What follows belongs to an exercise in optimizing a design on an open flow for small area; a production flow would make more cautious choices.
At most, simulation tests tie the RTL to the original design; equivalence was not proved.
Some runs may be left out. An edit can pass the tests and still lose a function that they never use.
Function not checked in runs 2 and 9: the RTL went through the layout flow alone.
No activity file was given, so power comes from the tool's default toggle rates.

===== design/flow/design.v =====
module Pong (
   output j01,
   output j02,
   output j03,
   output j04,
   output j05,
   output j06,
   input j13,
   input j14,
   input j15,
   input j16,
   input j17,
   input j18,
   input clk_in,
   input rst_n
);
wire clk = clk_in;
wire A_up = ~j14;
wire A_down = ~j15;
wire B_up = ~j16;
wire B_down = ~j17;
reg [9:0] xpix, ypix;
reg [2:0] rgb;
always @(posedge clk) begin
	if (~rst_n) begin
		xpix <= 10'd0;
		ypix <= 10'd0;
	end else begin
		xpix <= (xpix == 10'd799) ? 10'd0 : xpix + 10'd1;
		if (xpix == 10'd799)
			ypix <= (ypix == 10'd524) ? 10'd0 : ypix + 10'd1;
	end
end
wire x0 = (xpix == 10'd0);
assign j01 = ~((xpix > 10'd656) && (xpix < 10'd753));
assign j05 = ~(x0 ? (ypix == 10'd491 || ypix == 10'd492) : (ypix == 10'd490 || ypix == 10'd491));
assign j02 = rgb[2];
assign j03 = rgb[1];
assign j04 = rgb[0];
reg game_en, pause, pause_en, gmv_flash, flick;
reg [8:0] counter;
reg [13:0] countergmv;
reg [14:0] counterflick;
always @(posedge clk) begin
	if (~rst_n) begin
		game_en <= 1'b0;
		pause <= 1'b0;
		pause_en <= 1'b0;
		counter <= 9'd0;
		countergmv <= 14'd0;
		counterflick <= 15'd0;
		gmv_flash <= 1'b0;
		flick <= 1'b0;
	end else begin
		game_en <= ~pause && (counter == 9'd300);
		if (pause_en && j13) begin
			pause <= ~pause;
			pause_en <= 1'b0;
		end
		if (~j13)
			pause_en <= 1'b1;
		if (~pause) begin
			counter <= (counter == 9'd300) ? 9'd0 : counter + 9'd1;
			if (countergmv == 14'd8500) begin
				countergmv <= 14'd0;
				gmv_flash <= ~gmv_flash;
			end else
				countergmv <= countergmv + 14'd1;
			if (counterflick == 15'd17000) begin
				counterflick <= 15'd0;
				flick <= ~flick;
			end else
				counterflick <= counterflick + 15'd1;
		end
	end
end
reg [15:0] rst_cnt;
wire game_rst_n = &rst_cnt;
wire gmv = rst_cnt[15];
reg [2:0] scrA, scrB;
wire lossA = &scrA;
wire lossB = &scrB;
always @(posedge clk) begin
	if (~rst_n)
		rst_cnt <= 16'd0;
	else if (game_rst_n) begin
		if (lossA || lossB)
			rst_cnt <= 16'd0;
	end else
		rst_cnt <= rst_cnt + 16'd1;
end
wire total_reset = j18 && game_rst_n;
reg [9:0] x_ball;
reg [7:0] yk;           
reg x_dir, y_dir;
reg xl_fast, xr_fast;   
reg [7:0] ma, mb;       
reg va_fast, vb_fast;   
reg [1:0] ha, hb;       
reg [2:0] Astatus, Bstatus;
reg [2:0] power_type;
reg [8:0] powercount;
reg [8:0] poweroffcount;
reg power_spawn, power_en, power_dir;
reg [9:0] power_pos_x;
reg py240;              
reg [2:0] buzzcount;
reg wall_col, pad_col;
wire [1:0] ha_n = (Astatus == 3'd1) ? 2'd1 : (Astatus == 3'd4) ? 2'd2 : (Astatus == 3'd0) ? 2'd0 : ha;
wire [1:0] hb_n = (Bstatus == 3'd1) ? 2'd1 : (Bstatus == 3'd4) ? 2'd2 : (Bstatus == 3'd0) ? 2'd0 : hb;
wire [7:0] ea = yk - ma;
wire [7:0] eb = yk - mb;
function ball_hit(input [7:0] e, input [1:0] h);
	ball_hit = (h == 2'd1) ? (e <= 8'd69) : (h == 2'd2) ? (e <= 8'd24) : (e <= 8'd44);
endfunction
function can_down(input [7:0] m, input [1:0] h);
	can_down = (h == 2'd1) ? (m <= 8'd162) : (h == 2'd2) ? (m <= 8'd207) : (m <= 8'd187);
endfunction
function catch_y(input [7:0] m, input [1:0] h);
	catch_y = (m < 8'd120) && ((h == 2'd1) ? (m >= 8'd54) : (h == 2'd2) ? (m >= 8'd99) : (m >= 8'd79));
endfunction
wire hitA = ~x_dir && (x_ball > 10'd20) && (x_ball < 10'd32) && ball_hit(ea, ha);
wire hitB = x_dir && (x_ball > 10'd610) && (x_ball < 10'd622) && ball_hit(eb, hb);
wire wallA = ~x_dir && (x_ball < 10'd5);
wire wallB = x_dir && (x_ball > 10'd625);
wire upA = A_up ? (Astatus != 3'd5) : A_down ? (Astatus == 3'd5) : 1'b0;
wire dnA = A_up ? (Astatus == 3'd5) : A_down ? (Astatus != 3'd5) : 1'b0;
wire upB = B_up ? (Bstatus != 3'd5) : B_down ? (Bstatus == 3'd5) : 1'b0;
wire dnB = B_up ? (Bstatus == 3'd5) : B_down ? (Bstatus != 3'd5) : 1'b0;
wire oob = ~py240 || (power_pos_x < 10'd5) || (power_pos_x > 10'd618);
wire catchA = (power_pos_x > 10'd20) && (power_pos_x < 10'd32) && catch_y(ma, ha_n);
wire catchB = (power_pos_x > 10'd593) && (power_pos_x < 10'd622) && catch_y(mb, hb_n);
wire bad_type = (power_type == 3'd2) || (power_type == 3'd4) || (power_type == 3'd5) || (power_type == 3'd6);
wire poc_done = (poweroffcount == 9'd260);
always @(posedge clk) begin
	if (~rst_n) begin
		yk <= 8'd117;
		x_ball <= 10'd315;
		x_dir <= 1'b1;
		y_dir <= 1'b1;
		xl_fast <= 1'b0;
		xr_fast <= 1'b0;
		ma <= 8'd100;
		mb <= 8'd100;
		va_fast <= 1'b0;
		vb_fast <= 1'b0;
		ha <= 2'd0;
		hb <= 2'd0;
		Astatus <= 3'd0;
		Bstatus <= 3'd0;
		power_type <= 3'd1;
		powercount <= 9'd0;
		poweroffcount <= 9'd0;
		power_spawn <= 1'b0;
		power_en <= 1'b0;
		power_pos_x <= 10'd320;
		py240 <= 1'b0;
		power_dir <= 1'b0;
		buzzcount <= 3'd0;
		scrA <= 3'd0;
		scrB <= 3'd0;
		wall_col <= 1'b0;
		pad_col <= 1'b0;
	end else if (game_en) begin
		if (~total_reset) begin
			yk <= 8'd117;
			x_ball <= 10'd315;
			x_dir <= 1'b1;
			y_dir <= 1'b1;
			xl_fast <= 1'b0;
			xr_fast <= 1'b0;
			ma <= 8'd100;
			mb <= 8'd100;
			va_fast <= 1'b0;
			vb_fast <= 1'b0;
			ha <= 2'd0;
			hb <= 2'd0;
			Astatus <= 3'd0;
			Bstatus <= 3'd0;
			power_type <= 3'd1;
			powercount <= 9'd0;
			poweroffcount <= 9'd0;
			power_spawn <= 1'b0;
			power_en <= 1'b0;
			power_pos_x <= 10'd320;
			if (gmv) begin
				scrA <= 3'd0;
				scrB <= 3'd0;
				wall_col <= 1'b0;
				pad_col <= 1'b0;
			end
		end else begin
			if (pad_col || wall_col)
				buzzcount <= buzzcount + 3'd1;
			if (pad_col && buzzcount >= 3'd3) begin
				buzzcount <= 3'd0;
				pad_col <= 1'b0;
			end
			if (wall_col && buzzcount >= 3'd6) begin
				buzzcount <= 3'd0;
				wall_col <= 1'b0;
			end
			if (hitA || hitB) begin
				x_dir <= ~x_dir;
				pad_col <= 1'b1;
				buzzcount <= 3'd0;
			end
			if (wallA || wallB) begin
				x_ball <= 10'd315;
				yk <= 8'd117;
				wall_col <= 1'b1;
				buzzcount <= 3'd0;
				if (wallA) scrA <= scrA + 3'd1;
				else scrB <= scrB + 3'd1;
			end else if (x_dir)
				x_ball <= x_ball + (xr_fast ? 10'd3 : 10'd2);
			else
				x_ball <= x_ball - (xl_fast ? 10'd3 : 10'd2);
			if (~y_dir) begin
				if (yk <= 8'd1) y_dir <= 1'b1;
				else yk <= yk - 8'd1;
			end else begin
				if (yk >= 8'd233) y_dir <= 1'b0;
				else yk <= yk + 8'd1;
			end
			if ((Astatus != 3'd0) || (Bstatus != 3'd0))
				poweroffcount <= poc_done ? 9'd0 : poweroffcount + 9'd1;
			if (poc_done && Astatus != 3'd0) Astatus <= 3'd0;
			if (poc_done && Bstatus != 3'd0) Bstatus <= 3'd0;
			if (upA && ma >= 8'd3)
				ma <= ma - (va_fast ? 8'd2 : 8'd1);
			else if (dnA && can_down(ma, ha))
				ma <= ma + (va_fast ? 8'd2 : 8'd1);
			ha <= ha_n;
			if (Astatus == 3'd2) va_fast <= 1'b1;
			else if (Astatus == 3'd0) va_fast <= 1'b0;
			if (Astatus == 3'd3) xr_fast <= 1'b1;
			else if (Astatus == 3'd0) xr_fast <= 1'b0;
			if (upB && mb >= 8'd3)
				mb <= mb - (vb_fast ? 8'd2 : 8'd1);
			else if (dnB && can_down(mb, hb))
				mb <= mb + (vb_fast ? 8'd2 : 8'd1);
			hb <= hb_n;
			if (Bstatus == 3'd2) vb_fast <= 1'b1;
			else if (Bstatus == 3'd0) vb_fast <= 1'b0;
			if (Bstatus == 3'd3) xl_fast <= 1'b1;
			else if (Bstatus == 3'd0) xl_fast <= 1'b0;
			if (powercount == 9'd400) begin
				powercount <= 9'd0;
				power_spawn <= 1'b1;
				power_pos_x <= 10'd320;
			end else begin
				powercount <= powercount + 9'd1;
				power_spawn <= 1'b0;
			end
			if (power_spawn) begin
				power_en <= 1'b1;
				power_type <= (power_type == 3'd6) ? 3'd1 : power_type + 3'd1;
				power_dir <= ~power_dir;
			end
			if (power_en) begin
				if (oob || catchA || catchB) begin
					power_en <= 1'b0;
					poweroffcount <= 9'd0;
					power_pos_x <= 10'd320;
					py240 <= 1'b1;
					if (~oob) begin
						if (catchA ^ bad_type)
							Astatus <= power_type;
						else
							Bstatus <= power_type;
					end
				end else if (power_dir)
					power_pos_x <= power_pos_x + 10'd1;
				else
					power_pos_x <= power_pos_x - 10'd1;
			end
		end
	end
end
wire [9:0] dxb = xpix - x_ball;
wire [9:0] dyb = ypix - {1'b0, yk, 1'b1};
wire [9:0] eyA = ypix - {1'b0, ma, 1'b0};
wire [9:0] eyB = ypix - {1'b0, mb, 1'b0};
wire [9:0] dxp = xpix - power_pos_x;
wire bx_in = dxb < 10'd10;
wire by_in = dyb < 10'd10;
wire p_ball = bx_in && by_in;
wire dxm1 = (dxb == 10'h3ff);
wire p_ball_s1 = dxm1 && (dyb >= 10'd1) && (dyb <= 10'd10);
wire p_ball_s2 = (dxm1 || dxb < 10'd9) && (dyb == 10'd10);
function [3:0] pad_bands(input [9:0] e, input [1:0] h);
	reg [9:0] hv;
	begin
		hv = (h == 2'd1) ? 10'd150 : (h == 2'd2) ? 10'd60 : 10'd100;
		pad_bands[0] = (e >= 10'd4) && (e <= hv - 10'd4);                
		pad_bands[1] = (e >= 10'd1 && e <= 10'd3);                         
		pad_bands[2] = (e >= hv - 10'd3) && (e < hv);                      
		pad_bands[3] = (e == hv);                                          
	end
endfunction
wire [3:0] bA = pad_bands(eyA, ha);
wire [3:0] bB = pad_bands(eyB, hb);
wire xA_full = (xpix > 10'd20) && (xpix < 10'd32);
wire xA_nar = (xpix > 10'd22) && (xpix < 10'd30);
wire xB_full = (xpix > 10'd610) && (xpix < 10'd622);
wire xB_nar = (xpix > 10'd612) && (xpix < 10'd620);
wire p_padA = (xA_full && bA[0]) || (xA_nar && (bA[1] || bA[2]));
wire p_padB = (xB_full && bB[0]) || (xB_nar && (bB[1] || bB[2]));
wire p_padA_s = ((xpix == 10'd20) && bA[0]) || ((xpix == 10'd21 || xpix == 10'd22) && bA[2]) || (bA[3] && xA_nar);
wire p_padB_s = ((xpix == 10'd610) && bB[0]) || ((xpix == 10'd611 || xpix == 10'd612) && bB[2]) || (bB[3] && xB_nar);
wire flickpadA = (Astatus == 3'd6);
wire flickpadB = (Bstatus == 3'd6);
wire powerA = (Astatus != 3'd0);
wire powerB = (Bstatus != 3'd0);
wire affectedA = (Astatus == 3'd5) || (Astatus == 3'd4) || (Astatus == 3'd2);
wire affectedB = (Bstatus == 3'd5) || (Bstatus == 3'd4) || (Bstatus == 3'd2);
wire affectpowerup = power_en && bad_type;
wire chk = gmv_flash && (xpix[4] ^ ypix[4]);
wire p_gameover = ~game_rst_n && (lossA ? (chk && xpix < 10'd320) : lossB ? (chk && xpix >= 10'd320 && xpix < 10'd640) : 1'b0);
wire y_scr = (ypix > 10'd20) && (ypix <= 10'd25);
function bars_l(input [9:0] x, input [2:0] s);
	integer i;
	begin
		bars_l = 1'b0;
		for (i = 0; i < 7; i = i + 1)
			if (i < 7 - s && x >= 50 + 10*i && x < 55 + 10*i) bars_l = 1'b1;
	end
endfunction
function bars_r(input [9:0] x, input [2:0] s);
	integer i;
	begin
		bars_r = 1'b0;
		for (i = 0; i < 7; i = i + 1)
			if (i < 7 - s && x >= 585 - 10*i && x < 590 - 10*i) bars_r = 1'b1;
	end
endfunction
wire p_scrA = y_scr && bars_l(xpix, scrA);
wire p_scrB = y_scr && bars_r(xpix, scrB);
wire p_powerup = power_en && gmv_flash && (dxp < 10'd17) && (py240 ? (ypix >= 10'd240 && ypix < 10'd257) : (ypix < 10'd17));
wire pixval = p_ball || (p_padA && (~flickpadA || flick)) || (p_padB && (~flickpadB || flick)) || p_gameover ||
              p_scrA || p_scrB || p_ball_s1 || p_ball_s2 || (p_padA_s && (~flickpadA || flick)) ||
              (p_padB_s && (~flickpadB || flick)) || p_powerup;
wire altcol = (p_scrA || p_scrB || p_gameover || p_ball_s1 || p_ball_s2 || p_padA_s || p_padB_s) &&
              ~(p_ball || p_padA || p_padB);
wire altcol2 = (p_powerup && ~affectpowerup) || (powerA && p_padA) || (powerB && p_padB);
wire altcol3 = (p_padA && affectedA) || (p_padB && affectedB) || (p_powerup && affectpowerup);
always @(posedge clk) begin
	if (~rst_n)
		rgb <= 3'd0;
	else if (xpix < 10'd640 && ypix < 10'd480) begin
		rgb[2] <= ~altcol3 && ~altcol && pixval;
		rgb[1] <= altcol3 || ~pixval || altcol2;
		rgb[0] <= ~altcol3 && ~pixval;
	end else
		rgb <= 3'd0;
end
assign j06 = wall_col ? counter[4] : (pad_col ? counter[7] : 1'b1);
endmodule

===== design/flow/run.sh =====
#!/bin/bash
# synth_recipe.tcl (not shown) runs the flow's synth.tcl, then flattens the netlist and writes it again
# the make line also repeats each setting of config.mk as NAME=value (left out here)
make -C /OpenROAD-flow-scripts/flow DESIGN_CONFIG=/design/flow/config.mk WORK_HOME=/design/flow/orfs CLKGATE_MAP_FILE= SYNTH_SCRIPT=/design/flow/synth_recipe.tcl finish

===== design/flow/config.mk =====
export PLATFORM = sky130hd
export DESIGN_NAME = Pong
export DESIGN_NICKNAME = Pong
export VERILOG_FILES = /design/flow/design.v
export SDC_FILE = /design/flow/constraint.sdc
export NUM_CORES = 4
export LEC_CHECK = 0
export CAP_MARGIN = 20
export CORE_MARGIN = 2
export CORE_UTILIZATION = 40
export SLEW_MARGIN = 20

===== design/flow/constraint.sdc =====
create_clock -name core_clock -period 10.0 [get_ports {clk_in}]
set_input_delay 2.0000 -clock core_clock [delete_from_list [all_inputs] [get_ports {clk_in}]]
set_output_delay 2.0000 -clock core_clock [all_outputs]
set_load 0.01 [all_outputs]

==> flow_metrics.tcl, run 1 <==
set metrics [dict create \
    synthCells 1935 \
    antenna_found_initial 1 \
    synthToLayoutAreaGrowth_pct 7.77 \
    drtAntennaViolNets 0 \
    timing.rr.start "ypix[1]" \
    p_per_area_nw_per_um2 93.4 \
    die_width_um 196 \
    fin_total_pwr_mw 1.48 \
    clock_skew_ns 0.0241 \
    hpwlAfterDp_mm 31.2 \
    post_dp_cell_area_um2 15300 \
    drt-pass1-iter-count 6 \
    arrival_ns 2.91 \
    reg2reg_to "rgb[2]" \
    totalNegativeSetupSlack_ns 0 \
    synth_xor_area_share_pct 6.54 \
    cts_sinks 178 \
    final_area_um2 15900 \
    leakage_nw 6.27 \
    period_minus_slack_ns 4.91 \
    grt_pass1_wl_mm 68.3 \
    synth_edf_count 0 \
    setup_violations 0 \
    crit_required_ns 8.00 \
    cts_tree "yes" \
    synth_top_family_by_area "simple AND/OR/NAND/NOR gates" \
    synth-compound-area-share_pct 23.8 \
    p_int_mw 1.09 \
    relSlewSlack_pct 29.3 \
    comb-power_mw 0.0828 \
    max_stage_delay_ns 0.80 \
    grt_start_max_net_pins 71 \
    synth_fa_ha_area_share_pct 13.4 \
    critPathBufInv 1 \
    ys_warn_count 1 \
    drc 0 \
    grt_pass1_vias 13064 \
    initial_utilization_pct 40.4 \
    cp-startpoint "xpix[4]" \
    synth_area_leader_cell "dfxtp_1" \
    critPathLaunchType "register" \
    synth_top_area_share_pct 24.2 \
    power.share.clock_pct 45.4 \
    maxPowerGroup "registers" \
    power.switching_mw 0.396 \
    rows 70 \
    period_share_pct 49.1 \
    hp-start "rst_cnt[8]" \
    synth_area_leaders "dfxtp_1 24%, ha_1 12%, nor2_1 5.4%" \
    synth_seq_cells 178 \
    die_h_um 196 \
    synth-seq-area-share_pct 24.2 \
    drive_gt1_share_pct 4.34 \
    avgSynthCellArea_um2 7.61 \
    slowest_stage "nor4_1" \
    synthSimpleGateAreaFrac_pct 25.7 \
    end_kind "output port" \
    hold_buffers 0 \
    drt_iter0_markers 1085 \
    diodes 0 \
    place_ws_ns 4.83 \
    io_buffers 13 \
    maxSlewViolCount 0 \
    wl_per_cell_um 17.7 \
    cts_buffers 17 \
    pwr-share-seq_pct 49.0 \
    syn-cell-area_um2 14700 \
    root_buffer "clkbuf_16" \
    hp-class "reg -> reg" \
    cp.depth 7 \
    fillCellCount 3683 \
    cp_max_fo 18 \
    dp.cells 2371 \
    rsz0062_at_grt "no" \
    status "timing/DRC/antenna clean" \
]
[run 1: layer usage]
layer  up-vias  track usage, %  part of all wire [%]
met5         -               0                 0.031
met1      6680            29.8                    46
li1       7011               -                     -
met2       403            35.4                    45
met3        78            3.59                   5.7
met4         2            9.03                   3.3
[run 1: worst register-to-register path: cells and delay by family (launching register included)]
family                   cells  cell delay, ns
XOR/XNOR                     1            0.13
AND/OR/NAND/NOR              6            1.25
buffers and inverters        1            0.22
flip-flops                   1            0.51
adder cells (fa/ha/maj)      3            0.98
AO/OA/AOI/OAI                7            1.40
[run 1: area by class of cell]
type | instances | area, um2 | share of cell area [%]
clock inverters | 14 | 135 | 0.851
multi-input cells | 1556 | 10400 | 65.5
clock buffers | 18 | 439 | 2.77
well taps | 468 | 586 | 3.69
flip-flops and latches | 178 | 3560 | 22.5
repair buffers | 26 | 223 | 1.40
inverters | 143 | 537 | 3.38
[run 1: registers in the layout, indices dropped and copies added (netlist names), 9 cells and up]
register / flops
counter: 9
counterflick: 15
countergmv: 14
power_pos_x: 10
powercount: 9
poweroffcount: 9
rst_cnt: 16
x_ball: 10
xpix: 10
ypix: 10
[run 1: placed cells by master (no fill, tap or decap), drive strengths merged, types with 11 or more instances in the layout]
| cell | synthesis | final |
|---|---|---|
| nand2 | 163 | 163 |
| buf | 12 | 14 |
| or3 | 25 | 25 |
| inv | 140 | 149 |
| nor4 | 12 | 12 |
| clkbuf | 46 | 18 |
| a21oi | 143 | 143 |
| nor2 | 213 | 213 |
| clkdlybuf4s50 | 0 | 12 |
| o22ai | 31 | 31 |
| xnor2 | 58 | 58 |
| fa | 11 | 11 |
| and2 | 13 | 13 |
| a31oi | 23 | 23 |
| or2 | 21 | 21 |
| o21a | 12 | 12 |
| xor2 | 52 | 52 |
| dfxtp | 178 | 178 |
| a211oi | 26 | 26 |
| nor3b | 13 | 13 |
| nor3 | 46 | 46 |
| a2111oi | 13 | 13 |
| a21o | 19 | 19 |
| o211ai | 18 | 18 |
| mux2i | 13 | 13 |
| nand4 | 26 | 26 |
| and3 | 32 | 32 |
| o21ai | 103 | 103 |
| nand2b | 27 | 27 |
| nor2b | 36 | 36 |
| a32oi | 11 | 11 |
| ha | 140 | 140 |
| nand3 | 84 | 84 |
| o21bai | 13 | 13 |
Run 1, top view of the die:
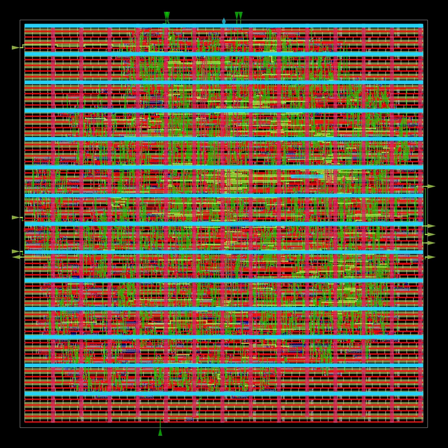
I/O pin count: 14
total routed wirelength: 42.6 mm
total die area: 38400 um2

Run 1, local utilization:
20 x 20 tiles, from dark blue (low) to red (high), 0 to 100% covered.
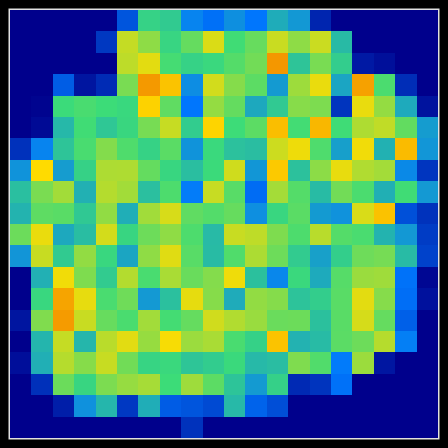
mean over tiles	40%
tiles over 75% full	3.7%
fullest tile	83%
nearly empty tiles	18%

Run 1, placement by cell class:
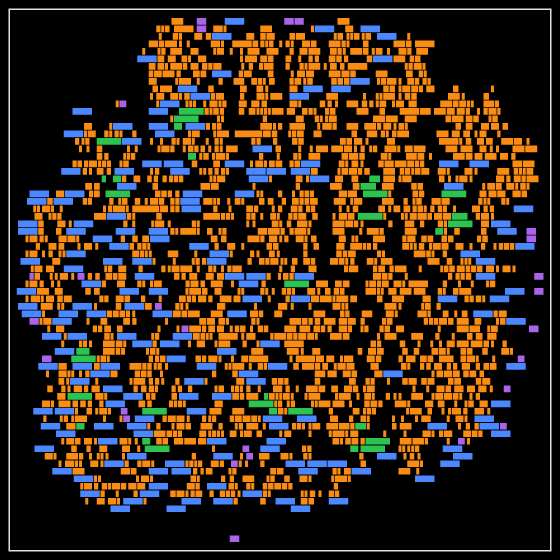
color	class	cells
orange	all other logic	1699
blue	flip-flops	178
green	clock drivers and dummy loads	32
purple	other buffers and delay cells	26

Run 1, sequential cells grouped by signal name:
Scale bar: 50 um.
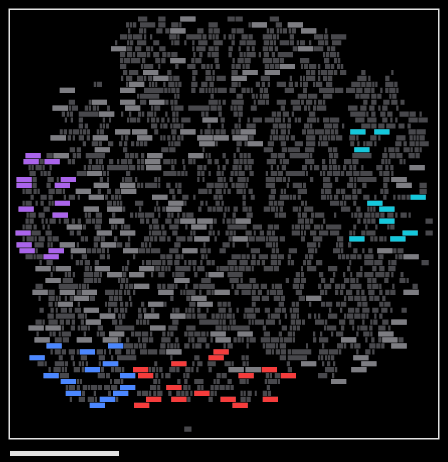

## Run 2: files that changed since run 1, shown whole
==> design/flow/design.v <==
module Pong (
   output j01,
   output j02,
   output j03,
   output j04,
   output j05,
   output j06,
   input j13,
   input j14,
   input j15,
   input j16,
   input j17,
   input j18,
   input clk_in,
   input rst_n
);
wire clk = clk_in;
wire A_up = ~j14;
wire A_down = ~j15;
wire B_up = ~j16;
wire B_down = ~j17;
function lt(input [9:0] a, input [9:0] b);    
	integer i;
	reg c;
	begin
		c = 1'b0;
		for (i = 0; i < 10; i = i + 1)
			c = (~a[i] & b[i]) | (~(a[i] ^ b[i]) & c);
		lt = c;
	end
endfunction
function [9:0] add(input [9:0] a, input [9:0] b, input ci);
	integer i;
	reg c;
	begin
		c = ci;
		for (i = 0; i < 10; i = i + 1) begin
			add[i] = a[i] ^ b[i] ^ c;
			c = (a[i] & b[i]) | (a[i] & c) | (b[i] & c);
		end
	end
endfunction
function [9:0] sub(input [9:0] a, input [9:0] b);
	sub = add(a, ~b, 1'b1);
endfunction
function [9:0] inc(input [9:0] a, input ci);
	integer i;
	reg c;
	begin
		c = ci;
		for (i = 0; i < 10; i = i + 1) begin
			inc[i] = a[i] ^ c;
			c = a[i] & c;
		end
	end
endfunction
reg [9:0] xpix, ypix;
reg [2:0] rgb;
wire x_end = (xpix == 10'd799);
always @(posedge clk) begin
	if (~rst_n) begin
		xpix <= 10'd0;
		ypix <= 10'd0;
	end else begin
		xpix <= x_end ? 10'd0 : inc(xpix, 1'b1);
		if (x_end)
			ypix <= (ypix == 10'd524) ? 10'd0 : inc(ypix, 1'b1);
	end
end
wire x0 = (xpix == 10'd0);
assign j01 = ~(lt(10'd656, xpix) && lt(xpix, 10'd753));
assign j05 = ~(x0 ? (ypix == 10'd491 || ypix == 10'd492) : (ypix == 10'd490 || ypix == 10'd491));
assign j02 = rgb[2];
assign j03 = rgb[1];
assign j04 = rgb[0];
reg game_en, pause, pause_en, gmv_flash, flick;
reg [8:0] counter;
reg [13:0] countergmv;
reg [14:0] counterflick;
wire cnt_end = (counter == 9'd300);
wire gmv_end = (countergmv == 14'd8500);
wire flick_end = (counterflick == 15'd17000);
wire [9:0] counter_inc = inc({1'b0, counter}, 1'b1);
always @(posedge clk) begin
	if (~rst_n) begin
		game_en <= 1'b0;
		pause <= 1'b0;
		pause_en <= 1'b0;
		counter <= 9'd0;
		countergmv <= 14'd0;
		counterflick <= 15'd0;
		gmv_flash <= 1'b0;
		flick <= 1'b0;
	end else begin
		game_en <= ~pause && cnt_end;
		if (pause_en && j13) begin
			pause <= ~pause;
			pause_en <= 1'b0;
		end
		if (~j13)
			pause_en <= 1'b1;
		if (~pause) begin
			counter <= cnt_end ? 9'd0 : counter_inc[8:0];
			countergmv <= gmv_end ? 14'd0 : countergmv + 14'd1;
			counterflick <= flick_end ? 15'd0 : counterflick + 15'd1;
			if (gmv_end) gmv_flash <= ~gmv_flash;
			if (flick_end) flick <= ~flick;
		end
	end
end
reg [15:0] rst_cnt;
wire game_rst_n = &rst_cnt;
wire gmv = rst_cnt[15];
reg [2:0] scrA, scrB;
wire lossA = &scrA;
wire lossB = &scrB;
always @(posedge clk) begin
	if (~rst_n || (game_rst_n && (lossA || lossB)))
		rst_cnt <= 16'd0;
	else if (~game_rst_n)
		rst_cnt <= rst_cnt + 16'd1;
end
wire total_reset = j18 && game_rst_n;
reg [9:0] x_ball;
reg [7:0] yk;           
reg x_dir, y_dir;
reg xl_fast, xr_fast;   
reg [7:0] ma, mb;       
reg va_fast, vb_fast;   
reg [1:0] ha, hb;       
reg [2:0] Astatus, Bstatus;
reg [2:0] power_type;
reg [8:0] powercount;
reg [8:0] poweroffcount;
reg power_spawn, power_en, power_dir;
reg [9:0] power_pos_x;
reg py240;              
reg [2:0] buzzcount;
reg wall_col, pad_col;
wire [1:0] ha_n = (Astatus == 3'd1) ? 2'd1 : (Astatus == 3'd4) ? 2'd2 : (Astatus == 3'd0) ? 2'd0 : ha;
wire [1:0] hb_n = (Bstatus == 3'd1) ? 2'd1 : (Bstatus == 3'd4) ? 2'd2 : (Bstatus == 3'd0) ? 2'd0 : hb;
wire [9:0] ea = sub({2'b0, yk}, {2'b0, ma});
wire [9:0] eb = sub({2'b0, yk}, {2'b0, mb});
function ball_hit(input [9:0] e, input [1:0] h);
	ball_hit = ~e[8] && ((h == 2'd1) ? lt(e, 10'd70) : (h == 2'd2) ? lt(e, 10'd25) : lt(e, 10'd45));
endfunction
function can_down(input [7:0] m, input [1:0] h);
	can_down = (h == 2'd1) ? lt(m, 10'd163) : (h == 2'd2) ? lt(m, 10'd208) : lt(m, 10'd188);
endfunction
function catch_y(input [7:0] m, input [1:0] h);
	catch_y = lt(m, 10'd120) && ~((h == 2'd1) ? lt(m, 10'd54) : (h == 2'd2) ? lt(m, 10'd99) : lt(m, 10'd79));
endfunction
wire hitA = ~x_dir && lt(10'd20, x_ball) && lt(x_ball, 10'd32) && ball_hit(ea, ha);
wire hitB = x_dir && lt(10'd610, x_ball) && lt(x_ball, 10'd622) && ball_hit(eb, hb);
wire wallA = ~x_dir && lt(x_ball, 10'd5);
wire wallB = x_dir && lt(10'd625, x_ball);
wire upA = A_up ? (Astatus != 3'd5) : A_down ? (Astatus == 3'd5) : 1'b0;
wire dnA = A_up ? (Astatus == 3'd5) : A_down ? (Astatus != 3'd5) : 1'b0;
wire upB = B_up ? (Bstatus != 3'd5) : B_down ? (Bstatus == 3'd5) : 1'b0;
wire dnB = B_up ? (Bstatus == 3'd5) : B_down ? (Bstatus != 3'd5) : 1'b0;
wire oob = ~py240 || lt(power_pos_x, 10'd5) || lt(10'd618, power_pos_x);
wire catchA = lt(10'd20, power_pos_x) && lt(power_pos_x, 10'd32) && catch_y(ma, ha_n);
wire catchB = lt(10'd593, power_pos_x) && lt(power_pos_x, 10'd622) && catch_y(mb, hb_n);
wire bad_type = (power_type == 3'd2) || (power_type == 3'd4) || (power_type == 3'd5) || (power_type == 3'd6);
wire poc_done = (poweroffcount == 9'd260);
wire clr = ~rst_n || (game_en && ~total_reset);
wire tick = game_en && total_reset;
wire pad_end = pad_col && (buzzcount >= 3'd3);
wire wall_end = wall_col && (buzzcount >= 3'd6);
wire hit = hitA || hitB;
wire wall = wallA || wallB;
always @(posedge clk) begin
	if (~rst_n || (game_en && ~total_reset && gmv)) begin
		scrA <= 3'd0;
		scrB <= 3'd0;
		wall_col <= 1'b0;
		pad_col <= 1'b0;
	end else if (tick) begin
		pad_col <= hit || (pad_col && ~pad_end);
		wall_col <= wall || (wall_col && ~wall_end);
		if (wallA) scrA <= scrA + 3'd1;
		if (wallB) scrB <= scrB + 3'd1;
	end
end
wire p_gone = power_en && (oob || catchA || catchB);
always @(posedge clk) begin
	if (~rst_n) begin
		buzzcount <= 3'd0;
		py240 <= 1'b0;
		power_dir <= 1'b0;
	end else if (tick) begin
		if (pad_end || wall_end || hit || wall)
			buzzcount <= 3'd0;
		else if (pad_col || wall_col)
			buzzcount <= buzzcount + 3'd1;
		if (p_gone)
			py240 <= 1'b1;
		if (power_spawn)
			power_dir <= ~power_dir;
	end
end
wire bounce = y_dir ? ~lt({2'b0, yk}, 10'd233) : ~|yk[7:1];
wire x_load = clr || (tick && wall);
wire [9:0] x_step = ~tick ? 10'd0 :
                    x_dir ? {8'd1, xr_fast} :
                    (xl_fast ? 10'h3fd : 10'h3fe);
wire [9:0] x_sum = add(x_ball, x_step, 1'b0);
wire y_load = clr || (tick && wall && bounce);
wire [9:0] y_sum = add({2'b0, yk}, {{9{~y_dir}}, 1'b1}, 1'b0);
wire movA_up = tick && upA && ~lt({2'b0, ma}, 10'd3);
wire movA_dn = tick && ~movA_up && dnA && can_down(ma, ha);
wire movB_up = tick && upB && ~lt({2'b0, mb}, 10'd3);
wire movB_dn = tick && ~movB_up && dnB && can_down(mb, hb);
wire [9:0] ma_sum = add({2'b0, ma}, {{8{movA_up}}, movA_up | (movA_dn & va_fast), (movA_up | movA_dn) & ~va_fast}, 1'b0);
wire [9:0] mb_sum = add({2'b0, mb}, {{8{movB_up}}, movB_up | (movB_dn & vb_fast), (movB_up | movB_dn) & ~vb_fast}, 1'b0);
wire pc_end = (powercount == 9'd400);
wire px_load = clr || (tick && (power_en ? (oob || catchA || catchB) : pc_end));
wire px_move = tick && power_en;
wire [9:0] px_sum = add(power_pos_x, {{9{px_move & ~power_dir}}, px_move}, 1'b0);
wire [9:0] pc_sum = inc({1'b0, powercount}, tick);
wire status_on = (Astatus != 3'd0) || (Bstatus != 3'd0);
wire poc_clr = clr || (tick && (p_gone || (status_on && poc_done)));
wire [9:0] poc_sum = inc({1'b0, poweroffcount}, tick && status_on);
always @(posedge clk) begin
	x_ball <= x_load ? 10'd315 : x_sum;
	if (y_load) yk <= 8'd117;
	else if (tick && ~bounce) yk <= y_sum[7:0];
	ma <= clr ? 8'd100 : ma_sum[7:0];
	mb <= clr ? 8'd100 : mb_sum[7:0];
	power_pos_x <= px_load ? 10'd320 : px_sum;
	powercount <= (clr || (tick && pc_end)) ? 9'd0 : pc_sum[8:0];
	poweroffcount <= poc_clr ? 9'd0 : poc_sum[8:0];
end
always @(posedge clk) begin
	if (clr) begin
		x_dir <= 1'b1;
		y_dir <= 1'b1;
		xl_fast <= 1'b0;
		xr_fast <= 1'b0;
		va_fast <= 1'b0;
		vb_fast <= 1'b0;
		ha <= 2'd0;
		hb <= 2'd0;
		Astatus <= 3'd0;
		Bstatus <= 3'd0;
		power_type <= 3'd1;
		power_spawn <= 1'b0;
		power_en <= 1'b0;
	end else if (game_en) begin
		if (hit)
			x_dir <= ~x_dir;
		if (bounce)
			y_dir <= ~y_dir;
		if (poc_done) begin
			Astatus <= 3'd0;
			Bstatus <= 3'd0;
		end
		ha <= ha_n;
		if (Astatus == 3'd2) va_fast <= 1'b1;
		else if (Astatus == 3'd0) va_fast <= 1'b0;
		if (Astatus == 3'd3) xr_fast <= 1'b1;
		else if (Astatus == 3'd0) xr_fast <= 1'b0;
		hb <= hb_n;
		if (Bstatus == 3'd2) vb_fast <= 1'b1;
		else if (Bstatus == 3'd0) vb_fast <= 1'b0;
		if (Bstatus == 3'd3) xl_fast <= 1'b1;
		else if (Bstatus == 3'd0) xl_fast <= 1'b0;
		power_spawn <= pc_end;
		if (power_spawn) begin
			power_en <= 1'b1;
			power_type <= (power_type == 3'd6) ? 3'd1 : power_type + 3'd1;
		end
		if (p_gone) begin
			power_en <= 1'b0;
			if (~oob) begin
				if (catchA ^ bad_type)
					Astatus <= power_type;
				else
					Bstatus <= power_type;
			end
		end
	end
end
wire [9:0] dxb = sub(xpix, x_ball);
wire [9:0] dyb = sub(ypix, {1'b0, yk, 1'b1});
wire [9:0] eyA = {sub({1'b0, ypix[9:1]}, {2'b0, ma}), ypix[0]};
wire [9:0] eyB = {sub({1'b0, ypix[9:1]}, {2'b0, mb}), ypix[0]};
wire [9:0] dxp = sub(xpix, power_pos_x);
wire bx_in = lt(dxb, 10'd10);
wire by_in = lt(dyb, 10'd10);
wire p_ball = bx_in && by_in;
wire dxm1 = &dxb;
wire dy10 = (dyb == 10'd10);
wire p_ball_s1 = dxm1 && (by_in || dy10) && (dyb != 10'd0);
wire p_ball_s2 = (dxm1 || lt(dxb, 10'd9)) && dy10;
function [3:0] pad_bands(input [9:0] e, input [1:0] h);
	reg ge4, le_h4, lt_h, eq_h;
	begin
		ge4 = |e[9:2];
		le_h4 = (h == 2'd1) ? lt(e, 10'd147) : (h == 2'd2) ? lt(e, 10'd57) : lt(e, 10'd97);
		lt_h = (h == 2'd1) ? lt(e, 10'd150) : (h == 2'd2) ? lt(e, 10'd60) : lt(e, 10'd100);
		eq_h = (h == 2'd1) ? (e == 10'd150) : (h == 2'd2) ? (e == 10'd60) : (e == 10'd100);
		pad_bands[0] = ge4 && le_h4;
		pad_bands[1] = ~ge4 && (|e[1:0]);
		pad_bands[2] = ~le_h4 && lt_h;
		pad_bands[3] = eq_h;
	end
endfunction
wire [3:0] bA = pad_bands(eyA, ha);
wire [3:0] bB = pad_bands(eyB, hb);
wire xA_full = lt(10'd20, xpix) && lt(xpix, 10'd32);
wire xA_nar = lt(10'd22, xpix) && lt(xpix, 10'd30);
wire xB_full = lt(10'd610, xpix) && lt(xpix, 10'd622);
wire xB_nar = lt(10'd612, xpix) && lt(xpix, 10'd620);
wire p_padA = (xA_full && bA[0]) || (xA_nar && (bA[1] || bA[2]));
wire p_padB = (xB_full && bB[0]) || (xB_nar && (bB[1] || bB[2]));
wire p_padA_s = ((xpix == 10'd20) && bA[0]) || ((xpix == 10'd21 || xpix == 10'd22) && bA[2]) || (bA[3] && xA_nar);
wire p_padB_s = ((xpix == 10'd610) && bB[0]) || ((xpix == 10'd611 || xpix == 10'd612) && bB[2]) || (bB[3] && xB_nar);
wire flickpadA = (Astatus == 3'd6);
wire flickpadB = (Bstatus == 3'd6);
wire powerA = (Astatus != 3'd0);
wire powerB = (Bstatus != 3'd0);
wire affectedA = (Astatus == 3'd5) || (Astatus == 3'd4) || (Astatus == 3'd2);
wire affectedB = (Bstatus == 3'd5) || (Bstatus == 3'd4) || (Bstatus == 3'd2);
wire affectpowerup = power_en && bad_type;
wire chk = gmv_flash && (xpix[4] ^ ypix[4]);
wire x_left = lt(xpix, 10'd320);
wire p_gameover = ~game_rst_n && chk && (lossA ? x_left : (lossB && ~x_left));
wire y_scr = lt(10'd20, ypix) && lt(ypix, 10'd26);
function bars_l(input [9:0] x, input [2:0] s);
	integer i;
	begin
		bars_l = 1'b0;
		for (i = 0; i < 7; i = i + 1)
			if (lt({7'b0, s}, 7 - i) && ~lt(x, 50 + 10*i) && lt(x, 55 + 10*i)) bars_l = 1'b1;
	end
endfunction
function bars_r(input [9:0] x, input [2:0] s);
	integer i;
	begin
		bars_r = 1'b0;
		for (i = 0; i < 7; i = i + 1)
			if (lt({7'b0, s}, 7 - i) && ~lt(x, 585 - 10*i) && lt(x, 590 - 10*i)) bars_r = 1'b1;
	end
endfunction
wire p_scrA = y_scr && bars_l(xpix, scrA);
wire p_scrB = y_scr && bars_r(xpix, scrB);
wire p_powerup = power_en && gmv_flash && lt(dxp, 10'd17) &&
                 (py240 ? (~lt(ypix, 10'd240) && lt(ypix, 10'd257)) : lt(ypix, 10'd17));
wire pixval = p_ball || (p_padA && (~flickpadA || flick)) || (p_padB && (~flickpadB || flick)) || p_gameover ||
              p_scrA || p_scrB || p_ball_s1 || p_ball_s2 || (p_padA_s && (~flickpadA || flick)) ||
              (p_padB_s && (~flickpadB || flick)) || p_powerup;
wire altcol = (p_scrA || p_scrB || p_gameover || p_ball_s1 || p_ball_s2 || p_padA_s || p_padB_s) &&
              ~(p_ball || p_padA || p_padB);
wire altcol2 = (p_powerup && ~affectpowerup) || (powerA && p_padA) || (powerB && p_padB);
wire altcol3 = (p_padA && affectedA) || (p_padB && affectedB) || (p_powerup && affectpowerup);
wire visible = lt(xpix, 10'd640) && lt(ypix, 10'd480);
always @(posedge clk) begin
	if (~rst_n || ~visible)
		rgb <= 3'd0;
	else begin
		rgb[2] <= ~altcol3 && ~altcol && pixval;
		rgb[1] <= altcol3 || ~pixval || altcol2;
		rgb[0] <= ~altcol3 && ~pixval;
	end
end
assign j06 = wall_col ? counter[4] : (pad_col ? counter[7] : 1'b1);
endmodule
==> design/flow/config.mk <==
export PLATFORM = sky130hd
export DESIGN_NAME = Pong
export DESIGN_NICKNAME = Pong
export VERILOG_FILES = /design/flow/design.v
export SDC_FILE = /design/flow/constraint.sdc
export NUM_CORES = 4
export LEC_CHECK = 0
export CAP_MARGIN = 20
export CORE_MARGIN = 2
export CORE_UTILIZATION = 60
export SLEW_MARGIN = 20
Run 2, sequential cells grouped by signal name:
Scale bar: 50 um.
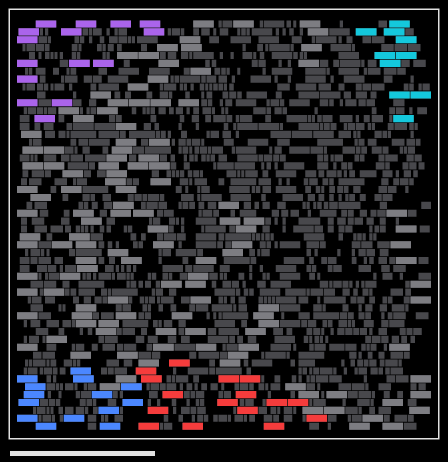
color	netlist name	placed flops	where
blue	`countergmv`	14	bottom left
red	`rst_cnt`	16	bottom middle
purple	`counterflick`	15	top left
cyan	`ypix`	10	top right

==> run 2 against run 1 <==
  * Still clean
  * Cell count decreased by 31%
  * Sequential power is essentially flat
  * First-iteration DRC count is 50% lower
  * Wire length down 30%
  * Utilization up 22 points
==> flow_metrics.tcl, run 2 <==
set metrics [dict create \
    hpwlAfterDp_mm 22.9 \
    clock_skew_ns 0.0197 \
    initial_utilization_pct 61.2 \
    final_area_um2 13300 \
    cts_tree "yes" \
    avgSynthCellArea_um2 9.01 \
    die_h_um 148 \
    synth-seq-area-share_pct 28.8 \
    rows 52 \
    dp.cells 1619 \
    totalNegativeSetupSlack_ns 0 \
    io_buffers 13 \
    setup_violations 0 \
    synthToLayoutAreaGrowth_pct 7.31 \
    grt_pass1_vias 9542 \
    fillCellCount 1700 \
    period_share_pct 69.6 \
    arrival_ns 7.30 \
    leakage_nw 5.57 \
    io_pins 14 \
    cp_max_fo 9 \
    final_cell_mix "178 x dfxtp_1, 134 x nor2_1, 105 x inv_1" \
    syn-cell-area_um2 12400 \
    layout_commonest_cell "dfxtp_1" \
    status "timing/DRC/antenna clean" \
    post_dp_cell_area_um2 12700 \
    synth_area_leaders "dfxtp_1 29%, fa_1 14%, ha_1 8.5%" \
    crit_required_ns 10.34 \
    synthCells 1374 \
    p_per_area_nw_per_um2 111 \
    end_kind "register" \
    grt_start_max_net_pins 29 \
    antenna_found_initial 0 \
    place_ws_ns 2.60 \
    cts_buffers 17 \
    critPathLaunchType "input pin" \
    wl_per_cell_um 18.1 \
    cts_sinks 178 \
    drtAntennaViolNets 0 \
    largest_register "rst_cnt" \
    synth_edf_count 0 \
    die_width_um 148 \
]
Run 2, zoomed window:
Region (101, 101) to (121, 121) um. Cells in gray, sequential cells in the stronger gray; small squares are vias.
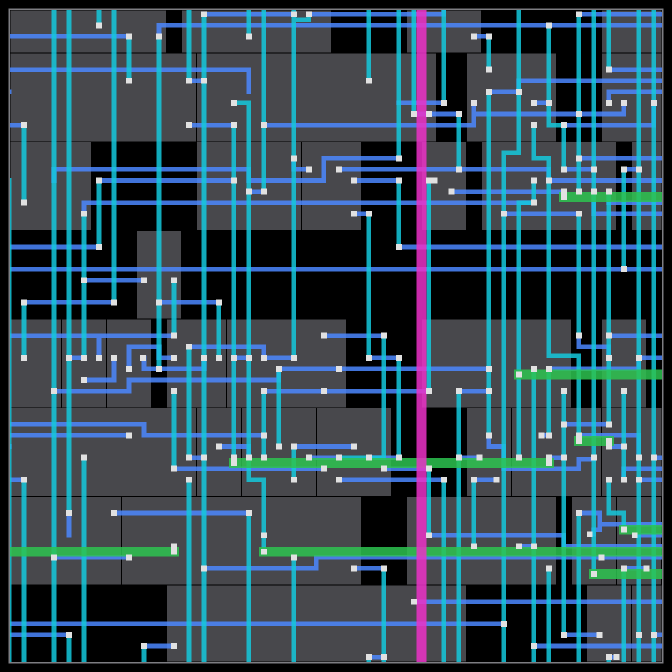
color	layer
cyan	met2
green	met3
magenta	met4
blue	met1
most frequent	inv_1 (5), fa_1 (4), nor2_1 (3)
cells with their middle in the window	27
sequential cells in the window	0

==> run 2: cell types whose count changed after synthesis, sizes merged, moves of 18 or more <==
| cell | delta |
|---|---|
| o22ai | -21 |
| nand2 | -63 |
| clkbuf | -18 |
| a21oi | -88 |
| o21ai | -56 |
| nor2 | -79 |
| fa | +75 |
| ha | -56 |
| and3 | +32 |
| inv | -34 |
| xnor2 | -30 |
| nor3 | -18 |
| nand3 | -44 |
==> run 2: worst max-delay path: stages <==
cell and delay [ns]:
clkdlybuf4s50_1 0.50, inv_1 0.12, or4_1 0.39, inv_6 0.12, and2_2 0.26, and2b_1 0.35, inv_1 0.15, fa_1 0.17
inv_1 0.05, fa_1 0.39, fa_1 0.40, fa_1 0.39, fa_1 0.39, fa_1 0.39, fa_1 0.39, fa_1 0.39
xnor2_1 0.14, xnor2_1 0.13, and3_1 0.19
==> run 2: metal layers <==
metal / wire [um] / global-route usage, % / part of all wire [%]
met5: 0 / 0 / 0
met4: 895 / 11.5 / 3.0
met3: 1450 / 4.10 / 4.8
met2: 13800 / 45.2 / 46
met1: 13800 / 39.7 / 46
==> run 2: area by class of cell <==
type                    instances  area (um2)  share of cell area [%]
flip-flops and latches        178        3560                    26.8
inverters                     107         407                    3.06
multi-input cells            1044        8190                    61.6
clock buffers                  17         425                    3.20
clock inverters                15         178                    1.34
well taps                     270         338                    2.54
repair buffers                 20         183                    1.38
==> run 2: report_power, final <==
| part | switching, mW | internal [mW] | total, mW |
|---|---|---|---|
| logic | 0.0392 | 0.0239 | 0.0631 |
| registers | 0.00909 | 0.716 | 0.725 |
| clock network | 0.345 | 0.340 | 0.685 |
| total | 0.394 | 1.08 | 1.47 |
==> run 2: path summary, 6_finish.rpt <==
path                                   from             end  slack [ns]  cells after the start
worst max-delay path                    j18  power_pos_x[9]        3.04                     19
worst min-delay path            power_spawn     power_spawn        0.48                      2
worst max register to register      xpix[0]          rgb[2]        4.11                     19
worst min register to register  power_spawn     power_spawn        0.48                      2
==> run 2: kinds of logic after synthesis <==
family	after synthesis	synth area share (%)
AND/OR/NAND/NOR	555	24.4
AO/OA/AOI/OAI	226	12.5
flip-flops	178	28.8
adder cells (fa/ha/maj)	170	22.4
buffers and inverters	152	5.06
XOR/XNOR	71	5.03
multiplexers	22	1.81
Run 2, local utilization:
15 x 15 tiles, from dark blue (low) to red (high), 0 to 100% covered.
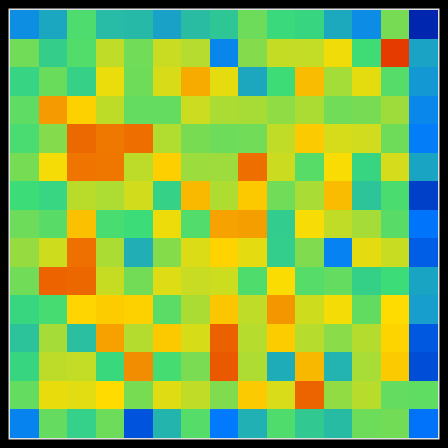

--- run 3 (diff from run 2) ---
--- a/design/flow/design.v
+++ b/design/flow/design.v
@@ -73,17 +73,16 @@
 assign j02 = rgb[2];
 assign j03 = rgb[1];
 assign j04 = rgb[0];
-reg game_en, pause, pause_en, gmv_flash, flick;
+reg pause, pause_en, gmv_flash, flick;
 reg [8:0] counter;
 reg [13:0] countergmv;
 reg [14:0] counterflick;
-wire cnt_end = (counter == 9'd300);
-wire gmv_end = (countergmv == 14'd8500);
-wire flick_end = (counterflick == 15'd17000);
-wire [9:0] counter_inc = inc({1'b0, counter}, 1'b1);
+wire game_en = &{counter[8], counter[5], counter[3], counter[2], counter[0]};
+wire gmv_end = &{countergmv[13], countergmv[8], countergmv[5], countergmv[4], countergmv[2]};
+wire flick_end = &{counterflick[14], counterflick[9], counterflick[6], counterflick[5], counterflick[3]};
+wire [9:0] counter_inc = inc({1'b0, counter}, ~pause);
 always @(posedge clk) begin
 	if (~rst_n) begin
-		game_en <= 1'b0;
 		pause <= 1'b0;
 		pause_en <= 1'b0;
 		counter <= 9'd0;
@@ -92,7 +91,7 @@
 		gmv_flash <= 1'b0;
 		flick <= 1'b0;
 	end else begin
-		game_en <= ~pause && cnt_end;
+		counter <= game_en ? {8'd0, ~pause} : counter_inc[8:0];
 		if (pause_en && j13) begin
 			pause <= ~pause;
 			pause_en <= 1'b0;
@@ -100,7 +99,6 @@
 		if (~j13)
 			pause_en <= 1'b1;
 		if (~pause) begin
-			counter <= cnt_end ? 9'd0 : counter_inc[8:0];
 			countergmv <= gmv_end ? 14'd0 : countergmv + 14'd1;
 			counterflick <= flick_end ? 15'd0 : counterflick + 15'd1;
 			if (gmv_end) gmv_flash <= ~gmv_flash;
@@ -132,7 +130,7 @@
 reg [2:0] power_type;
 reg [8:0] powercount;
 reg [8:0] poweroffcount;
-reg power_spawn, power_en, power_dir;
+reg power_en, power_dir;
 reg [9:0] power_pos_x;
 reg py240;              
 reg [2:0] buzzcount;
@@ -162,7 +160,7 @@
 wire catchA = lt(10'd20, power_pos_x) && lt(power_pos_x, 10'd32) && catch_y(ma, ha_n);
 wire catchB = lt(10'd593, power_pos_x) && lt(power_pos_x, 10'd622) && catch_y(mb, hb_n);
 wire bad_type = (power_type == 3'd2) || (power_type == 3'd4) || (power_type == 3'd5) || (power_type == 3'd6);
-wire poc_done = (poweroffcount == 9'd260);
+wire poc_done = poweroffcount[8] & poweroffcount[2];
 wire clr = ~rst_n || (game_en && ~total_reset);
 wire tick = game_en && total_reset;
 wire pad_end = pad_col && (buzzcount >= 3'd3);
@@ -213,7 +211,8 @@
 wire movB_dn = tick && ~movB_up && dnB && can_down(mb, hb);
 wire [9:0] ma_sum = add({2'b0, ma}, {{8{movA_up}}, movA_up | (movA_dn & va_fast), (movA_up | movA_dn) & ~va_fast}, 1'b0);
 wire [9:0] mb_sum = add({2'b0, mb}, {{8{movB_up}}, movB_up | (movB_dn & vb_fast), (movB_up | movB_dn) & ~vb_fast}, 1'b0);
-wire pc_end = (powercount == 9'd400);
+wire pc_end = &{powercount[8], powercount[7], powercount[4]} & ~powercount[0];
+wire power_spawn = &{powercount[8], powercount[7], powercount[4], powercount[0]};
 wire px_load = clr || (tick && (power_en ? (oob || catchA || catchB) : pc_end));
 wire px_move = tick && power_en;
 wire [9:0] px_sum = add(power_pos_x, {{9{px_move & ~power_dir}}, px_move}, 1'b0);
@@ -228,7 +227,7 @@
 	ma <= clr ? 8'd100 : ma_sum[7:0];
 	mb <= clr ? 8'd100 : mb_sum[7:0];
 	power_pos_x <= px_load ? 10'd320 : px_sum;
-	powercount <= (clr || (tick && pc_end)) ? 9'd0 : pc_sum[8:0];
+	powercount <= clr ? 9'd0 : (tick && power_spawn) ? 9'd1 : pc_sum[8:0];
 	poweroffcount <= poc_clr ? 9'd0 : poc_sum[8:0];
 end
 always @(posedge clk) begin
@@ -244,7 +243,6 @@
 		Astatus <= 3'd0;
 		Bstatus <= 3'd0;
 		power_type <= 3'd1;
-		power_spawn <= 1'b0;
 		power_en <= 1'b0;
 	end else if (game_en) begin
 		if (hit)
@@ -265,7 +263,6 @@
 		else if (Bstatus == 3'd0) vb_fast <= 1'b0;
 		if (Bstatus == 3'd3) xl_fast <= 1'b1;
 		else if (Bstatus == 3'd0) xl_fast <= 1'b0;
-		power_spawn <= pc_end;
 		if (power_spawn) begin
 			power_en <= 1'b1;
 			power_type <= (power_type == 3'd6) ? 3'd1 : power_type + 3'd1;
--- a/design/flow/config.mk
+++ b/design/flow/config.mk
@@ -7,5 +7,6 @@
 export LEC_CHECK = 0
 export CAP_MARGIN = 20
 export CORE_MARGIN = 2
-export CORE_UTILIZATION = 60
+export CORE_UTILIZATION = 70
+export CTS_BUF_LIST = sky130_fd_sc_hd__clkbuf_8
 export SLEW_MARGIN = 20
Run 3, local utilization:
13 x 13 tiles, from dark blue (low) to red (high), 0 to 100% covered.
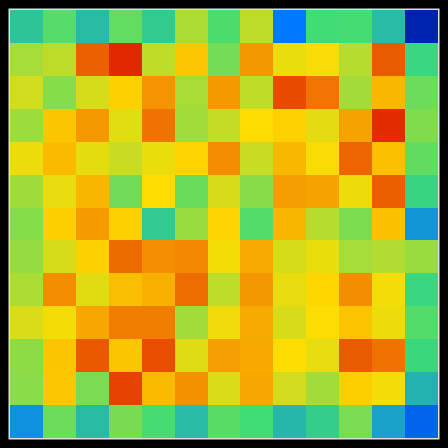
tiles over 75% full	38%
fullest tile	96%
mean over tiles	69%

Run 3, placement by cell class:
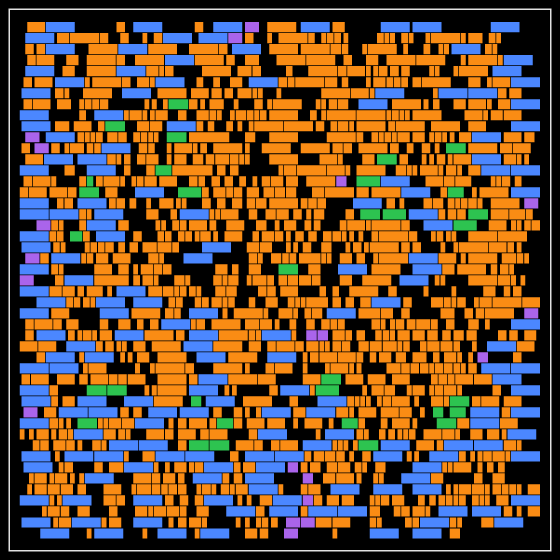
color	class	cells
orange	all other logic	1076
blue	flip-flops	176
green	clock drivers and dummy loads	32
purple	other buffers and delay cells	20

==> run 3 against run 2 <==
  * Fmax grew 3.3%
  * Synthesized area shrank 5.2%
  * Via count shrank 3.9%
  * Power shrank 13%
  * Non-clock buffer count is the same
  * Flip-flop and latch count shrank 2
  * Setup slack gained 0.22 ns
  * Critical endpoint unchanged
  * Largest cell class unchanged
==> flow_metrics.tcl, run 3 <==
set metrics [dict create \
    syn-cell-area_um2 11700 \
    wl_per_cell_um 18.2 \
    synth_area_leaders "dfxtp_1 30%, fa_1 15%, ha_1 8.7%" \
    drtAntennaViolNets 0 \
    grt_pass1_vias 9148 \
    rows 47 \
    synth.most_common_cell "dfxtp_1" \
    die_width_um 133 \
    dp.cells 1492 \
    routed_wl_mm 27.8 \
    cts_tree "yes" \
    largest_register "rst_cnt" \
    grt_pass1_wl_mm 45.6 \
    cp_max_fo 12 \
    antenna_found_initial 0 \
    vias 9513 \
    hold_buffers 0 \
    cts.clk_slew.worst_paths_ns 0.11 \
    hp-start "counterflick[14]" \
    grt_start_max_net_pins 37 \
    period_share_pct 67.3 \
    fin_util_pct 75.7 \
    period_minus_slack_ns 6.73 \
    fillCellCount 1231 \
    drv_cap 0 \
    drive_gt1_share_pct 5.06 \
    fin_total_pwr_mw 1.28 \
    hp-class "reg -> reg" \
    setup_violations 0 \
    avgViaCountPerCell 6.24 \
    root_buffer "clkbuf_8" \
    synth_seq_cells 176 \
    hpwlAfterDp_mm 20.9 \
    synth_common_cells "176 x dfxtp_1, 108 x nor2_1, 98 x inv_1" \
    setup_ws_ns 3.27 \
    synthToLayoutAreaGrowth_pct 6.30 \
    p_per_area_nw_per_um2 102 \
    avgSynthCellArea_um2 9.11 \
    io_pins 14 \
    layout.cells.non_filler 1524 \
    critPathLaunchType "input pin" \
    synth_top_area_share_pct 30.0 \
    synth_xor_area_share_pct 4.85 \
    cts_sinks 176 \
    synth_top_family_by_area "simple AND/OR/NAND/NOR gates" \
    cts_buffers 17 \
    dieArea_um2 17800 \
    synth_area_leader_cell "dfxtp_1" \
    clock_skew_ns 0.0191 \
    core_area_um2 16500 \
    hold_depth 2 \
    cts.htree.levels 4 \
    initial_utilization_pct 71.2 \
    synth-compound-area-share_pct 12.3 \
    drc 0 \
    ys_warn_count 1 \
    final_cell_mix "176 x dfxtp_1, 108 x nor2_1, 98 x inv_1" \
    area.sequential_um2 3520 \
    totalNegativeSetupSlack_ns 0 \
    post_cts_buffers 0 \
    whs_ns 0.495 \
    relSlewSlack_pct 34.3 \
    rsz0062_at_grt "no" \
    gp_congestion 0.937 \
    ctsResizeCount 0 \
    crit_required_ns 10.41 \
    drt-pass1-iter-count 5 \
    final_area_um2 12500 \
    reg2reg_to "power_pos_x[9]" \
    diodes 0 \
    maxSlewViolCount 0 \
    post_dp_cell_area_um2 12100 \
    leakage_nw 5.21 \
    whs_endpoint "counterflick[14]" \
    io_buffers 13 \
    arrival_ns 7.15 \
    worst_pin_slew_ns 0.982 \
    ys.flop_type "dfxtp_1" \
    largest_register_ffs 16 \
    synthCells 1287 \
    grt_use_total_pct 32.4 \
    layout_commonest_cell "dfxtp_1" \
    muxShareOfSynthArea_pct 1.22 \
    drt_iter0_markers 918 \
    status "timing/DRC/antenna clean" \
    top_regs "rst_cnt (16), counterflick (15), countergmv (14)" \
    synth_edf_count 0 \
    cts_max_path_buffers 2 \
    place_ws_ns 2.79 \
    synth-seq-area-share_pct 30.0 \
    nets 1467 \
    async_reset_ff_share_pct 0 \
    reg2reg_depth 21 \
    synth_fa_ha_area_share_pct 23.4 \
    ir_drop_v 0.000112 \
    timing.rr.start "rst_cnt[0]" \
    end_kind "register" \
    max_freq_mhz 148 \
    multi_input_area_um2 7700 \
    critical_path_class "in -> reg" \
    synth.distinct_cells 79 \
    timing_hold_violations_final 0 \
    clk_latency_ns 0.49 \
    die_h_um 133 \
    overflow 0 \
    synthSimpleGateAreaFrac_pct 23.8 \
    r2r_slack_ns 4.01 \
]
[run 3: changes by cell type after synthesis, moves of 10 or more]
cell,before,now
and2_1,19,50
and3_1,61,37
nand2b_1,16,28
nand3_1,40,51
nor2_1,134,108
or3_1,19,9
[run 3: worst max path at each step]
| stage | from | end | slack, ns | cells after the start |
|---|---|---|---|---|
| 6_report | j18 | power_pos_x[9] | 3.27 | 19 |
| 5_1_grt | j18 | power_pos_x[9] | 3.03 | 19 |
| 4_1_cts | j18 | power_pos_x[9] | 3.31 | 19 |
| 3_5_place_dp | j18 | power_pos_x[9] | 2.79 | 19 |
| 3_3_place_gp | j18 | power_pos_x[8] | 2.84 | 17 |
| 2_1_floorplan | j18 | power_pos_x[8] | 4.06 | 15 |
[run 3: logic make-up after synthesis]
kind of cell / count (synthesis)
simple gates: 522
compound gates: 208
flops: 176
fa+ha+maj: 168
buf+inv: 134
xor+xnor: 65
mux: 14
[run 3: cell type report]
| cell class | instances | area share (%) |
|---|---|---|
| multi-input combinational | 977 | 61.8 |
| clock buffer | 18 | 1.99 |
| inverter | 99 | 2.98 |
| clock inverter | 14 | 1.33 |
| timing repair buffer | 20 | 1.46 |
| tap | 220 | 2.21 |
| sequential | 176 | 28.3 |
[run 3: layer usage]
layer	vias up	track usage, %	routed length, um
met5	-	0	0
met4	0	12.2	839
met3	68	6.77	2020
met2	356	52.7	13000
met1	4578	43.0	11900
li1	4511	-	-
[run 3: critical path: stages]
cell,delay [ns]
clkdlybuf4s50_1,0.44
nand3_1,0.09
buf_4,0.24
inv_1,0.33
nand2_1,0.26
nor2_1,0.25
inv_1,0.15
fa_1,0.17
inv_1,0.05
fa_1,0.37
fa_1,0.39
fa_1,0.39
fa_1,0.39
fa_1,0.39
fa_1,0.39
fa_1,0.39
xor2_1,0.17
xnor2_1,0.13
nor3_1,0.15
[run 3: power breakdown]
| part | switching (mW) | internal [mW] |
|---|---|---|
| Clock | 0.308 | 0.197 |
| Combinational | 0.0338 | 0.0218 |
| Sequential | 0.00914 | 0.708 |
| Total | 0.351 | 0.927 |
Run 3, top view of the die:
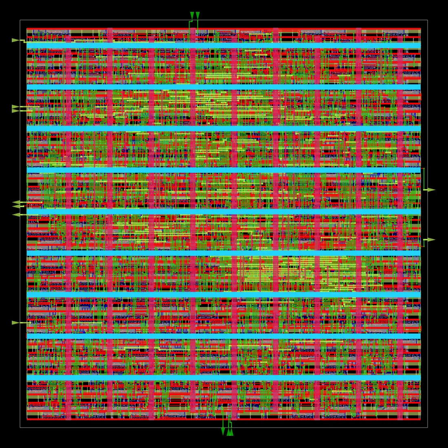

--- run 4 (diff from run 3) ---
==> design/flow/flow/run.sh (new file) <==
#!/bin/bash
# Own layout flow: the standard synthesis, then the logic between the
# registers is re-mapped with a stronger ABC script (the registers, their
# names and cell types are kept), then the standard layout from the
# floorplan on. Each tool writes its output to a log file of its own.
set -euo pipefail
WORK=$(pwd)
FLOWDIR=$WORK/flow
R=$WORK/orfs/results/${FLOW_PLATFORM}/Pong/base
LIB=$FLOW_HOME/platforms/${FLOW_PLATFORM}/lib/sky130_fd_sc_hd__tt_025C_1v80.lib

# 1. standard synthesis
bash standard.sh synth > $WORK/log_1_synth.txt 2>&1
cp $R/1_2_yosys.v $WORK/1_2_yosys_standard.v

# 2. re-map the combinational logic
python3 $FLOWDIR/genlogic.py $LIB $WORK/cells_logic.v > $WORK/log_2_genlogic.txt 2>&1
DONT_USE=$(grep -o 'cell *( *"\?sky130_fd_sc_hd__\(lpflow\|probe\)[a-z0-9_]*' $LIB | sed 's/.*(\s*"\?//' | sed 's/^/-dont_use /' | tr '\n' ' ')
cat > $WORK/reabc.ys <<EOT
read_liberty -lib $LIB
read_verilog $WORK/cells_logic.v
read_verilog $WORK/1_2_yosys_standard.v
hierarchy -top $FLOW_TOP
rename -hide w:_* c:_*
flatten
techmap
opt -fast
stat
abc -liberty $LIB $DONT_USE -script $FLOWDIR/area.abc
read_liberty -lib -overwrite $LIB
opt_clean -purge
splitnets
opt_clean -purge
hilomap -singleton -hicell sky130_fd_sc_hd__conb_1 HI -locell sky130_fd_sc_hd__conb_1 LO
insbuf -buf sky130_fd_sc_hd__buf_4 A X
check -assert -mapped
stat -liberty $LIB
write_verilog -noattr -noexpr -nohex -nodec $R/1_2_yosys.v
EOT
yosys -s $WORK/reabc.ys > $WORK/log_2_reabc.txt 2>&1

# 3. standard layout from the synthesized netlist on
CTS_ARGS="${CTS_ARGS_OVERRIDE:--sink_clustering_enable -repair_clock_nets -dont_use_dummy_load -buf_list sky130_fd_sc_hd__clkbuf_8}" bash standard.sh finish > $WORK/log_3_layout.txt 2>&1
==> design/flow/flow/area.abc (new file) <==
strash
&get -n
&deepsyn -T 60 -S 1
&dch -f
&nf -R 1000
&put
==> design/flow/flow/genlogic.py (new file) <==
# Writes Verilog models of the combinational cells of a liberty file (their
# 'function' attributes), so that yosys can re-map the logic between registers.
import re, sys
lib = open(sys.argv[1]).read()
out = []
def block(text, start):
    depth = 1
    i = start
    while depth:
        c = text[i]
        if c == '{':
            depth += 1
        elif c == '}':
            depth -= 1
        i += 1
    return text[start:i]
def conv(f):
    f = f.replace('!', '~')
    f = re.sub(r"(\w+)\s*'", r'~\1', f)
    f = f.replace('+', '|').replace('*', '&')
    f = re.sub(r'(\w|\))\s+(?=[\w(~])', r'\1 & ', f)
    return f
for m in re.finditer(r'\n\s*cell\s*\(\s*"?(\w+)"?\s*\)\s*\{', lib):
    name = m.group(1)
    body = block(lib, m.end())
    if re.search(r'\bff\s*\(|\blatch\s*\(|statetable', body):
        continue
    pins = []
    for pm in re.finditer(r'\bpin\s*\(\s*"?(\w+)"?\s*\)\s*\{', body):
        pb = block(body, pm.end())
        d = re.search(r'direction\s*:\s*"?(\w+)"?', pb)
        f = re.search(r'function\s*:\s*"([^"]*)"', pb)
        pins.append((pm.group(1), d.group(1) if d else None, f.group(1) if f else None))
    outs = [p for p in pins if p[1] == 'output']
    ins = [p for p in pins if p[1] == 'input']
    if not outs or any(f is None for _, _, f in outs):
        continue
    s = 'module %s(%s);\n' % (name, ', '.join([p[0] for p in ins] + [p[0] for p in outs]))
    for p in ins:
        s += '  input %s;\n' % p[0]
    for p in outs:
        s += '  output %s;\n  assign %s = %s;\n' % (p[0], p[0], conv(p[2]))
    out.append(s + 'endmodule\n')
open(sys.argv[2], 'w').write('\n'.join(out))
==> design/flow/standard.sh (new file) <==
#!/bin/bash
# synth_recipe.tcl (not shown) runs the flow's synth.tcl, then flattens the netlist and writes it again
# the make line also repeats each setting of config.mk as NAME=value (left out here)
make -C /OpenROAD-flow-scripts/flow DESIGN_CONFIG=/design/flow/config.mk WORK_HOME=/design/flow/orfs CLKGATE_MAP_FILE= SYNTH_SCRIPT=/design/flow/synth_recipe.tcl "${@:-finish}"
--- a/design/flow/config.mk
+++ b/design/flow/config.mk
@@ -8,5 +8,4 @@
 export CAP_MARGIN = 20
 export CORE_MARGIN = 2
 export CORE_UTILIZATION = 70
-export CTS_BUF_LIST = sky130_fd_sc_hd__clkbuf_8
 export SLEW_MARGIN = 20
removed: design/flow/run.sh
Run 4, top view of the die:
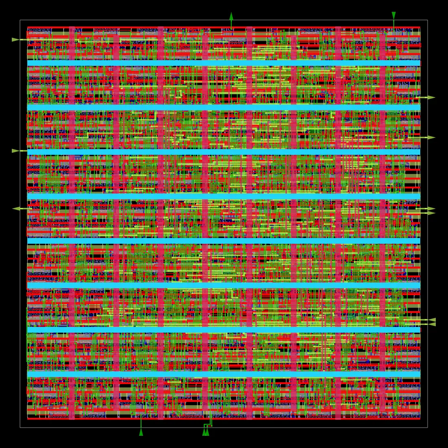
Die Ht: 125 um
total routed wirelength: 27.6 mm

==> run 4 against run 3 <==
  * Fmax is 40% higher
  * Non-clock buffer count is 2 lower
  * Largest power group unchanged
  * Clock power is 25% lower
  * Critical endpoint is now j05
  * Still clean
  * Sequential power is 0.8% higher
  * Critical path type is now reg -> out
  * Cell count is 4.6% higher
  * First-iteration DRC count is 22% higher
  * Setup slack better by 1.9 ns
  * Register-to-register slack better by 1.6 ns
  * Synthesized area is 13% lower
  * Clock-buffer cell count is 1 lower
==> flow_metrics.tcl, run 4 <==
set metrics [dict create \
    drt_iter0_markers 1124 \
    io_buffers 13 \
    nets 1420 \
    leakage_nw 3.80 \
    critPathLaunchType "register" \
    drt-pass1-iter-count 8 \
    synthCells 1375 \
    slowest_stage "clkdlybuf4s50_1" \
    timing_hold_violations_final 0 \
    hold_buffers 0 \
    hp-class "reg -> reg" \
    hpwlAfterDp_mm 20.3 \
    fillCellCount 1153 \
    final_cell_mix "179 x nor2_1, 176 x dfxtp_1, 159 x a21oi_1" \
    rows 44 \
    cts_max_path_buffers 2 \
    period_share_pct 48.0 \
    place_ws_ns 5.17 \
    ctsResizeCount 0 \
    grt_use_total_pct 35.4 \
    status "timing/DRC/antenna clean" \
    avgViaCountPerCell 6.49 \
    gp_congestion 1.00 \
    max_stage_delay_ns 0.55 \
    clk_latency_ns 0.47 \
    root_buffer "clkbuf_8" \
    diodes 0 \
    drtAntennaViolNets 0 \
    syn-cell-area_um2 10200 \
    post_dp_cell_area_um2 10600 \
    cp_top_family "simple AND/OR/NAND/NOR gates" \
    grt_start_max_net_pins 30 \
    wl_per_cell_um 17.3 \
    drive_gt1_share_pct 1.56 \
    maxSlewViolCount 0 \
    cts.clk_slew.worst_paths_ns 0.09 \
    cpMostUsedCell "nand2_1" \
    period_minus_slack_ns 4.80 \
    setup_violations 0 \
]
Run 4, sequential cells grouped by signal name:
Scale bar: 20 um.
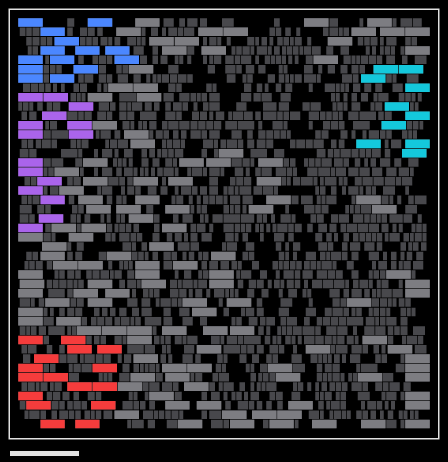
color	netlist name	placed flops
cyan	`ypix`	10
red	`rst_cnt`	16
purple	`counterflick`	15
blue	`countergmv`	14

## run 4: area by class of cell
cell class	count	area [um2]	share of cell area, %
repair buffers	18	168	1.55
flip-flops and latches	176	3520	32.5
well taps	184	230	2.13
clock buffers	17	234	2.16
multi-input cells	1162	6530	60.3
inverters	37	139	1.28
## run 4: path summary, 6_finish.rpt
kind / start / cells past startpoint / slack [ns] / to
setup reg to reg: ypix[2] / 20 / 5.62 / rgb[1]
hold / removal: powercount[2] / 1 / 0.46 / powercount[2]
setup / recovery: xpix[1] / 7 / 5.20 / j05
hold reg to reg: powercount[2] / 1 / 0.46 / powercount[2]
## run 4: metrics by stage
stage / instances / power [mW]
2_1_floorplan: 1375 / 0.779
3_3_place_gp: 1577 / 0.800
3_5_place_dp: 1577 / 0.802
4_1_cts: 1594 / 1.17
5_1_grt: 1594 / 1.20
6_report: 1594 / 1.17
## run 4: power by group
| group | total [mW] | switching [mW] | leakage [nW] | internal [mW] |
|---|---|---|---|---|
| logic | 0.0648 | 0.0404 | 2.26 | 0.0245 |
| clock network | 0.378 | 0.228 | 0.122 | 0.150 |
| registers | 0.723 | 0.0124 | 1.42 | 0.711 |
## run 4: metal layers
| metal | wire, um | vias up | share of wire, % |
|---|---|---|---|
| met2 | 12600 | 512 | 45 |
| li1 | - | 5053 | - |
| met3 | 2400 | 89 | 8.7 |
| met4 | 971 | 0 | 3.5 |
| met1 | 11700 | 4698 | 42 |
| met5 | 0 | - | 0 |
Run 4, placement by cell class:
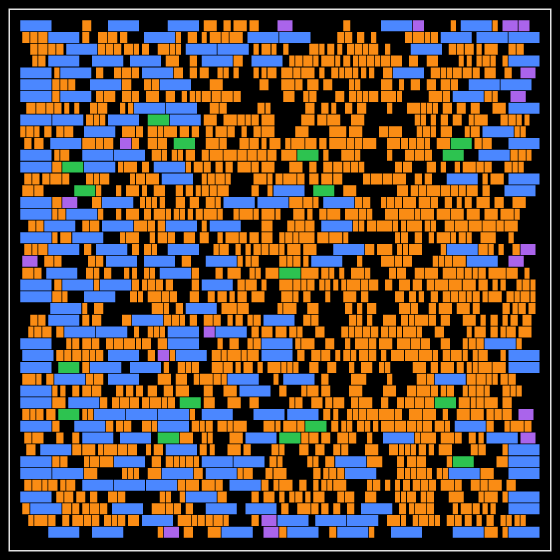

--- run 5 (diff from run 4) ---
--- a/design/flow/design.v
+++ b/design/flow/design.v
@@ -137,8 +137,7 @@
 reg wall_col, pad_col;
 wire [1:0] ha_n = (Astatus == 3'd1) ? 2'd1 : (Astatus == 3'd4) ? 2'd2 : (Astatus == 3'd0) ? 2'd0 : ha;
 wire [1:0] hb_n = (Bstatus == 3'd1) ? 2'd1 : (Bstatus == 3'd4) ? 2'd2 : (Bstatus == 3'd0) ? 2'd0 : hb;
-wire [9:0] ea = sub({2'b0, yk}, {2'b0, ma});
-wire [9:0] eb = sub({2'b0, yk}, {2'b0, mb});
+wire [9:0] e_hit = sub({2'b0, yk}, {2'b0, x_dir ? mb : ma});
 function ball_hit(input [9:0] e, input [1:0] h);
 	ball_hit = ~e[8] && ((h == 2'd1) ? lt(e, 10'd70) : (h == 2'd2) ? lt(e, 10'd25) : lt(e, 10'd45));
 endfunction
@@ -148,8 +147,9 @@
 function catch_y(input [7:0] m, input [1:0] h);
 	catch_y = lt(m, 10'd120) && ~((h == 2'd1) ? lt(m, 10'd54) : (h == 2'd2) ? lt(m, 10'd99) : lt(m, 10'd79));
 endfunction
-wire hitA = ~x_dir && lt(10'd20, x_ball) && lt(x_ball, 10'd32) && ball_hit(ea, ha);
-wire hitB = x_dir && lt(10'd610, x_ball) && lt(x_ball, 10'd622) && ball_hit(eb, hb);
+wire hit_y = ball_hit(e_hit, x_dir ? hb : ha);
+wire hitA = ~x_dir && lt(10'd20, x_ball) && lt(x_ball, 10'd32) && hit_y;
+wire hitB = x_dir && lt(10'd610, x_ball) && lt(x_ball, 10'd622) && hit_y;
 wire wallA = ~x_dir && lt(x_ball, 10'd5);
 wire wallB = x_dir && lt(10'd625, x_ball);
 wire upA = A_up ? (Astatus != 3'd5) : A_down ? (Astatus == 3'd5) : 1'b0;
@@ -280,8 +280,8 @@
 end
 wire [9:0] dxb = sub(xpix, x_ball);
 wire [9:0] dyb = sub(ypix, {1'b0, yk, 1'b1});
-wire [9:0] eyA = {sub({1'b0, ypix[9:1]}, {2'b0, ma}), ypix[0]};
-wire [9:0] eyB = {sub({1'b0, ypix[9:1]}, {2'b0, mb}), ypix[0]};
+wire pad_sel = xpix[9];
+wire [9:0] eyP = {sub({1'b0, ypix[9:1]}, {2'b0, pad_sel ? mb : ma}), ypix[0]};
 wire [9:0] dxp = sub(xpix, power_pos_x);
 wire bx_in = lt(dxb, 10'd10);
 wire by_in = lt(dyb, 10'd10);
@@ -303,22 +303,18 @@
 		pad_bands[3] = eq_h;
 	end
 endfunction
-wire [3:0] bA = pad_bands(eyA, ha);
-wire [3:0] bB = pad_bands(eyB, hb);
-wire xA_full = lt(10'd20, xpix) && lt(xpix, 10'd32);
-wire xA_nar = lt(10'd22, xpix) && lt(xpix, 10'd30);
-wire xB_full = lt(10'd610, xpix) && lt(xpix, 10'd622);
-wire xB_nar = lt(10'd612, xpix) && lt(xpix, 10'd620);
-wire p_padA = (xA_full && bA[0]) || (xA_nar && (bA[1] || bA[2]));
-wire p_padB = (xB_full && bB[0]) || (xB_nar && (bB[1] || bB[2]));
-wire p_padA_s = ((xpix == 10'd20) && bA[0]) || ((xpix == 10'd21 || xpix == 10'd22) && bA[2]) || (bA[3] && xA_nar);
-wire p_padB_s = ((xpix == 10'd610) && bB[0]) || ((xpix == 10'd611 || xpix == 10'd612) && bB[2]) || (bB[3] && xB_nar);
-wire flickpadA = (Astatus == 3'd6);
-wire flickpadB = (Bstatus == 3'd6);
-wire powerA = (Astatus != 3'd0);
-wire powerB = (Bstatus != 3'd0);
-wire affectedA = (Astatus == 3'd5) || (Astatus == 3'd4) || (Astatus == 3'd2);
-wire affectedB = (Bstatus == 3'd5) || (Bstatus == 3'd4) || (Bstatus == 3'd2);
+wire [3:0] bA = pad_bands(eyP, pad_sel ? hb : ha);
+wire [3:0] bB = bA;
+wire x_full = (lt(10'd20, xpix) && lt(xpix, 10'd32)) || (lt(10'd610, xpix) && lt(xpix, 10'd622));
+wire x_nar = (lt(10'd22, xpix) && lt(xpix, 10'd30)) || (lt(10'd612, xpix) && lt(xpix, 10'd620));
+wire x_edge = (xpix == 10'd20) || (xpix == 10'd610);
+wire x_edge2 = (xpix == 10'd21) || (xpix == 10'd22) || (xpix == 10'd611) || (xpix == 10'd612);
+wire p_pad = (x_full && bA[0]) || (x_nar && (bA[1] || bA[2]));
+wire p_pad_s = (x_edge && bA[0]) || (x_edge2 && bA[2]) || (bA[3] && x_nar);
+wire [2:0] pstat = pad_sel ? Bstatus : Astatus;
+wire flickpad = (pstat == 3'd6);
+wire powerpad = (pstat != 3'd0);
+wire affectedpad = (pstat == 3'd5) || (pstat == 3'd4) || (pstat == 3'd2);
 wire affectpowerup = power_en && bad_type;
 wire chk = gmv_flash && (xpix[4] ^ ypix[4]);
 wire x_left = lt(xpix, 10'd320);
@@ -340,17 +336,15 @@
 			if (lt({7'b0, s}, 7 - i) && ~lt(x, 585 - 10*i) && lt(x, 590 - 10*i)) bars_r = 1'b1;
 	end
 endfunction
-wire p_scrA = y_scr && bars_l(xpix, scrA);
-wire p_scrB = y_scr && bars_r(xpix, scrB);
+wire p_scr = y_scr && (xpix[9] ? bars_r(xpix, scrB) : bars_l(xpix, scrA));
 wire p_powerup = power_en && gmv_flash && lt(dxp, 10'd17) &&
                  (py240 ? (~lt(ypix, 10'd240) && lt(ypix, 10'd257)) : lt(ypix, 10'd17));
-wire pixval = p_ball || (p_padA && (~flickpadA || flick)) || (p_padB && (~flickpadB || flick)) || p_gameover ||
-              p_scrA || p_scrB || p_ball_s1 || p_ball_s2 || (p_padA_s && (~flickpadA || flick)) ||
-              (p_padB_s && (~flickpadB || flick)) || p_powerup;
-wire altcol = (p_scrA || p_scrB || p_gameover || p_ball_s1 || p_ball_s2 || p_padA_s || p_padB_s) &&
-              ~(p_ball || p_padA || p_padB);
-wire altcol2 = (p_powerup && ~affectpowerup) || (powerA && p_padA) || (powerB && p_padB);
-wire altcol3 = (p_padA && affectedA) || (p_padB && affectedB) || (p_powerup && affectpowerup);
+wire pad_on = ~flickpad || flick;
+wire pixval = p_ball || (p_pad && pad_on) || p_gameover || p_scr || p_ball_s1 || p_ball_s2 ||
+              (p_pad_s && pad_on) || p_powerup;
+wire altcol = (p_scr || p_gameover || p_ball_s1 || p_ball_s2 || p_pad_s) && ~(p_ball || p_pad);
+wire altcol2 = (p_powerup && ~affectpowerup) || (powerpad && p_pad);
+wire altcol3 = (p_pad && affectedpad) || (p_powerup && affectpowerup);
 wire visible = lt(xpix, 10'd640) && lt(ypix, 10'd480);
 always @(posedge clk) begin
 	if (~rst_n || ~visible)
--- a/design/flow/flow/run.sh
+++ b/design/flow/flow/run.sh
@@ -8,6 +8,8 @@
 FLOWDIR=$WORK/flow
 R=$WORK/orfs/results/${FLOW_PLATFORM}/Pong/base
 LIB=$FLOW_HOME/platforms/${FLOW_PLATFORM}/lib/sky130_fd_sc_hd__tt_025C_1v80.lib
+# layout options (clock tree and port buffers)
+source $FLOWDIR/opts.sh
 
 # 1. standard synthesis
 bash standard.sh synth > $WORK/log_1_synth.txt 2>&1
@@ -40,4 +42,4 @@
 yosys -s $WORK/reabc.ys > $WORK/log_2_reabc.txt 2>&1
 
 # 3. standard layout from the synthesized netlist on
-CTS_ARGS="${CTS_ARGS_OVERRIDE:--sink_clustering_enable -repair_clock_nets -dont_use_dummy_load -buf_list sky130_fd_sc_hd__clkbuf_8}" bash standard.sh finish > $WORK/log_3_layout.txt 2>&1
+CTS_ARGS="$OPT_CTS_ARGS" BUFFER_PORTS_ARGS="$OPT_BUFFER_PORTS_ARGS" bash standard.sh finish > $WORK/log_3_layout.txt 2>&1
==> design/flow/flow/opts.sh (new file) <==
OPT_CTS_ARGS="-sink_clustering_enable -repair_clock_nets -dont_use_dummy_load -buf_list sky130_fd_sc_hd__clkbuf_8 -sink_clustering_size 30 -sink_clustering_max_diameter 80"
OPT_BUFFER_PORTS_ARGS="-buffer_cell sky130_fd_sc_hd__buf_1"
Run 5, placement by cell class:
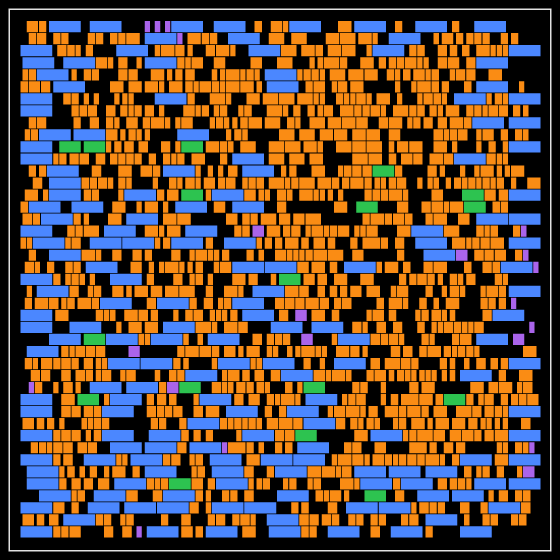
color	class	cells
purple	other buffers and delay cells	21
orange	all other logic	1098
green	cells driving clock nets	17
blue	flip-flops	176

==> run 5 against run 4 <==
  * Via count decreased by 7.5%
  * Clock skew increased by 0.0082 ns
  * Synthesized cell count decreased by 7.3%
  * Wire length decreased by 9.5%
  * Largest power group unchanged
  * Clock power decreased by 2%
  * Die area decreased by 4.1%
  * Hold slack improved by 0.0013 ns
  * Cell count decreased by 6.4%
  * Design area decreased by 4.6%
  * Non-clock buffer count increased by 3
  * Sequential power about the same
  * Still clean on timing, DRC and antenna
==> flow_metrics.tcl, run 5 <==
set metrics [dict create \
    maxSlewViolCount 0 \
    grt_start_max_net_pins 33 \
    synthToLayoutAreaGrowth_pct 5.82 \
    cts_max_path_buffers 2 \
    critical_path_class "reg -> reg" \
    cp-startpoint "xpix[9]" \
    clock_skew_ns 0.0326 \
    post_dp_cell_area_um2 10100 \
    drt_iter0_markers 941 \
    r2r_slack_ns 5.02 \
    root_buffer "clkbuf_8" \
    place_ws_ns 5.13 \
    clk_latency_ns 0.47 \
    cts.clk_slew.worst_paths_ns 0.07 \
    leakage_nw 3.63 \
    fin_total_pwr_mw 1.14 \
    critPathLaunchType "register" \
    grt_use_total_pct 34.3 \
    period_share_pct 49.8 \
    hp-class "reg -> reg" \
    period_minus_slack_ns 4.98 \
    final_cell_mix "176 x dfxtp_1, 162 x nor2_1, 126 x a21oi_1" \
    status "timing/DRC/antenna clean" \
    drt-pass1-iter-count 6 \
    io_buffers 13 \
    crit_end "rgb[1]" \
    timing.rr.start "xpix[9]" \
    hp-start "counterflick[13]" \
    reg2reg_depth 17 \
    drtAntennaViolNets 0 \
    die_h_um 122 \
    gp_congestion 0.948 \
    whs_ns 0.457 \
    reg2reg_to "rgb[1]" \
    ctsResizeCount 0 \
    synthCells 1274 \
    hpwlAfterDp_mm 18.2 \
    drive_gt1_share_pct 1.91 \
    timing_hold_violations_final 0 \
    avgViaCountPerCell 6.42 \
    nets 1322 \
    wl_per_cell_um 16.8 \
    setup_violations 0 \
    syn-cell-area_um2 9760 \
    drc 0 \
]
Run 5, top view of the die:
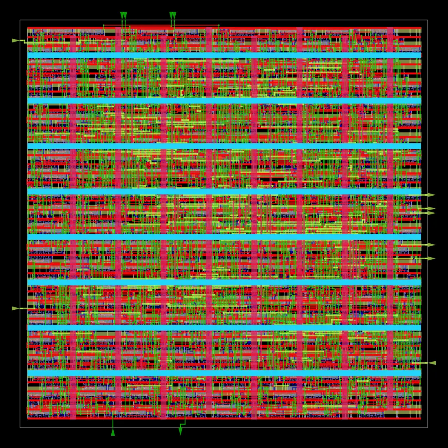
Rows: 43
total die area: 14900 um2
finished layout cell area: 10300 um2
total routed wirelength: 25.0 mm

-- run 5: layout make-up --
cell class                      count  area (um2)
Sequential cell                   176        3520
Tap cell                          180         225
Clock buffer                       17         234
Fill cell                        1111        3440
Inverter                           30         113
Timing Repair Buffer               21         109
Multi-Input combinational cell   1068        6130
-- run 5: how the worst min path moves through the flow --
stage,endpoint,slack (ns),depth (start not counted)
2_1_floorplan,counterflick[13],0.42,1
3_3_place_gp,counterflick[13],0.44,1
3_5_place_dp,counterflick[13],0.44,1
4_1_cts,counterflick[13],0.46,1
5_1_grt,poweroffcount[7],0.49,1
6_report,counterflick[13],0.46,1
-- run 5: per-stage QoR --
stage	utilization (%)	cells
detailed placement	73.3	1475
floorplan	-	1274
CTS	75.0	1492
global placement	73.3	1475
global route	75.0	1492
finish	75.0	1492
-- run 5: routing by layer --
metal / vias up / wire length (um) / GRT usage [%]
li1: 4726 / - / -
met1: 4397 / 11400 / 47.2
met2: 375 / 11100 / 54.3
met3: 77 / 1770 / 5.85
met4: 0 / 741 / 12.6
met5: - / 0 / 0
-- run 5: power breakdown --
part	switching (mW)	internal (mW)
sequential	0.00986	0.711
combinational	0.0353	0.0180
clock	0.221	0.150
total	0.266	0.879
-- run 5: worst max-delay path: stages (launching register included) --
cell	delay [ns]
dfxtp_1	0.31
buf_4	0.31
mux2i_1	0.32
xnor2_1	0.16
o32a_1	0.36
maj3_1	0.41
maj3_1	0.41
maj3_1	0.40
maj3_1	0.40
xnor2_1	0.31
a21oi_1	0.07
o22a_1	0.24
nor3_1	0.25
o21bai_1	0.14
a32oi_1	0.10
a31o_1	0.22
o2111a_1	0.27
o21a_1	0.18
Run 5, cell placement:
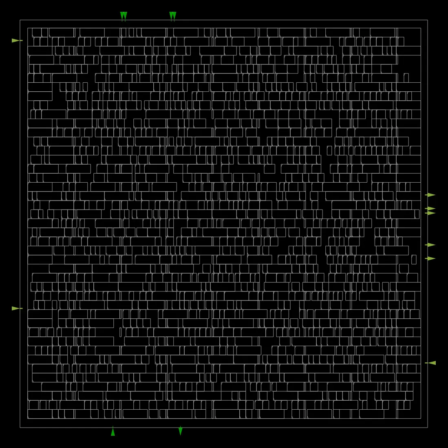

--- run 6 (diff from run 5) ---
==> design/flow/flow/opts.sh (replaced) <==
OPT_CTS_ARGS="-sink_clustering_enable -repair_clock_nets -dont_use_dummy_load -buf_list sky130_fd_sc_hd__clkbuf_16 -sink_clustering_size 50 -sink_clustering_max_diameter 120"
OPT_BUFFER_PORTS_ARGS="-buffer_cell sky130_fd_sc_hd__buf_1"
Run 6, cell placement:
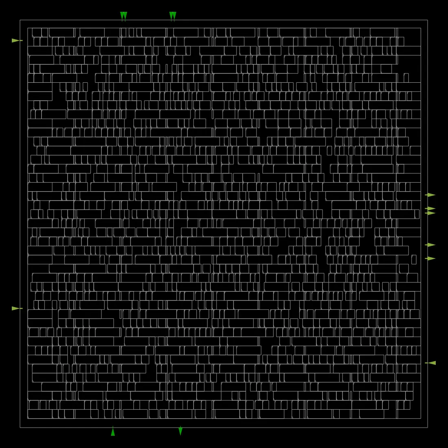
seq_cells: 176
Finished Core Util: 76.4%
core area: 13800 um2
num tapcells: 180
FILL cells: 1066

==> run 6 against run 5 <==
  * Wire length grew 0.64%
  * Utilization increased by 1.4 points
  * Power rose by 14%
  * Synthesized cell count did not move
  * First-iteration DRC count increased by 11%
  * Design area up 1.9%
  * Hold slack worse by 0.0022 ns
  * Fmax about the same
  * Sequential power is essentially flat
  * Register-to-register slack about the same
  * Sequential share of layout area decreased by 0.62 points
  * Flip-flop and latch count unchanged
  * Critical path type unchanged
  * Largest power group unchanged
==> flow_metrics.tcl, run 6 <==
set metrics [dict create \
    final_cell_mix "176 x dfxtp_1, 162 x nor2_1, 126 x a21oi_1" \
    grt_start_max_net_pins 33 \
    largest_register "rst_cnt" \
    critPathBufInv 1 \
    clock_skew_ns 0.0226 \
    avgViaCountPerCell 6.45 \
    gp_congestion 0.948 \
    critical_path_class "reg -> reg" \
    area.sequential_um2 3520 \
    synthToLayoutAreaGrowth_pct 7.78 \
    drt-pass1-iter-count 6 \
    cp_top_family "adder cells" \
    synthCells 1274 \
    status "timing/DRC/antenna clean" \
    cpMostUsedCell "maj3_1" \
    setup_violations 0 \
    leakage_nw 3.72 \
    timing_hold_violations_final 0 \
    nets 1322 \
    hpwlAfterDp_mm 18.2 \
    max_stage_delay_ns 0.41 \
    die_h_um 122 \
    layout.cells.non_filler 1492 \
    wl_per_cell_um 16.9 \
    root_buffer "clkbuf_16" \
    critPathLaunchType "register" \
    dieArea_um2 14900 \
    crit_chain "buf_4 -> mux2i_1 -> xnor2_1 -> o32a_1 -> maj3_1 -> maj3_1 -> maj3_1 -> maj3_1 -> xnor2_1 -> a21oi_1 -> o22a_1 -> nor3_1 -> o21bai_1 -> a32oi_1 -> a31o_1 -> o2111a_1 -> nor3_1" \
    hp-class "reg -> reg" \
    ctsResizeCount 0 \
    multi_input_area_um2 6130 \
    routed_wl_mm 25.2 \
    drive_gt1_share_pct 1.91 \
    slowest_stage "maj3_1" \
    cts_max_path_buffers 2 \
    clk_latency_ns 0.43 \
    drt_iter0_markers 1045 \
    drc 0 \
    rows 43 \
    cts.clk_slew.worst_paths_ns 0.07 \
    period_minus_slack_ns 4.99 \
    drtAntennaViolNets 0 \
    grt_use_total_pct 34.5 \
]
Run 6, sequential cells grouped by signal name:
Scale bar: 20 um.
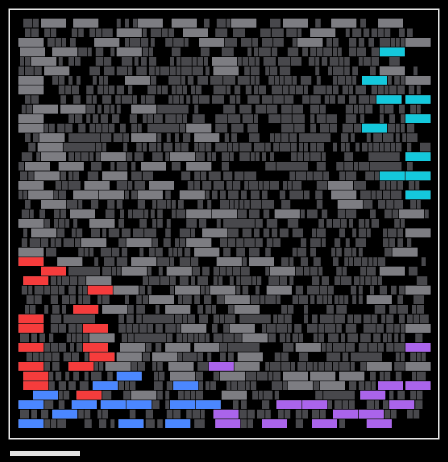
color	netlist name	placed flops
purple	`counterflick`	15
cyan	`ypix`	10
red	`rst_cnt`	16
blue	`countergmv`	14
not colored	121

run 6: worst paths after layout:
path / from / to / slack (ns) / cells after the start
setup / recovery: xpix[9] / rgb[2] / 5.01 / 17
hold / removal: poweroffcount[7] / poweroffcount[7] / 0.45 / 1
setup reg to reg: xpix[9] / rgb[2] / 5.01 / 17
hold reg to reg: poweroffcount[7] / poweroffcount[7] / 0.45 / 1
run 6: where the power goes:
part           switching (mW)  total [mW]  leakage (nW)  internal, mW
Clock                   0.238       0.533         0.209         0.295
Sequential             0.0102       0.722          1.42         0.712
Combinational          0.0357      0.0537          2.09        0.0180
Total                   0.284        1.31          3.72          1.02
run 6: layout make-up:
class,count,share of cell area [%]
multi-input cells,1068,58.2
flip-flops and latches,176,33.5
clock buffers,17,4.04
well taps,180,2.14
inverters,30,1.07
repair buffers,21,1.03
run 6: metal layers:
metal | part of all wire (%) | global-route usage, % | vias up | routed length [um]
li1 | - | - | 4728 | -
met1 | 45 | 47.2 | 4418 | 11300
met2 | 45 | 55.1 | 402 | 11200
met3 | 7.6 | 5.76 | 68 | 1920
met4 | 3.1 | 12.6 | 0 | 775
met5 | 0 | 0 | - | 0
run 6: per-stage QoR:
| step | setup slack (ns) | instance area [um2] | power [mW] | hold slack (ns) | utilization, % |
|---|---|---|---|---|---|
| after floorplan | 5.10 | 9760 | 0.770 | 0.422 | - |
| after global placement | 5.23 | 10100 | 0.787 | 0.440 | 73.3 |
| after detailed placement | 5.13 | 10100 | 0.789 | 0.443 | 73.3 |
| after CTS | 5.08 | 10500 | 1.32 | 0.454 | 76.4 |
| after global routing | 4.73 | 10500 | 1.35 | 0.483 | 76.4 |
| final | 5.01 | 10500 | 1.31 | 0.455 | 76.4 |
Run 6, local utilization:
12 x 12 tiles, from dark blue (low) to red (high), 0 to 100% covered.
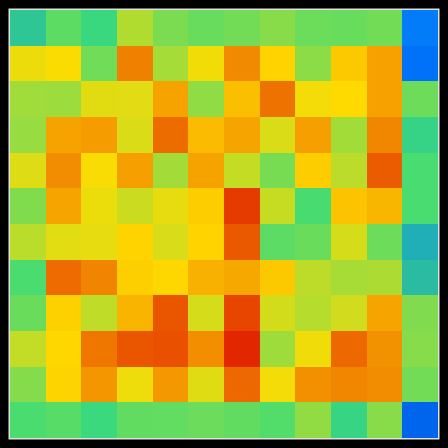

--- run 7 (diff from run 6) ---
--- a/design/flow/flow/run.sh
+++ b/design/flow/flow/run.sh
@@ -15,10 +15,13 @@
 bash standard.sh synth > $WORK/log_1_synth.txt 2>&1
 cp $R/1_2_yosys.v $WORK/1_2_yosys_standard.v
 
-# 2. re-map the combinational logic
+# 2. re-map the combinational logic (a few seeds of ABC's deepsyn, the
+#    smallest result is kept)
 python3 $FLOWDIR/genlogic.py $LIB $WORK/cells_logic.v > $WORK/log_2_genlogic.txt 2>&1
 DONT_USE=$(grep -o 'cell *( *"\?sky130_fd_sc_hd__\(lpflow\|probe\)[a-z0-9_]*' $LIB | sed 's/.*(\s*"\?//' | sed 's/^/-dont_use /' | tr '\n' ' ')
-cat > $WORK/reabc.ys <<EOT
+for S in 1 2 3; do
+  sed "s/@SEED@/$S/" $FLOWDIR/area.abc > $WORK/area_$S.abc
+  cat > $WORK/reabc_$S.ys <<EOT
 read_liberty -lib $LIB
 read_verilog $WORK/cells_logic.v
 read_verilog $WORK/1_2_yosys_standard.v
@@ -27,8 +30,7 @@
 flatten
 techmap
 opt -fast
-stat
-abc -liberty $LIB $DONT_USE -script $FLOWDIR/area.abc
+abc -liberty $LIB $DONT_USE -script $WORK/area_$S.abc
 read_liberty -lib -overwrite $LIB
 opt_clean -purge
 splitnets
@@ -36,10 +38,19 @@
 hilomap -singleton -hicell sky130_fd_sc_hd__conb_1 HI -locell sky130_fd_sc_hd__conb_1 LO
 insbuf -buf sky130_fd_sc_hd__buf_4 A X
 check -assert -mapped
-stat -liberty $LIB
-write_verilog -noattr -noexpr -nohex -nodec $R/1_2_yosys.v
+tee -o $WORK/area_$S.txt stat -liberty $LIB
+write_verilog -noattr -noexpr -nohex -nodec $WORK/reabc_$S.v
 EOT
-yosys -s $WORK/reabc.ys > $WORK/log_2_reabc.txt 2>&1
+  yosys -s $WORK/reabc_$S.ys > $WORK/log_2_reabc_$S.txt 2>&1 &
+done
+wait
+BEST=$(for S in 1 2 3; do
+  if [[ -s $WORK/area_$S.txt && -s $WORK/reabc_$S.v ]]; then
+    echo "$(grep 'Chip area' $WORK/area_$S.txt | awk '{print $NF}') $S"
+  fi
+done | sort -g | head -1 | awk '{print $2}')
+echo "kept seed $BEST" > $WORK/log_2_choice.txt
+cp $WORK/reabc_$BEST.v $R/1_2_yosys.v
 
 # 3. standard layout from the synthesized netlist on
 CTS_ARGS="$OPT_CTS_ARGS" BUFFER_PORTS_ARGS="$OPT_BUFFER_PORTS_ARGS" bash standard.sh finish > $WORK/log_3_layout.txt 2>&1
==> design/flow/flow/area.abc (replaced) <==
strash
&get -n
&deepsyn -T 60 -S @SEED@
&put
dch -f
amap -m
topo
==> design/flow/flow/opts.sh (replaced) <==
OPT_CTS_ARGS="-sink_clustering_enable -repair_clock_nets -dont_use_dummy_load -buf_list sky130_fd_sc_hd__clkbuf_8"
OPT_BUFFER_PORTS_ARGS="-buffer_cell sky130_fd_sc_hd__buf_1"
Run 7, local utilization:
12 x 12 tiles, from dark blue (low) to red (high), 0 to 100% covered.
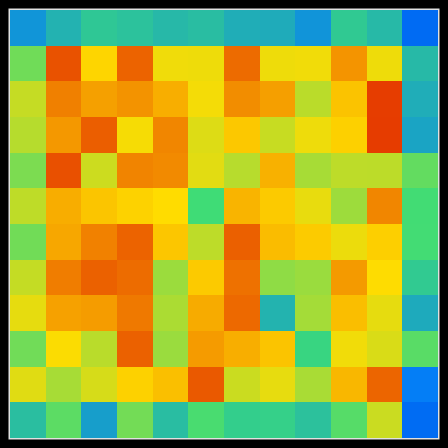
mean over tiles	68%
tiles over 75% full	40%
fullest tile	93%

==> run 7 against run 6 <==
  * Still clean
  * Wire length is 5.2% higher
  * Sequential share of layout area is 1.2 points higher
  * Clock power down about 30%
  * Critical path depth grew 4
  * First-iteration DRC count grew 35%
  * Flip-flop and latch count unchanged
  * Cell count increased by 7.6%
  * Critical path type unchanged
  * Largest cell class unchanged
  * Highest routed layer unchanged
==> flow_metrics.tcl, run 7 <==
set metrics [dict create \
    status "timing/DRC/antenna clean" \
    grt_start_max_net_pins 22 \
    cts_max_path_buffers 2 \
    arrival_ns 5.54 \
    area.sequential_um2 3520 \
    syn-cell-area_um2 9620 \
    cts_buffers 17 \
    cp_max_fo 21 \
    rows 42 \
    grt_pass1_wl_mm 43.2 \
    cpMostUsedCell "nand2_1" \
    whs_ns 0.465 \
    leakage_nw 3.29 \
    wl_per_cell_um 16.5 \
    period_share_pct 52.3 \
    ir_drop_v 0.000124 \
    crit_required_ns 10.31 \
    clk_latency_ns 0.47 \
    grt-busiest-layer "met2" \
    grt_use_total_pct 36.6 \
    critPathLaunchType "register" \
    hp-class "reg -> reg" \
    overflow 0 \
    slowest_stage "dfxtp_1" \
    layout_commonest_cell "nor2_1" \
    root_buffer "clkbuf_8" \
    drt-pass1-iter-count 8 \
    grt.met1_usage_pct 48.1 \
    nets 1439 \
    io_pins 14 \
    io_buffers 13 \
    cts_sinks 176 \
    period_minus_slack_ns 5.23 \
    relSlewSlack_pct 47.7 \
    dieArea_um2 14700 \
    hold_buffers 0 \
    vias 10393 \
    multi_input_area_um2 5440 \
    synthCells 1395 \
    final_cell_mix "328 x nor2_1, 176 x dfxtp_1, 176 x clkinv_1" \
    clock_skew_ns 0.0310 \
    worst_pin_slew_ns 0.785 \
    cts_tree "yes" \
    setup_violations 0 \
    max_stage_delay_ns 0.79 \
    avgViaCountPerCell 6.48 \
    critical_path_class "reg -> reg" \
    avgSynthCellArea_um2 6.90 \
    post_cts_buffers 0 \
    ctsResizeCount 0 \
    dp.cells 1588 \
    end_kind "register" \
    diodes 0 \
    drc 0 \
    crit_chain "clkinv_1 -> o22ai_1 -> nand2_1 -> a21oi_1 -> nand2_1 -> o21ai_0 -> nand2_1 -> o21a_1 -> a21oi_1 -> nand2_1 -> o21ai_0 -> o21ai_0 -> nor3_1 -> clkinv_1 -> o41ai_1 -> nor2_1 -> a211oi_1 -> nor2_1 -> o32a_1 -> nor4_1 -> a2111oi_0" \
    die_width_um 121 \
    hpwlAfterDp_mm 20.1 \
    grt_util_met3_pct 9.07 \
    fillCellCount 1030 \
    cts.htree.levels 4 \
    die_h_um 121 \
    initial_utilization_pct 72.1 \
    largest_register "rst_cnt" \
    cts.clk_slew.worst_paths_ns 0.09 \
    top_regs "rst_cnt (16), counterflick (15), countergmv (14)" \
    ys_warn_count 1 \
    routed_wl_mm 26.5 \
    grt_util_met2_pct 57.4 \
    place_ws_ns 4.92 \
    p_per_area_nw_per_um2 112 \
    setup_ws_ns 4.77 \
    antenna_found_initial 0 \
    timing_hold_violations_final 0 \
    drv_cap 0 \
    largest_register_ffs 16 \
    drt_iter0_markers 1408 \
    maxSlewViolCount 0 \
    layout.cells.non_filler 1605 \
    max_freq_mhz 191 \
    totalNegativeSetupSlack_ns 0 \
    synthToLayoutAreaGrowth_pct 5.54 \
    drive_gt1_share_pct 1.47 \
    grt_pass1_vias 9277 \
    rsz0062_at_grt "no" \
    drtAntennaViolNets 0 \
    gp_congestion 1.04 \
    fin_total_pwr_mw 1.14 \
    core_area_um2 13300 \
]
Run 7, sequential cells grouped by signal name:
Scale bar: 20 um.
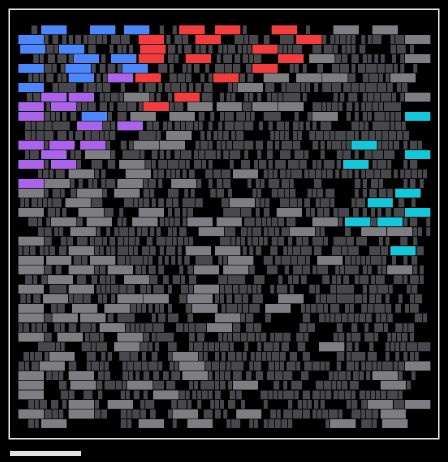
color	netlist name	placed flops	where
blue	`countergmv`	14	top left
red	`rst_cnt`	16	top middle
purple	`counterflick`	15	top left
cyan	`ypix`	10	right middle

-- run 7: power by group --
part	leakage [nW]	internal, mW	switching (mW)	total [mW]
Sequential	1.42	0.708	0.00635	0.715
Clock	0.122	0.150	0.223	0.374
Combinational	1.75	0.0154	0.0360	0.0514
Total	3.29	0.874	0.266	1.14
-- run 7: worst paths after layout --
check / from / endpoint / slack, ns / cells past startpoint
worst max register to register: xpix[9] / rgb[2] / 4.77 / 21
worst min register to register: pause_en / pause / 0.46 / 1
worst max-delay path: xpix[9] / rgb[2] / 4.77 / 21
worst min-delay path: pause_en / pause / 0.46 / 1
-- run 7: cell type report --
type                       instances  share of cell area (%)
multi-input combinational       1043                    53.5
sequential                       176                    34.7
inverter                         176                    6.51
clock buffer                      17                    2.30
tap                              176                    2.17
timing repair buffer              17                   0.776
-- run 7: critical path, delay by kind of cell (launching register included) --
kind                   cells  cell delay, ns
flip-flops                 1            0.79
buffers and inverters      2            0.84
AND/OR/NAND/NOR            8            1.18
AO/OA/AOI/OAI             11            2.27
-- run 7: metal layers --
layer	share of wire, %	vias up
met3	11	122
met1	41	4596
li1	-	5093
met2	43	582
met4	4.1	0
met5	0	-
-- run 7: stage by stage --
step                instance area, um2  utilization (%)
global route                     10200             76.1
detailed placement                9920             74.3
finish                           10200             76.1
global placement                  9920             74.3
CTS                              10200             76.1
floorplan                         9620                -
Run 7, cell placement:
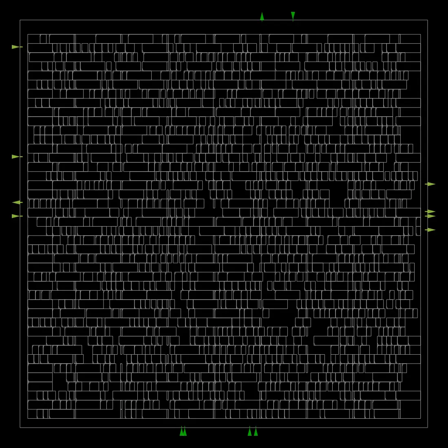

--- run 8 (diff from run 7) ---
--- a/design/flow/design.v
+++ b/design/flow/design.v
@@ -107,16 +107,22 @@
 	end
 end
 reg [15:0] rst_cnt;
-wire game_rst_n = &rst_cnt;
-wire gmv = rst_cnt[15];
+reg gmv_half;
+wire game_rst_n = ~|rst_cnt;
+wire gmv = gmv_half;
 reg [2:0] scrA, scrB;
 wire lossA = &scrA;
 wire lossB = &scrB;
+wire rst_fb = rst_cnt[15] ^ rst_cnt[14] ^ rst_cnt[12] ^ rst_cnt[3] ^ (rst_cnt[15] & ~|rst_cnt[14:0]);
 always @(posedge clk) begin
-	if (~rst_n || (game_rst_n && (lossA || lossB)))
-		rst_cnt <= 16'd0;
-	else if (~game_rst_n)
-		rst_cnt <= rst_cnt + 16'd1;
+	if (~rst_n || (game_rst_n && (lossA || lossB))) begin
+		rst_cnt <= 16'd1;
+		gmv_half <= 1'b0;
+	end else begin
+		rst_cnt <= {rst_cnt[14:0], rst_fb};
+		if (rst_cnt == 16'h7f99)
+			gmv_half <= 1'b1;
+	end
 end
 wire total_reset = j18 && game_rst_n;
 reg [9:0] x_ball;
Run 8, cell placement:
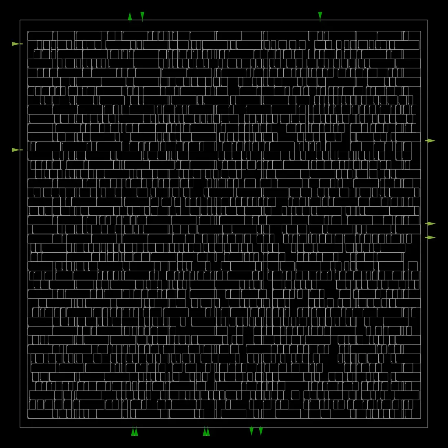
core area: 13200 um2
sequential share of cell area: 35.4%

==> run 8 against run 7 <==
  * Design area fell by 1.5%
  * Clock skew increased by 0.0035 ns
  * Fmax grew 6.4%
  * First-iteration DRC count fell by 22%
  * Utilization fell by 0.53 points
  * Clock power about the same
  * Hold slack got worse by 0.019 ns
  * Die area down 1.6%
  * Combinational power shrank 3%
  * Cell count down 1.9%
  * Power is 0.31% higher
==> flow_metrics.tcl, run 8 <==
set metrics [dict create \
    crit_required_ns 10.40 \
    die_h_um 120 \
    status "timing/DRC/antenna clean" \
    syn-cell-area_um2 9460 \
    antenna_found_initial 0 \
    vias 10171 \
    hpwlAfterDp_mm 19.9 \
    place_ws_ns 4.71 \
    drt_iter0_markers 1092 \
    layout_commonest_cell "nor2_1" \
    r2r_slack_ns 5.09 \
    clock_skew_ns 0.0346 \
    largest_register "rst_cnt" \
    hp-class "reg -> reg" \
    period_share_pct 49.2 \
    max_freq_mhz 203 \
    grt_pass1_vias 9222 \
    drv_cap 0 \
    totalNegativeSetupSlack_ns 0 \
    reg2reg_to "rgb[2]" \
    die_width_um 120 \
    end_kind "register" \
    synthToLayoutAreaGrowth_pct 5.71 \
    rows 42 \
    layout.cells.non_filler 1575 \
    setup_ws_ns 5.08 \
    crit_end "yk[7]" \
    fillCellCount 1154 \
    cp-startpoint "rst_n" \
    cts.htree.levels 4 \
    relSlewSlack_pct 39.4 \
    top_regs "rst_cnt (16), counterflick (15), countergmv (14)" \
    fin_total_pwr_mw 1.14 \
    io_buffers 13 \
    cts_buffers 17 \
    hold_buffers 0 \
    critPathLaunchType "input pin" \
    ctsResizeCount 0 \
    setup_violations 0 \
    overflow 0 \
    root_buffer "clkbuf_8" \
    grt_use_total_pct 37.4 \
    worst_pin_slew_ns 0.906 \
    rsz0062_at_grt "no" \
    cp_max_fo 14 \
    post_cts_buffers 0 \
    synthCells 1364 \
    routed_wl_mm 26.6 \
    hp-start "rst_cnt[7]" \
    initial_utilization_pct 71.5 \
    maxSlewViolCount 0 \
    leakage_nw 3.36 \
    cts_tree "yes" \
    ir_drop_v 0.000175 \
    timing_hold_violations_final 0 \
    largest_register_ffs 16 \
    dp.cells 1558 \
    io_pins 14 \
    drc 0 \
    nets 1409 \
    drtAntennaViolNets 0 \
    grt_start_max_net_pins 40 \
    final_cell_mix "314 x nor2_1, 177 x dfxtp_1, 173 x clkinv_1" \
    cts_max_path_buffers 2 \
    grt_pass1_wl_mm 43.8 \
    drt-pass1-iter-count 8 \
    p_per_area_nw_per_um2 114 \
    period_minus_slack_ns 4.92 \
    drive_gt1_share_pct 1.57 \
    critical_path_class "in -> reg" \
    timing.rr.start "xpix[9]" \
    wl_per_cell_um 16.9 \
    arrival_ns 5.32 \
    diodes 0 \
    whs_ns 0.446 \
    avgSynthCellArea_um2 6.94 \
    gp_congestion 0.969 \
    clk_latency_ns 0.48 \
    reg2reg_depth 24 \
    cts.clk_slew.worst_paths_ns 0.10 \
    avgViaCountPerCell 6.46 \
    ys_warn_count 1 \
    dieArea_um2 14500 \
    cts_sinks 177 \
]
Run 8, zoomed window:
Region (80, 80) to (100, 100) um. Cells in gray, sequential cells in the stronger gray; small squares are vias.
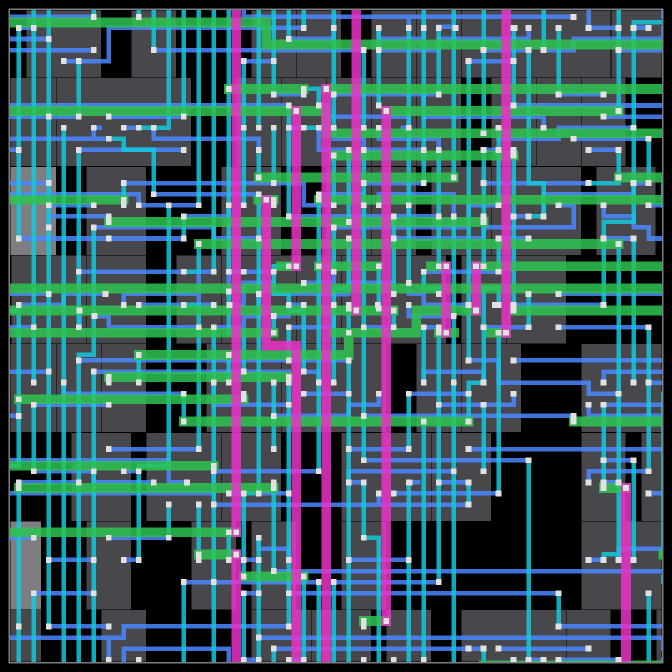
color	layer
magenta	met4
green	met3
blue	met1
cyan	met2
most frequent	nor2_1 (16), clkinv_1 (11), o21ai_0 (7)
cells with their middle in the window	62
sequential cells in the window	0

==> run 8: routing by layer <==
metal | up-vias | global-route usage (%) | wire length [um]
met2 | 484 | 59.7 | 11800
met1 | 4630 | 49.2 | 11300
li1 | 4950 | - | -
met5 | - | 0 | 0
met3 | 107 | 7.69 | 2390
met4 | 0 | 16.4 | 1140
==> run 8: area by class of cell <==
class,instances,area [um2],share of cell area (%)
clock buffers,17,234,2.34
flip-flops and latches,177,3540,35.4
repair buffers,18,86.3,0.863
well taps,176,220,2.20
inverters,173,649,6.49
multi-input cells,1014,5270,52.7
==> run 8: through the flow <==
stage / util, % / instance area [um2]
2_1_floorplan: - / 9460
3_3_place_gp: 73.8 / 9770
3_5_place_dp: 73.8 / 9770
4_1_cts: 75.5 / 10000
5_1_grt: 75.5 / 10000
6_report: 75.5 / 10000
==> run 8: critical path, stage by stage <==
cell and delay [ns]:
buf_1 0.39, clkinv_1 0.18, nor2_1 0.52, nor2_1 0.38, buf_4 0.30, nor2_1 0.33, clkinv_1 0.27, o21ai_0 0.24
clkinv_1 0.22, a21oi_1 0.14, o21ai_0 0.12, clkinv_1 0.07, a32o_1 0.14
==> run 8: worst min path at each step <==
| stage | end | slack [ns] | depth (start not counted) |
|---|---|---|---|
| floorplan | rst_cnt[11] | 0.41 | 2 |
| global placement | rst_cnt[12] | 0.42 | 2 |
| detailed placement | rst_cnt[8] | 0.43 | 2 |
| CTS | rst_cnt[1] | 0.44 | 2 |
| global route | rst_cnt[1] | 0.46 | 2 |
| finish | rst_cnt[8] | 0.45 | 2 |
==> run 8: where the power goes <==
part / switching, mW / internal, mW / total (mW)
clock: 0.225 / 0.150 / 0.375
sequential: 0.00657 / 0.711 / 0.718
combinational: 0.0351 / 0.0146 / 0.0498
Run 8, top view of the die:
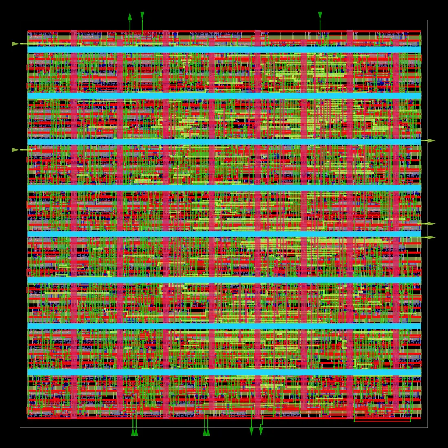

## Run 9: large edit since run 8, in outline
design/flow/design.v: 365 -> 957 lines; modules unchanged: 0
  VGAController: new, 74 lines
  CounterModule: new, 65 lines
  DisplayController: new, 127 lines
  CollisionController: new, 384 lines
  EnableGenerator: new, 67 lines
  rst_gen: new, 26 lines
  BuzzerModule: new, 10 lines
  Pong: edited, 365 -> 150 lines
==> module VGAController as of run 9 <==
module VGAController(
	input clk,
	input sys_rst_n,
	input altcolor,
	input altcolor2,
	input pixval,
	output reg hsync,
	output reg vsync,
	output reg [9:0] xpix,
	output reg [9:0] ypix,
	output reg [2:0] rgb,
	input altcolor3
);
wire ypix_enable;
always@(posedge clk) begin
	if (~sys_rst_n)
		ypix <= 10'd0;
	else if (ypix_enable) begin
		if(ypix < 524)			 
			ypix <= ypix + 1;
		else ypix <= 0;			 
	end
end
assign ypix_enable = (xpix == 799);
always@(posedge clk) begin
	if (~sys_rst_n)
		xpix <= 10'd0;
	else if(xpix < 799)				  
		xpix <= xpix + 1;
	else 
		xpix <= 0;				 
end
always @(posedge clk) begin
	if (~sys_rst_n)
		hsync <= 1'b1;
	else if(xpix >= 0 && xpix < 640)
		hsync <= 1;
	else 
		if (xpix >= 640 && xpix < 656)
			hsync <= 1;
		else 
			if (xpix >= 656 && xpix < 752)
				hsync <= 0;
			else 
				if (xpix < 800)
					hsync <= 1;
end
always @(posedge clk) begin
	if (~sys_rst_n)
		vsync <= 1'b1;
	else if(ypix <  480)
		vsync <= 1;
	else 
		if (ypix >= 480 && ypix < 490)
			vsync <= 1;
		else 
			if (ypix >= 490 && ypix < 492)
				vsync <= 0;
			else 
				if (ypix < 525)
					vsync <= 1;
end
always @(posedge clk) begin
	if (~sys_rst_n)
		rgb <= 3'd0;
	else if(xpix < 640  && ypix < 480) begin
		rgb[2] <= altcolor3? (0):(altcolor?  0 : pixval);	 
		rgb[1] <= altcolor3? (1):(pixval? ( altcolor2? 1 : 0 ) : 1);			 
		rgb[0] <= altcolor3? (0):(pixval? 0 : 1);
	end
	else
		rgb <= 3'd0;  
end
endmodule
==> module BuzzerModule as of run 9 <==
module BuzzerModule(
input clk,
input buzzer_wall_col,
input buzzer_paddle_col,
input paddle_frequency,
input wall_frequency,
output buzzer
);
assign buzzer = buzzer_wall_col? (wall_frequency) : (buzzer_paddle_col? (paddle_frequency) : (1));
endmodule
==> module rst_gen as of run 9 <==
module rst_gen(
   output rst_n,
   output gmv,
   input lock,
   input lossA,
   input lossB,
   input clk,
   input sys_rst_n
   );
localparam N=16;
reg [N-1:0] rst_cnt;
always @(posedge clk) begin
	if (~sys_rst_n)
		rst_cnt <= {N{1'b0}};
	else begin
	if (rst_cnt < {N{1'b1}}) begin
		if (lock)
			rst_cnt <= rst_cnt + 1'd1;
	end
	if((lossA||lossB) && rst_n)
		rst_cnt <= {N{1'b0}};
	end
end
assign gmv = (rst_cnt > {1'b0,{(N-1){1'b1}}});
assign rst_n = (rst_cnt == {N{1'b1}});
endmodule
==> module EnableGenerator as of run 9 <==
module EnableGenerator (
input clk,
input sys_rst_n,
input pause_pulse,
output reg game_en,
output reg gmv_flash,
output pad_buzz_en,
output wall_buzz_en,
output reg flick
);
reg pause;
reg pause_en;
localparam CLOCK_MODULO_DIV = 300;  
localparam DIVGMV = 8500;
localparam DIVFLICK = 17000;
reg [8:0] counter;
reg [13:0] countergmv;
reg [14:0] counterflick;
assign pad_buzz_en = counter[7];
assign wall_buzz_en = counter[4];
always@(posedge clk) begin
	if (~sys_rst_n) begin
		game_en <= 1'b0;
		pause <= 1'b0;
		pause_en <= 1'b0;
		counter <= 9'd0;
		countergmv <= 14'd0;
		counterflick <= 15'd0;
		gmv_flash <= 1'b0;
		flick <= 1'b0;
	end
	else begin
	game_en <= 1'b0;
	if(pause_en) begin
		if(~pause_pulse) begin
			pause <= ~pause;
			pause_en <= 1'b0;
		end
	end
	if(pause_pulse)
		pause_en <= 1'b1;
	if(~pause) begin
		if(counter < CLOCK_MODULO_DIV) begin 
			counter <= counter + 1'b1;
		end
		else begin
			counter <= 0;
			game_en <= 1'b1;
		end
		if(countergmv < DIVGMV) begin
			countergmv <= countergmv + 1'b1;
		end
		else begin
			countergmv <= 1'b0;
			gmv_flash <= ~gmv_flash;
		end
		if(counterflick < DIVFLICK) begin
			counterflick <= counterflick + 1'b1;
		end
		else begin
			counterflick <= 1'b0;
			flick <= ~flick;
		end
	end
	end
end
endmodule
==> design/flow/run.sh (new file) <==
#!/bin/bash
# synth_recipe.tcl (not shown) runs the flow's synth.tcl, then flattens the netlist and writes it again
# the make line also repeats each setting of config.mk as NAME=value (left out here)
make -C /OpenROAD-flow-scripts/flow DESIGN_CONFIG=/design/flow/config.mk WORK_HOME=/design/flow/orfs CLKGATE_MAP_FILE= SYNTH_SCRIPT=/design/flow/synth_recipe.tcl finish
--- a/design/flow/config.mk
+++ b/design/flow/config.mk
@@ -8,4 +8,4 @@
 export CAP_MARGIN = 20
 export CORE_MARGIN = 2
-export CORE_UTILIZATION = 70
+export CORE_UTILIZATION = 40
 export SLEW_MARGIN = 20
removed: design/flow/flow/run.sh
removed: design/flow/flow/area.abc
removed: design/flow/flow/genlogic.py
removed: design/flow/flow/opts.sh
removed: design/flow/standard.sh
Run 9, top view of the die:
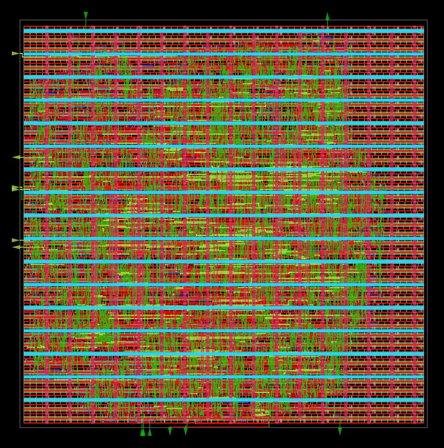
Rows: 86
Finished Core Util: 43.6%
die width: 240 um
Die Ht: 240 um

==> run 9 against run 8 <==
  * Critical path type is now reg -> reg
  * Flip-flop and latch count increased by 32
  * Clock skew decreased by 0.013 ns
  * Utilization decreased by 32 points
  * Clock power increased to 2.7 times the previous value
==> flow_metrics.tcl, run 9 <==
set metrics [dict create \
    status "timing/DRC/antenna clean" \
    drc 0 \
    final_area_um2 24100 \
    routed_wl_mm 74.9 \
    grt_use_total_pct 25.5 \
    critical_path_class "reg -> reg" \
    drtAntennaViolNets 0 \
    end_kind "register" \
    synth_area_leaders "dfxtp_1 19%, ha_1 18%, xnor2_1 5.8%" \
    p_per_area_nw_per_um2 80.2 \
    drv_cap 0 \
    largest_register_ffs 16 \
    setup_violations 0 \
    drt_iter0_markers 1887 \
    initial_utilization_pct 40.5 \
    synthToLayoutAreaGrowth_pct 7.73 \
    ir_drop_v 0.000120 \
    fillCellCount 5593 \
    gp_congestion 0.938 \
    final_cell_mix "327 x ha_1, 310 x nor2_1, 237 x nand2_1" \
    synth_edf_count 0 \
    area.sequential_um2 4190 \
    setup_ws_ns 4.48 \
    io_buffers 13 \
    whs_ns 0.456 \
    async_reset_ff_share_pct 0 \
    ctsResizeCount 0 \
    rsz0062_at_grt "no" \
    core_area_um2 55200 \
    hpwlAfterDp_mm 56.2 \
    cts_sinks 209 \
    relSlewSlack_pct 29.3 \
    arrival_ns 5.96 \
    antenna_found_initial 0 \
    grt_pass1_vias 20750 \
    synth.distinct_cells 96 \
    post_cts_buffers 0 \
    hp-class "reg -> reg" \
    critPathLaunchType "register" \
    cts.htree.levels 1 \
    synth_common_cells "327 x ha_1, 310 x nor2_1, 237 x nand2_1" \
    synth_seq_cells 209 \
    layout_commonest_cell "ha_1" \
    r2r_slack_ns 4.48 \
    syn-cell-area_um2 22400 \
    drive_gt1_share_pct 4.44 \
    io_pins 14 \
    totalNegativeSetupSlack_ns 0 \
    vias 22118 \
    avgViaCountPerCell 6.05 \
    diodes 0 \
    hold_buffers 0 \
    synth.most_common_cell "ha_1" \
    dieArea_um2 57800 \
    ys.flop_type "dfxtp_1" \
    cts_buffers 26 \
    root_buffer "clkbuf_16" \
    wl_per_cell_um 20.5 \
    synth_area_leader_cell "dfxtp_1" \
    clock_skew_ns 0.0211 \
    cts_tree "yes" \
    synth-seq-area-share_pct 18.7 \
    period_share_pct 55.2 \
    grt_start_max_net_pins 65 \
    leakage_nw 9.79 \
    synth_top_area_share_pct 18.7 \
    cts_max_path_buffers 3 \
    synthCells 2938 \
    ys_warn_count 15 \
    timing_hold_violations_final 0 \
    worst_pin_slew_ns 1.05 \
    period_minus_slack_ns 5.52 \
    post_dp_cell_area_um2 23200 \
    multi_input_area_um2 17200 \
    avgSynthCellArea_um2 7.61 \
    cts.clk_slew.worst_paths_ns 0.07 \
    nets 3230 \
    grt_pass1_wl_mm 117 \
    cp_max_fo 15 \
    place_ws_ns 4.61 \
    max_freq_mhz 181 \
    largest_register "rst_gen_inst.rst_cnt" \
    overflow 0 \
    crit_required_ns 10.45 \
    drt-pass1-iter-count 5 \
    top_regs "rst_gen_inst.rst_cnt (16), col_ctrl.powercount (15), enable_gen.counterflick (15)" \
    clk_latency_ns 0.57 \
    maxSlewViolCount 0 \
]
Run 9, placement by cell class:
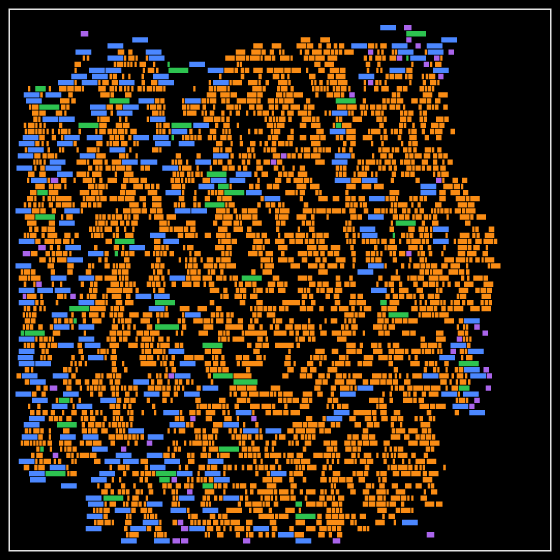
color	class	cells
purple	other buffers and delay cells	47
orange	all other logic	2604
blue	flip-flops	209
green	clock drivers and dummy loads	47

-- run 9: cells by family after synthesis --
logic type,Yosys count,synth area share (%)
AOI/OAI and AO/OA,735,21.9
xor gates and xnor gates,230,9.42
adders and majority gates,337,19.1
buffers and inverters,270,4.67
DFF,209,18.7
muxes,15,0.683
other,1,0.0168
and+or+nand+nor,1141,25.5
-- run 9: metal layers --
layer | part of all wire (%) | track usage [%] | up-vias
li1 | - | - | 10652
met4 | 5.4 | 12.9 | 0
met2 | 43 | 40.5 | 715
met3 | 6.6 | 3.42 | 173
met5 | 0 | 0 | -
met1 | 44 | 33.9 | 10578
-- run 9: worst max-delay path, stage by stage (launching register included) --
cell and delay, ns:
dfxtp_1 0.68, ha_1 0.46, o21a_1 0.24, a21oi_1 0.28
xor2_1 0.57, ha_1 0.37, a21o_1 0.16, a21oi_1 0.14
nor2b_1 0.07, a2111oi_0 0.54, o211ai_1 0.15, o31ai_1 0.85
nand4_1 0.30, nand3b_1 0.28, nand2_1 0.10, and3_1 0.19
-- run 9: where the power goes --
group | switching (mW) | internal [mW]
clock network | 0.401 | 0.595
logic | 0.0545 | 0.0288
registers | 0.0115 | 0.842
total | 0.467 | 1.47
-- run 9: final timing paths --
check                                 start                         to  cells after the start
setup / recovery         col_ctrl.y_padB[3]      col_ctrl.buzzcount[4]                     15
hold / removal    col_ctrl.poweroffcount[9]  col_ctrl.poweroffcount[9]                      2
setup reg to reg         col_ctrl.y_padB[3]      col_ctrl.buzzcount[4]                     15
hold reg to reg   col_ctrl.poweroffcount[9]  col_ctrl.poweroffcount[9]                      2
-- run 9: through the flow --
step	instances	power, mW	utilization [%]
6_report	3655	1.93	43.6
5_1_grt	3655	2.00	43.6
4_1_cts	3655	1.96	43.6
3_5_place_dp	3608	0.955	42.0
3_3_place_gp	3608	0.952	42.0
2_1_floorplan	2939	0.923	-
-- run 9: final cells by class --
class	instances	share of cell area, %
Timing Repair Buffer	47	1.58
Clock inverter	9	0.436
Clock buffer	38	3.27
Tap cell	748	3.89
Sequential cell	209	17.4
Inverter	144	2.24
Multi-Input combinational cell	2460	71.2

[re-timing with driven ports]
The flow's constraints put no driver on any port. The routed layouts listed below were extracted and timed again, unchanged, in two steps. Step 1 (the two cells are an assumption about what drives the block):
set clk [get_ports {clk_in}]
set_driving_cell -lib_cell sky130_fd_sc_hd__clkbuf_16 $clk
set_driving_cell -lib_cell sky130_fd_sc_hd__buf_2 [delete_from_list [all_inputs] $clk]
Step 2 moves the port delays by t, midway between the first and last clock arrival at a register: inputs arrive t later, outputs are due t later. That takes back most of the time a late clock gives input paths. Three values: ideal, step 1, step 2; two values: the first two.
| run | shift t [ns] | setup WS [ns] | worst setup path at the end | worst slew at a driven data input, ns |
|---|---|---|---|---|
| run 1 | 0.500 | 5.094 / 5.038 / 4.794 | input to register | 0.03 |
| run 2 | 0.484 | 3.042 / 3.055 / 2.571 | input to register | 0.04 |
| run 3 | 0.519 | 3.265 / 3.286 / 2.767 | input to register | 0.03 |
| run 4 | 0.495 | 5.202 / 5.162 / 5.080 | input to register | 0.04 |
| run 5 | 0.497 | 5.019 / 5.019 / 5.019 | register to register | 0.04 |
| run 6 | 0.463 | 5.014 / 5.014 / 5.014 | register to register | 0.04 |
| run 7 | 0.491 | 4.768 / 4.768 / 4.768 | register to register | 0.04 |
| run 8 | 0.499 | 5.081 / 5.092 / 4.599 | input to register | 0.03 |
| run 9 | 0.613 | 4.484 / 4.484 / 4.484 | register to register | 0.03 |
After both steps setup and hold are still met in every run listed. For run 3, which loses most, drivers alone change the setup slack by +0.021 ns; drivers and shift together by -0.498 ns.
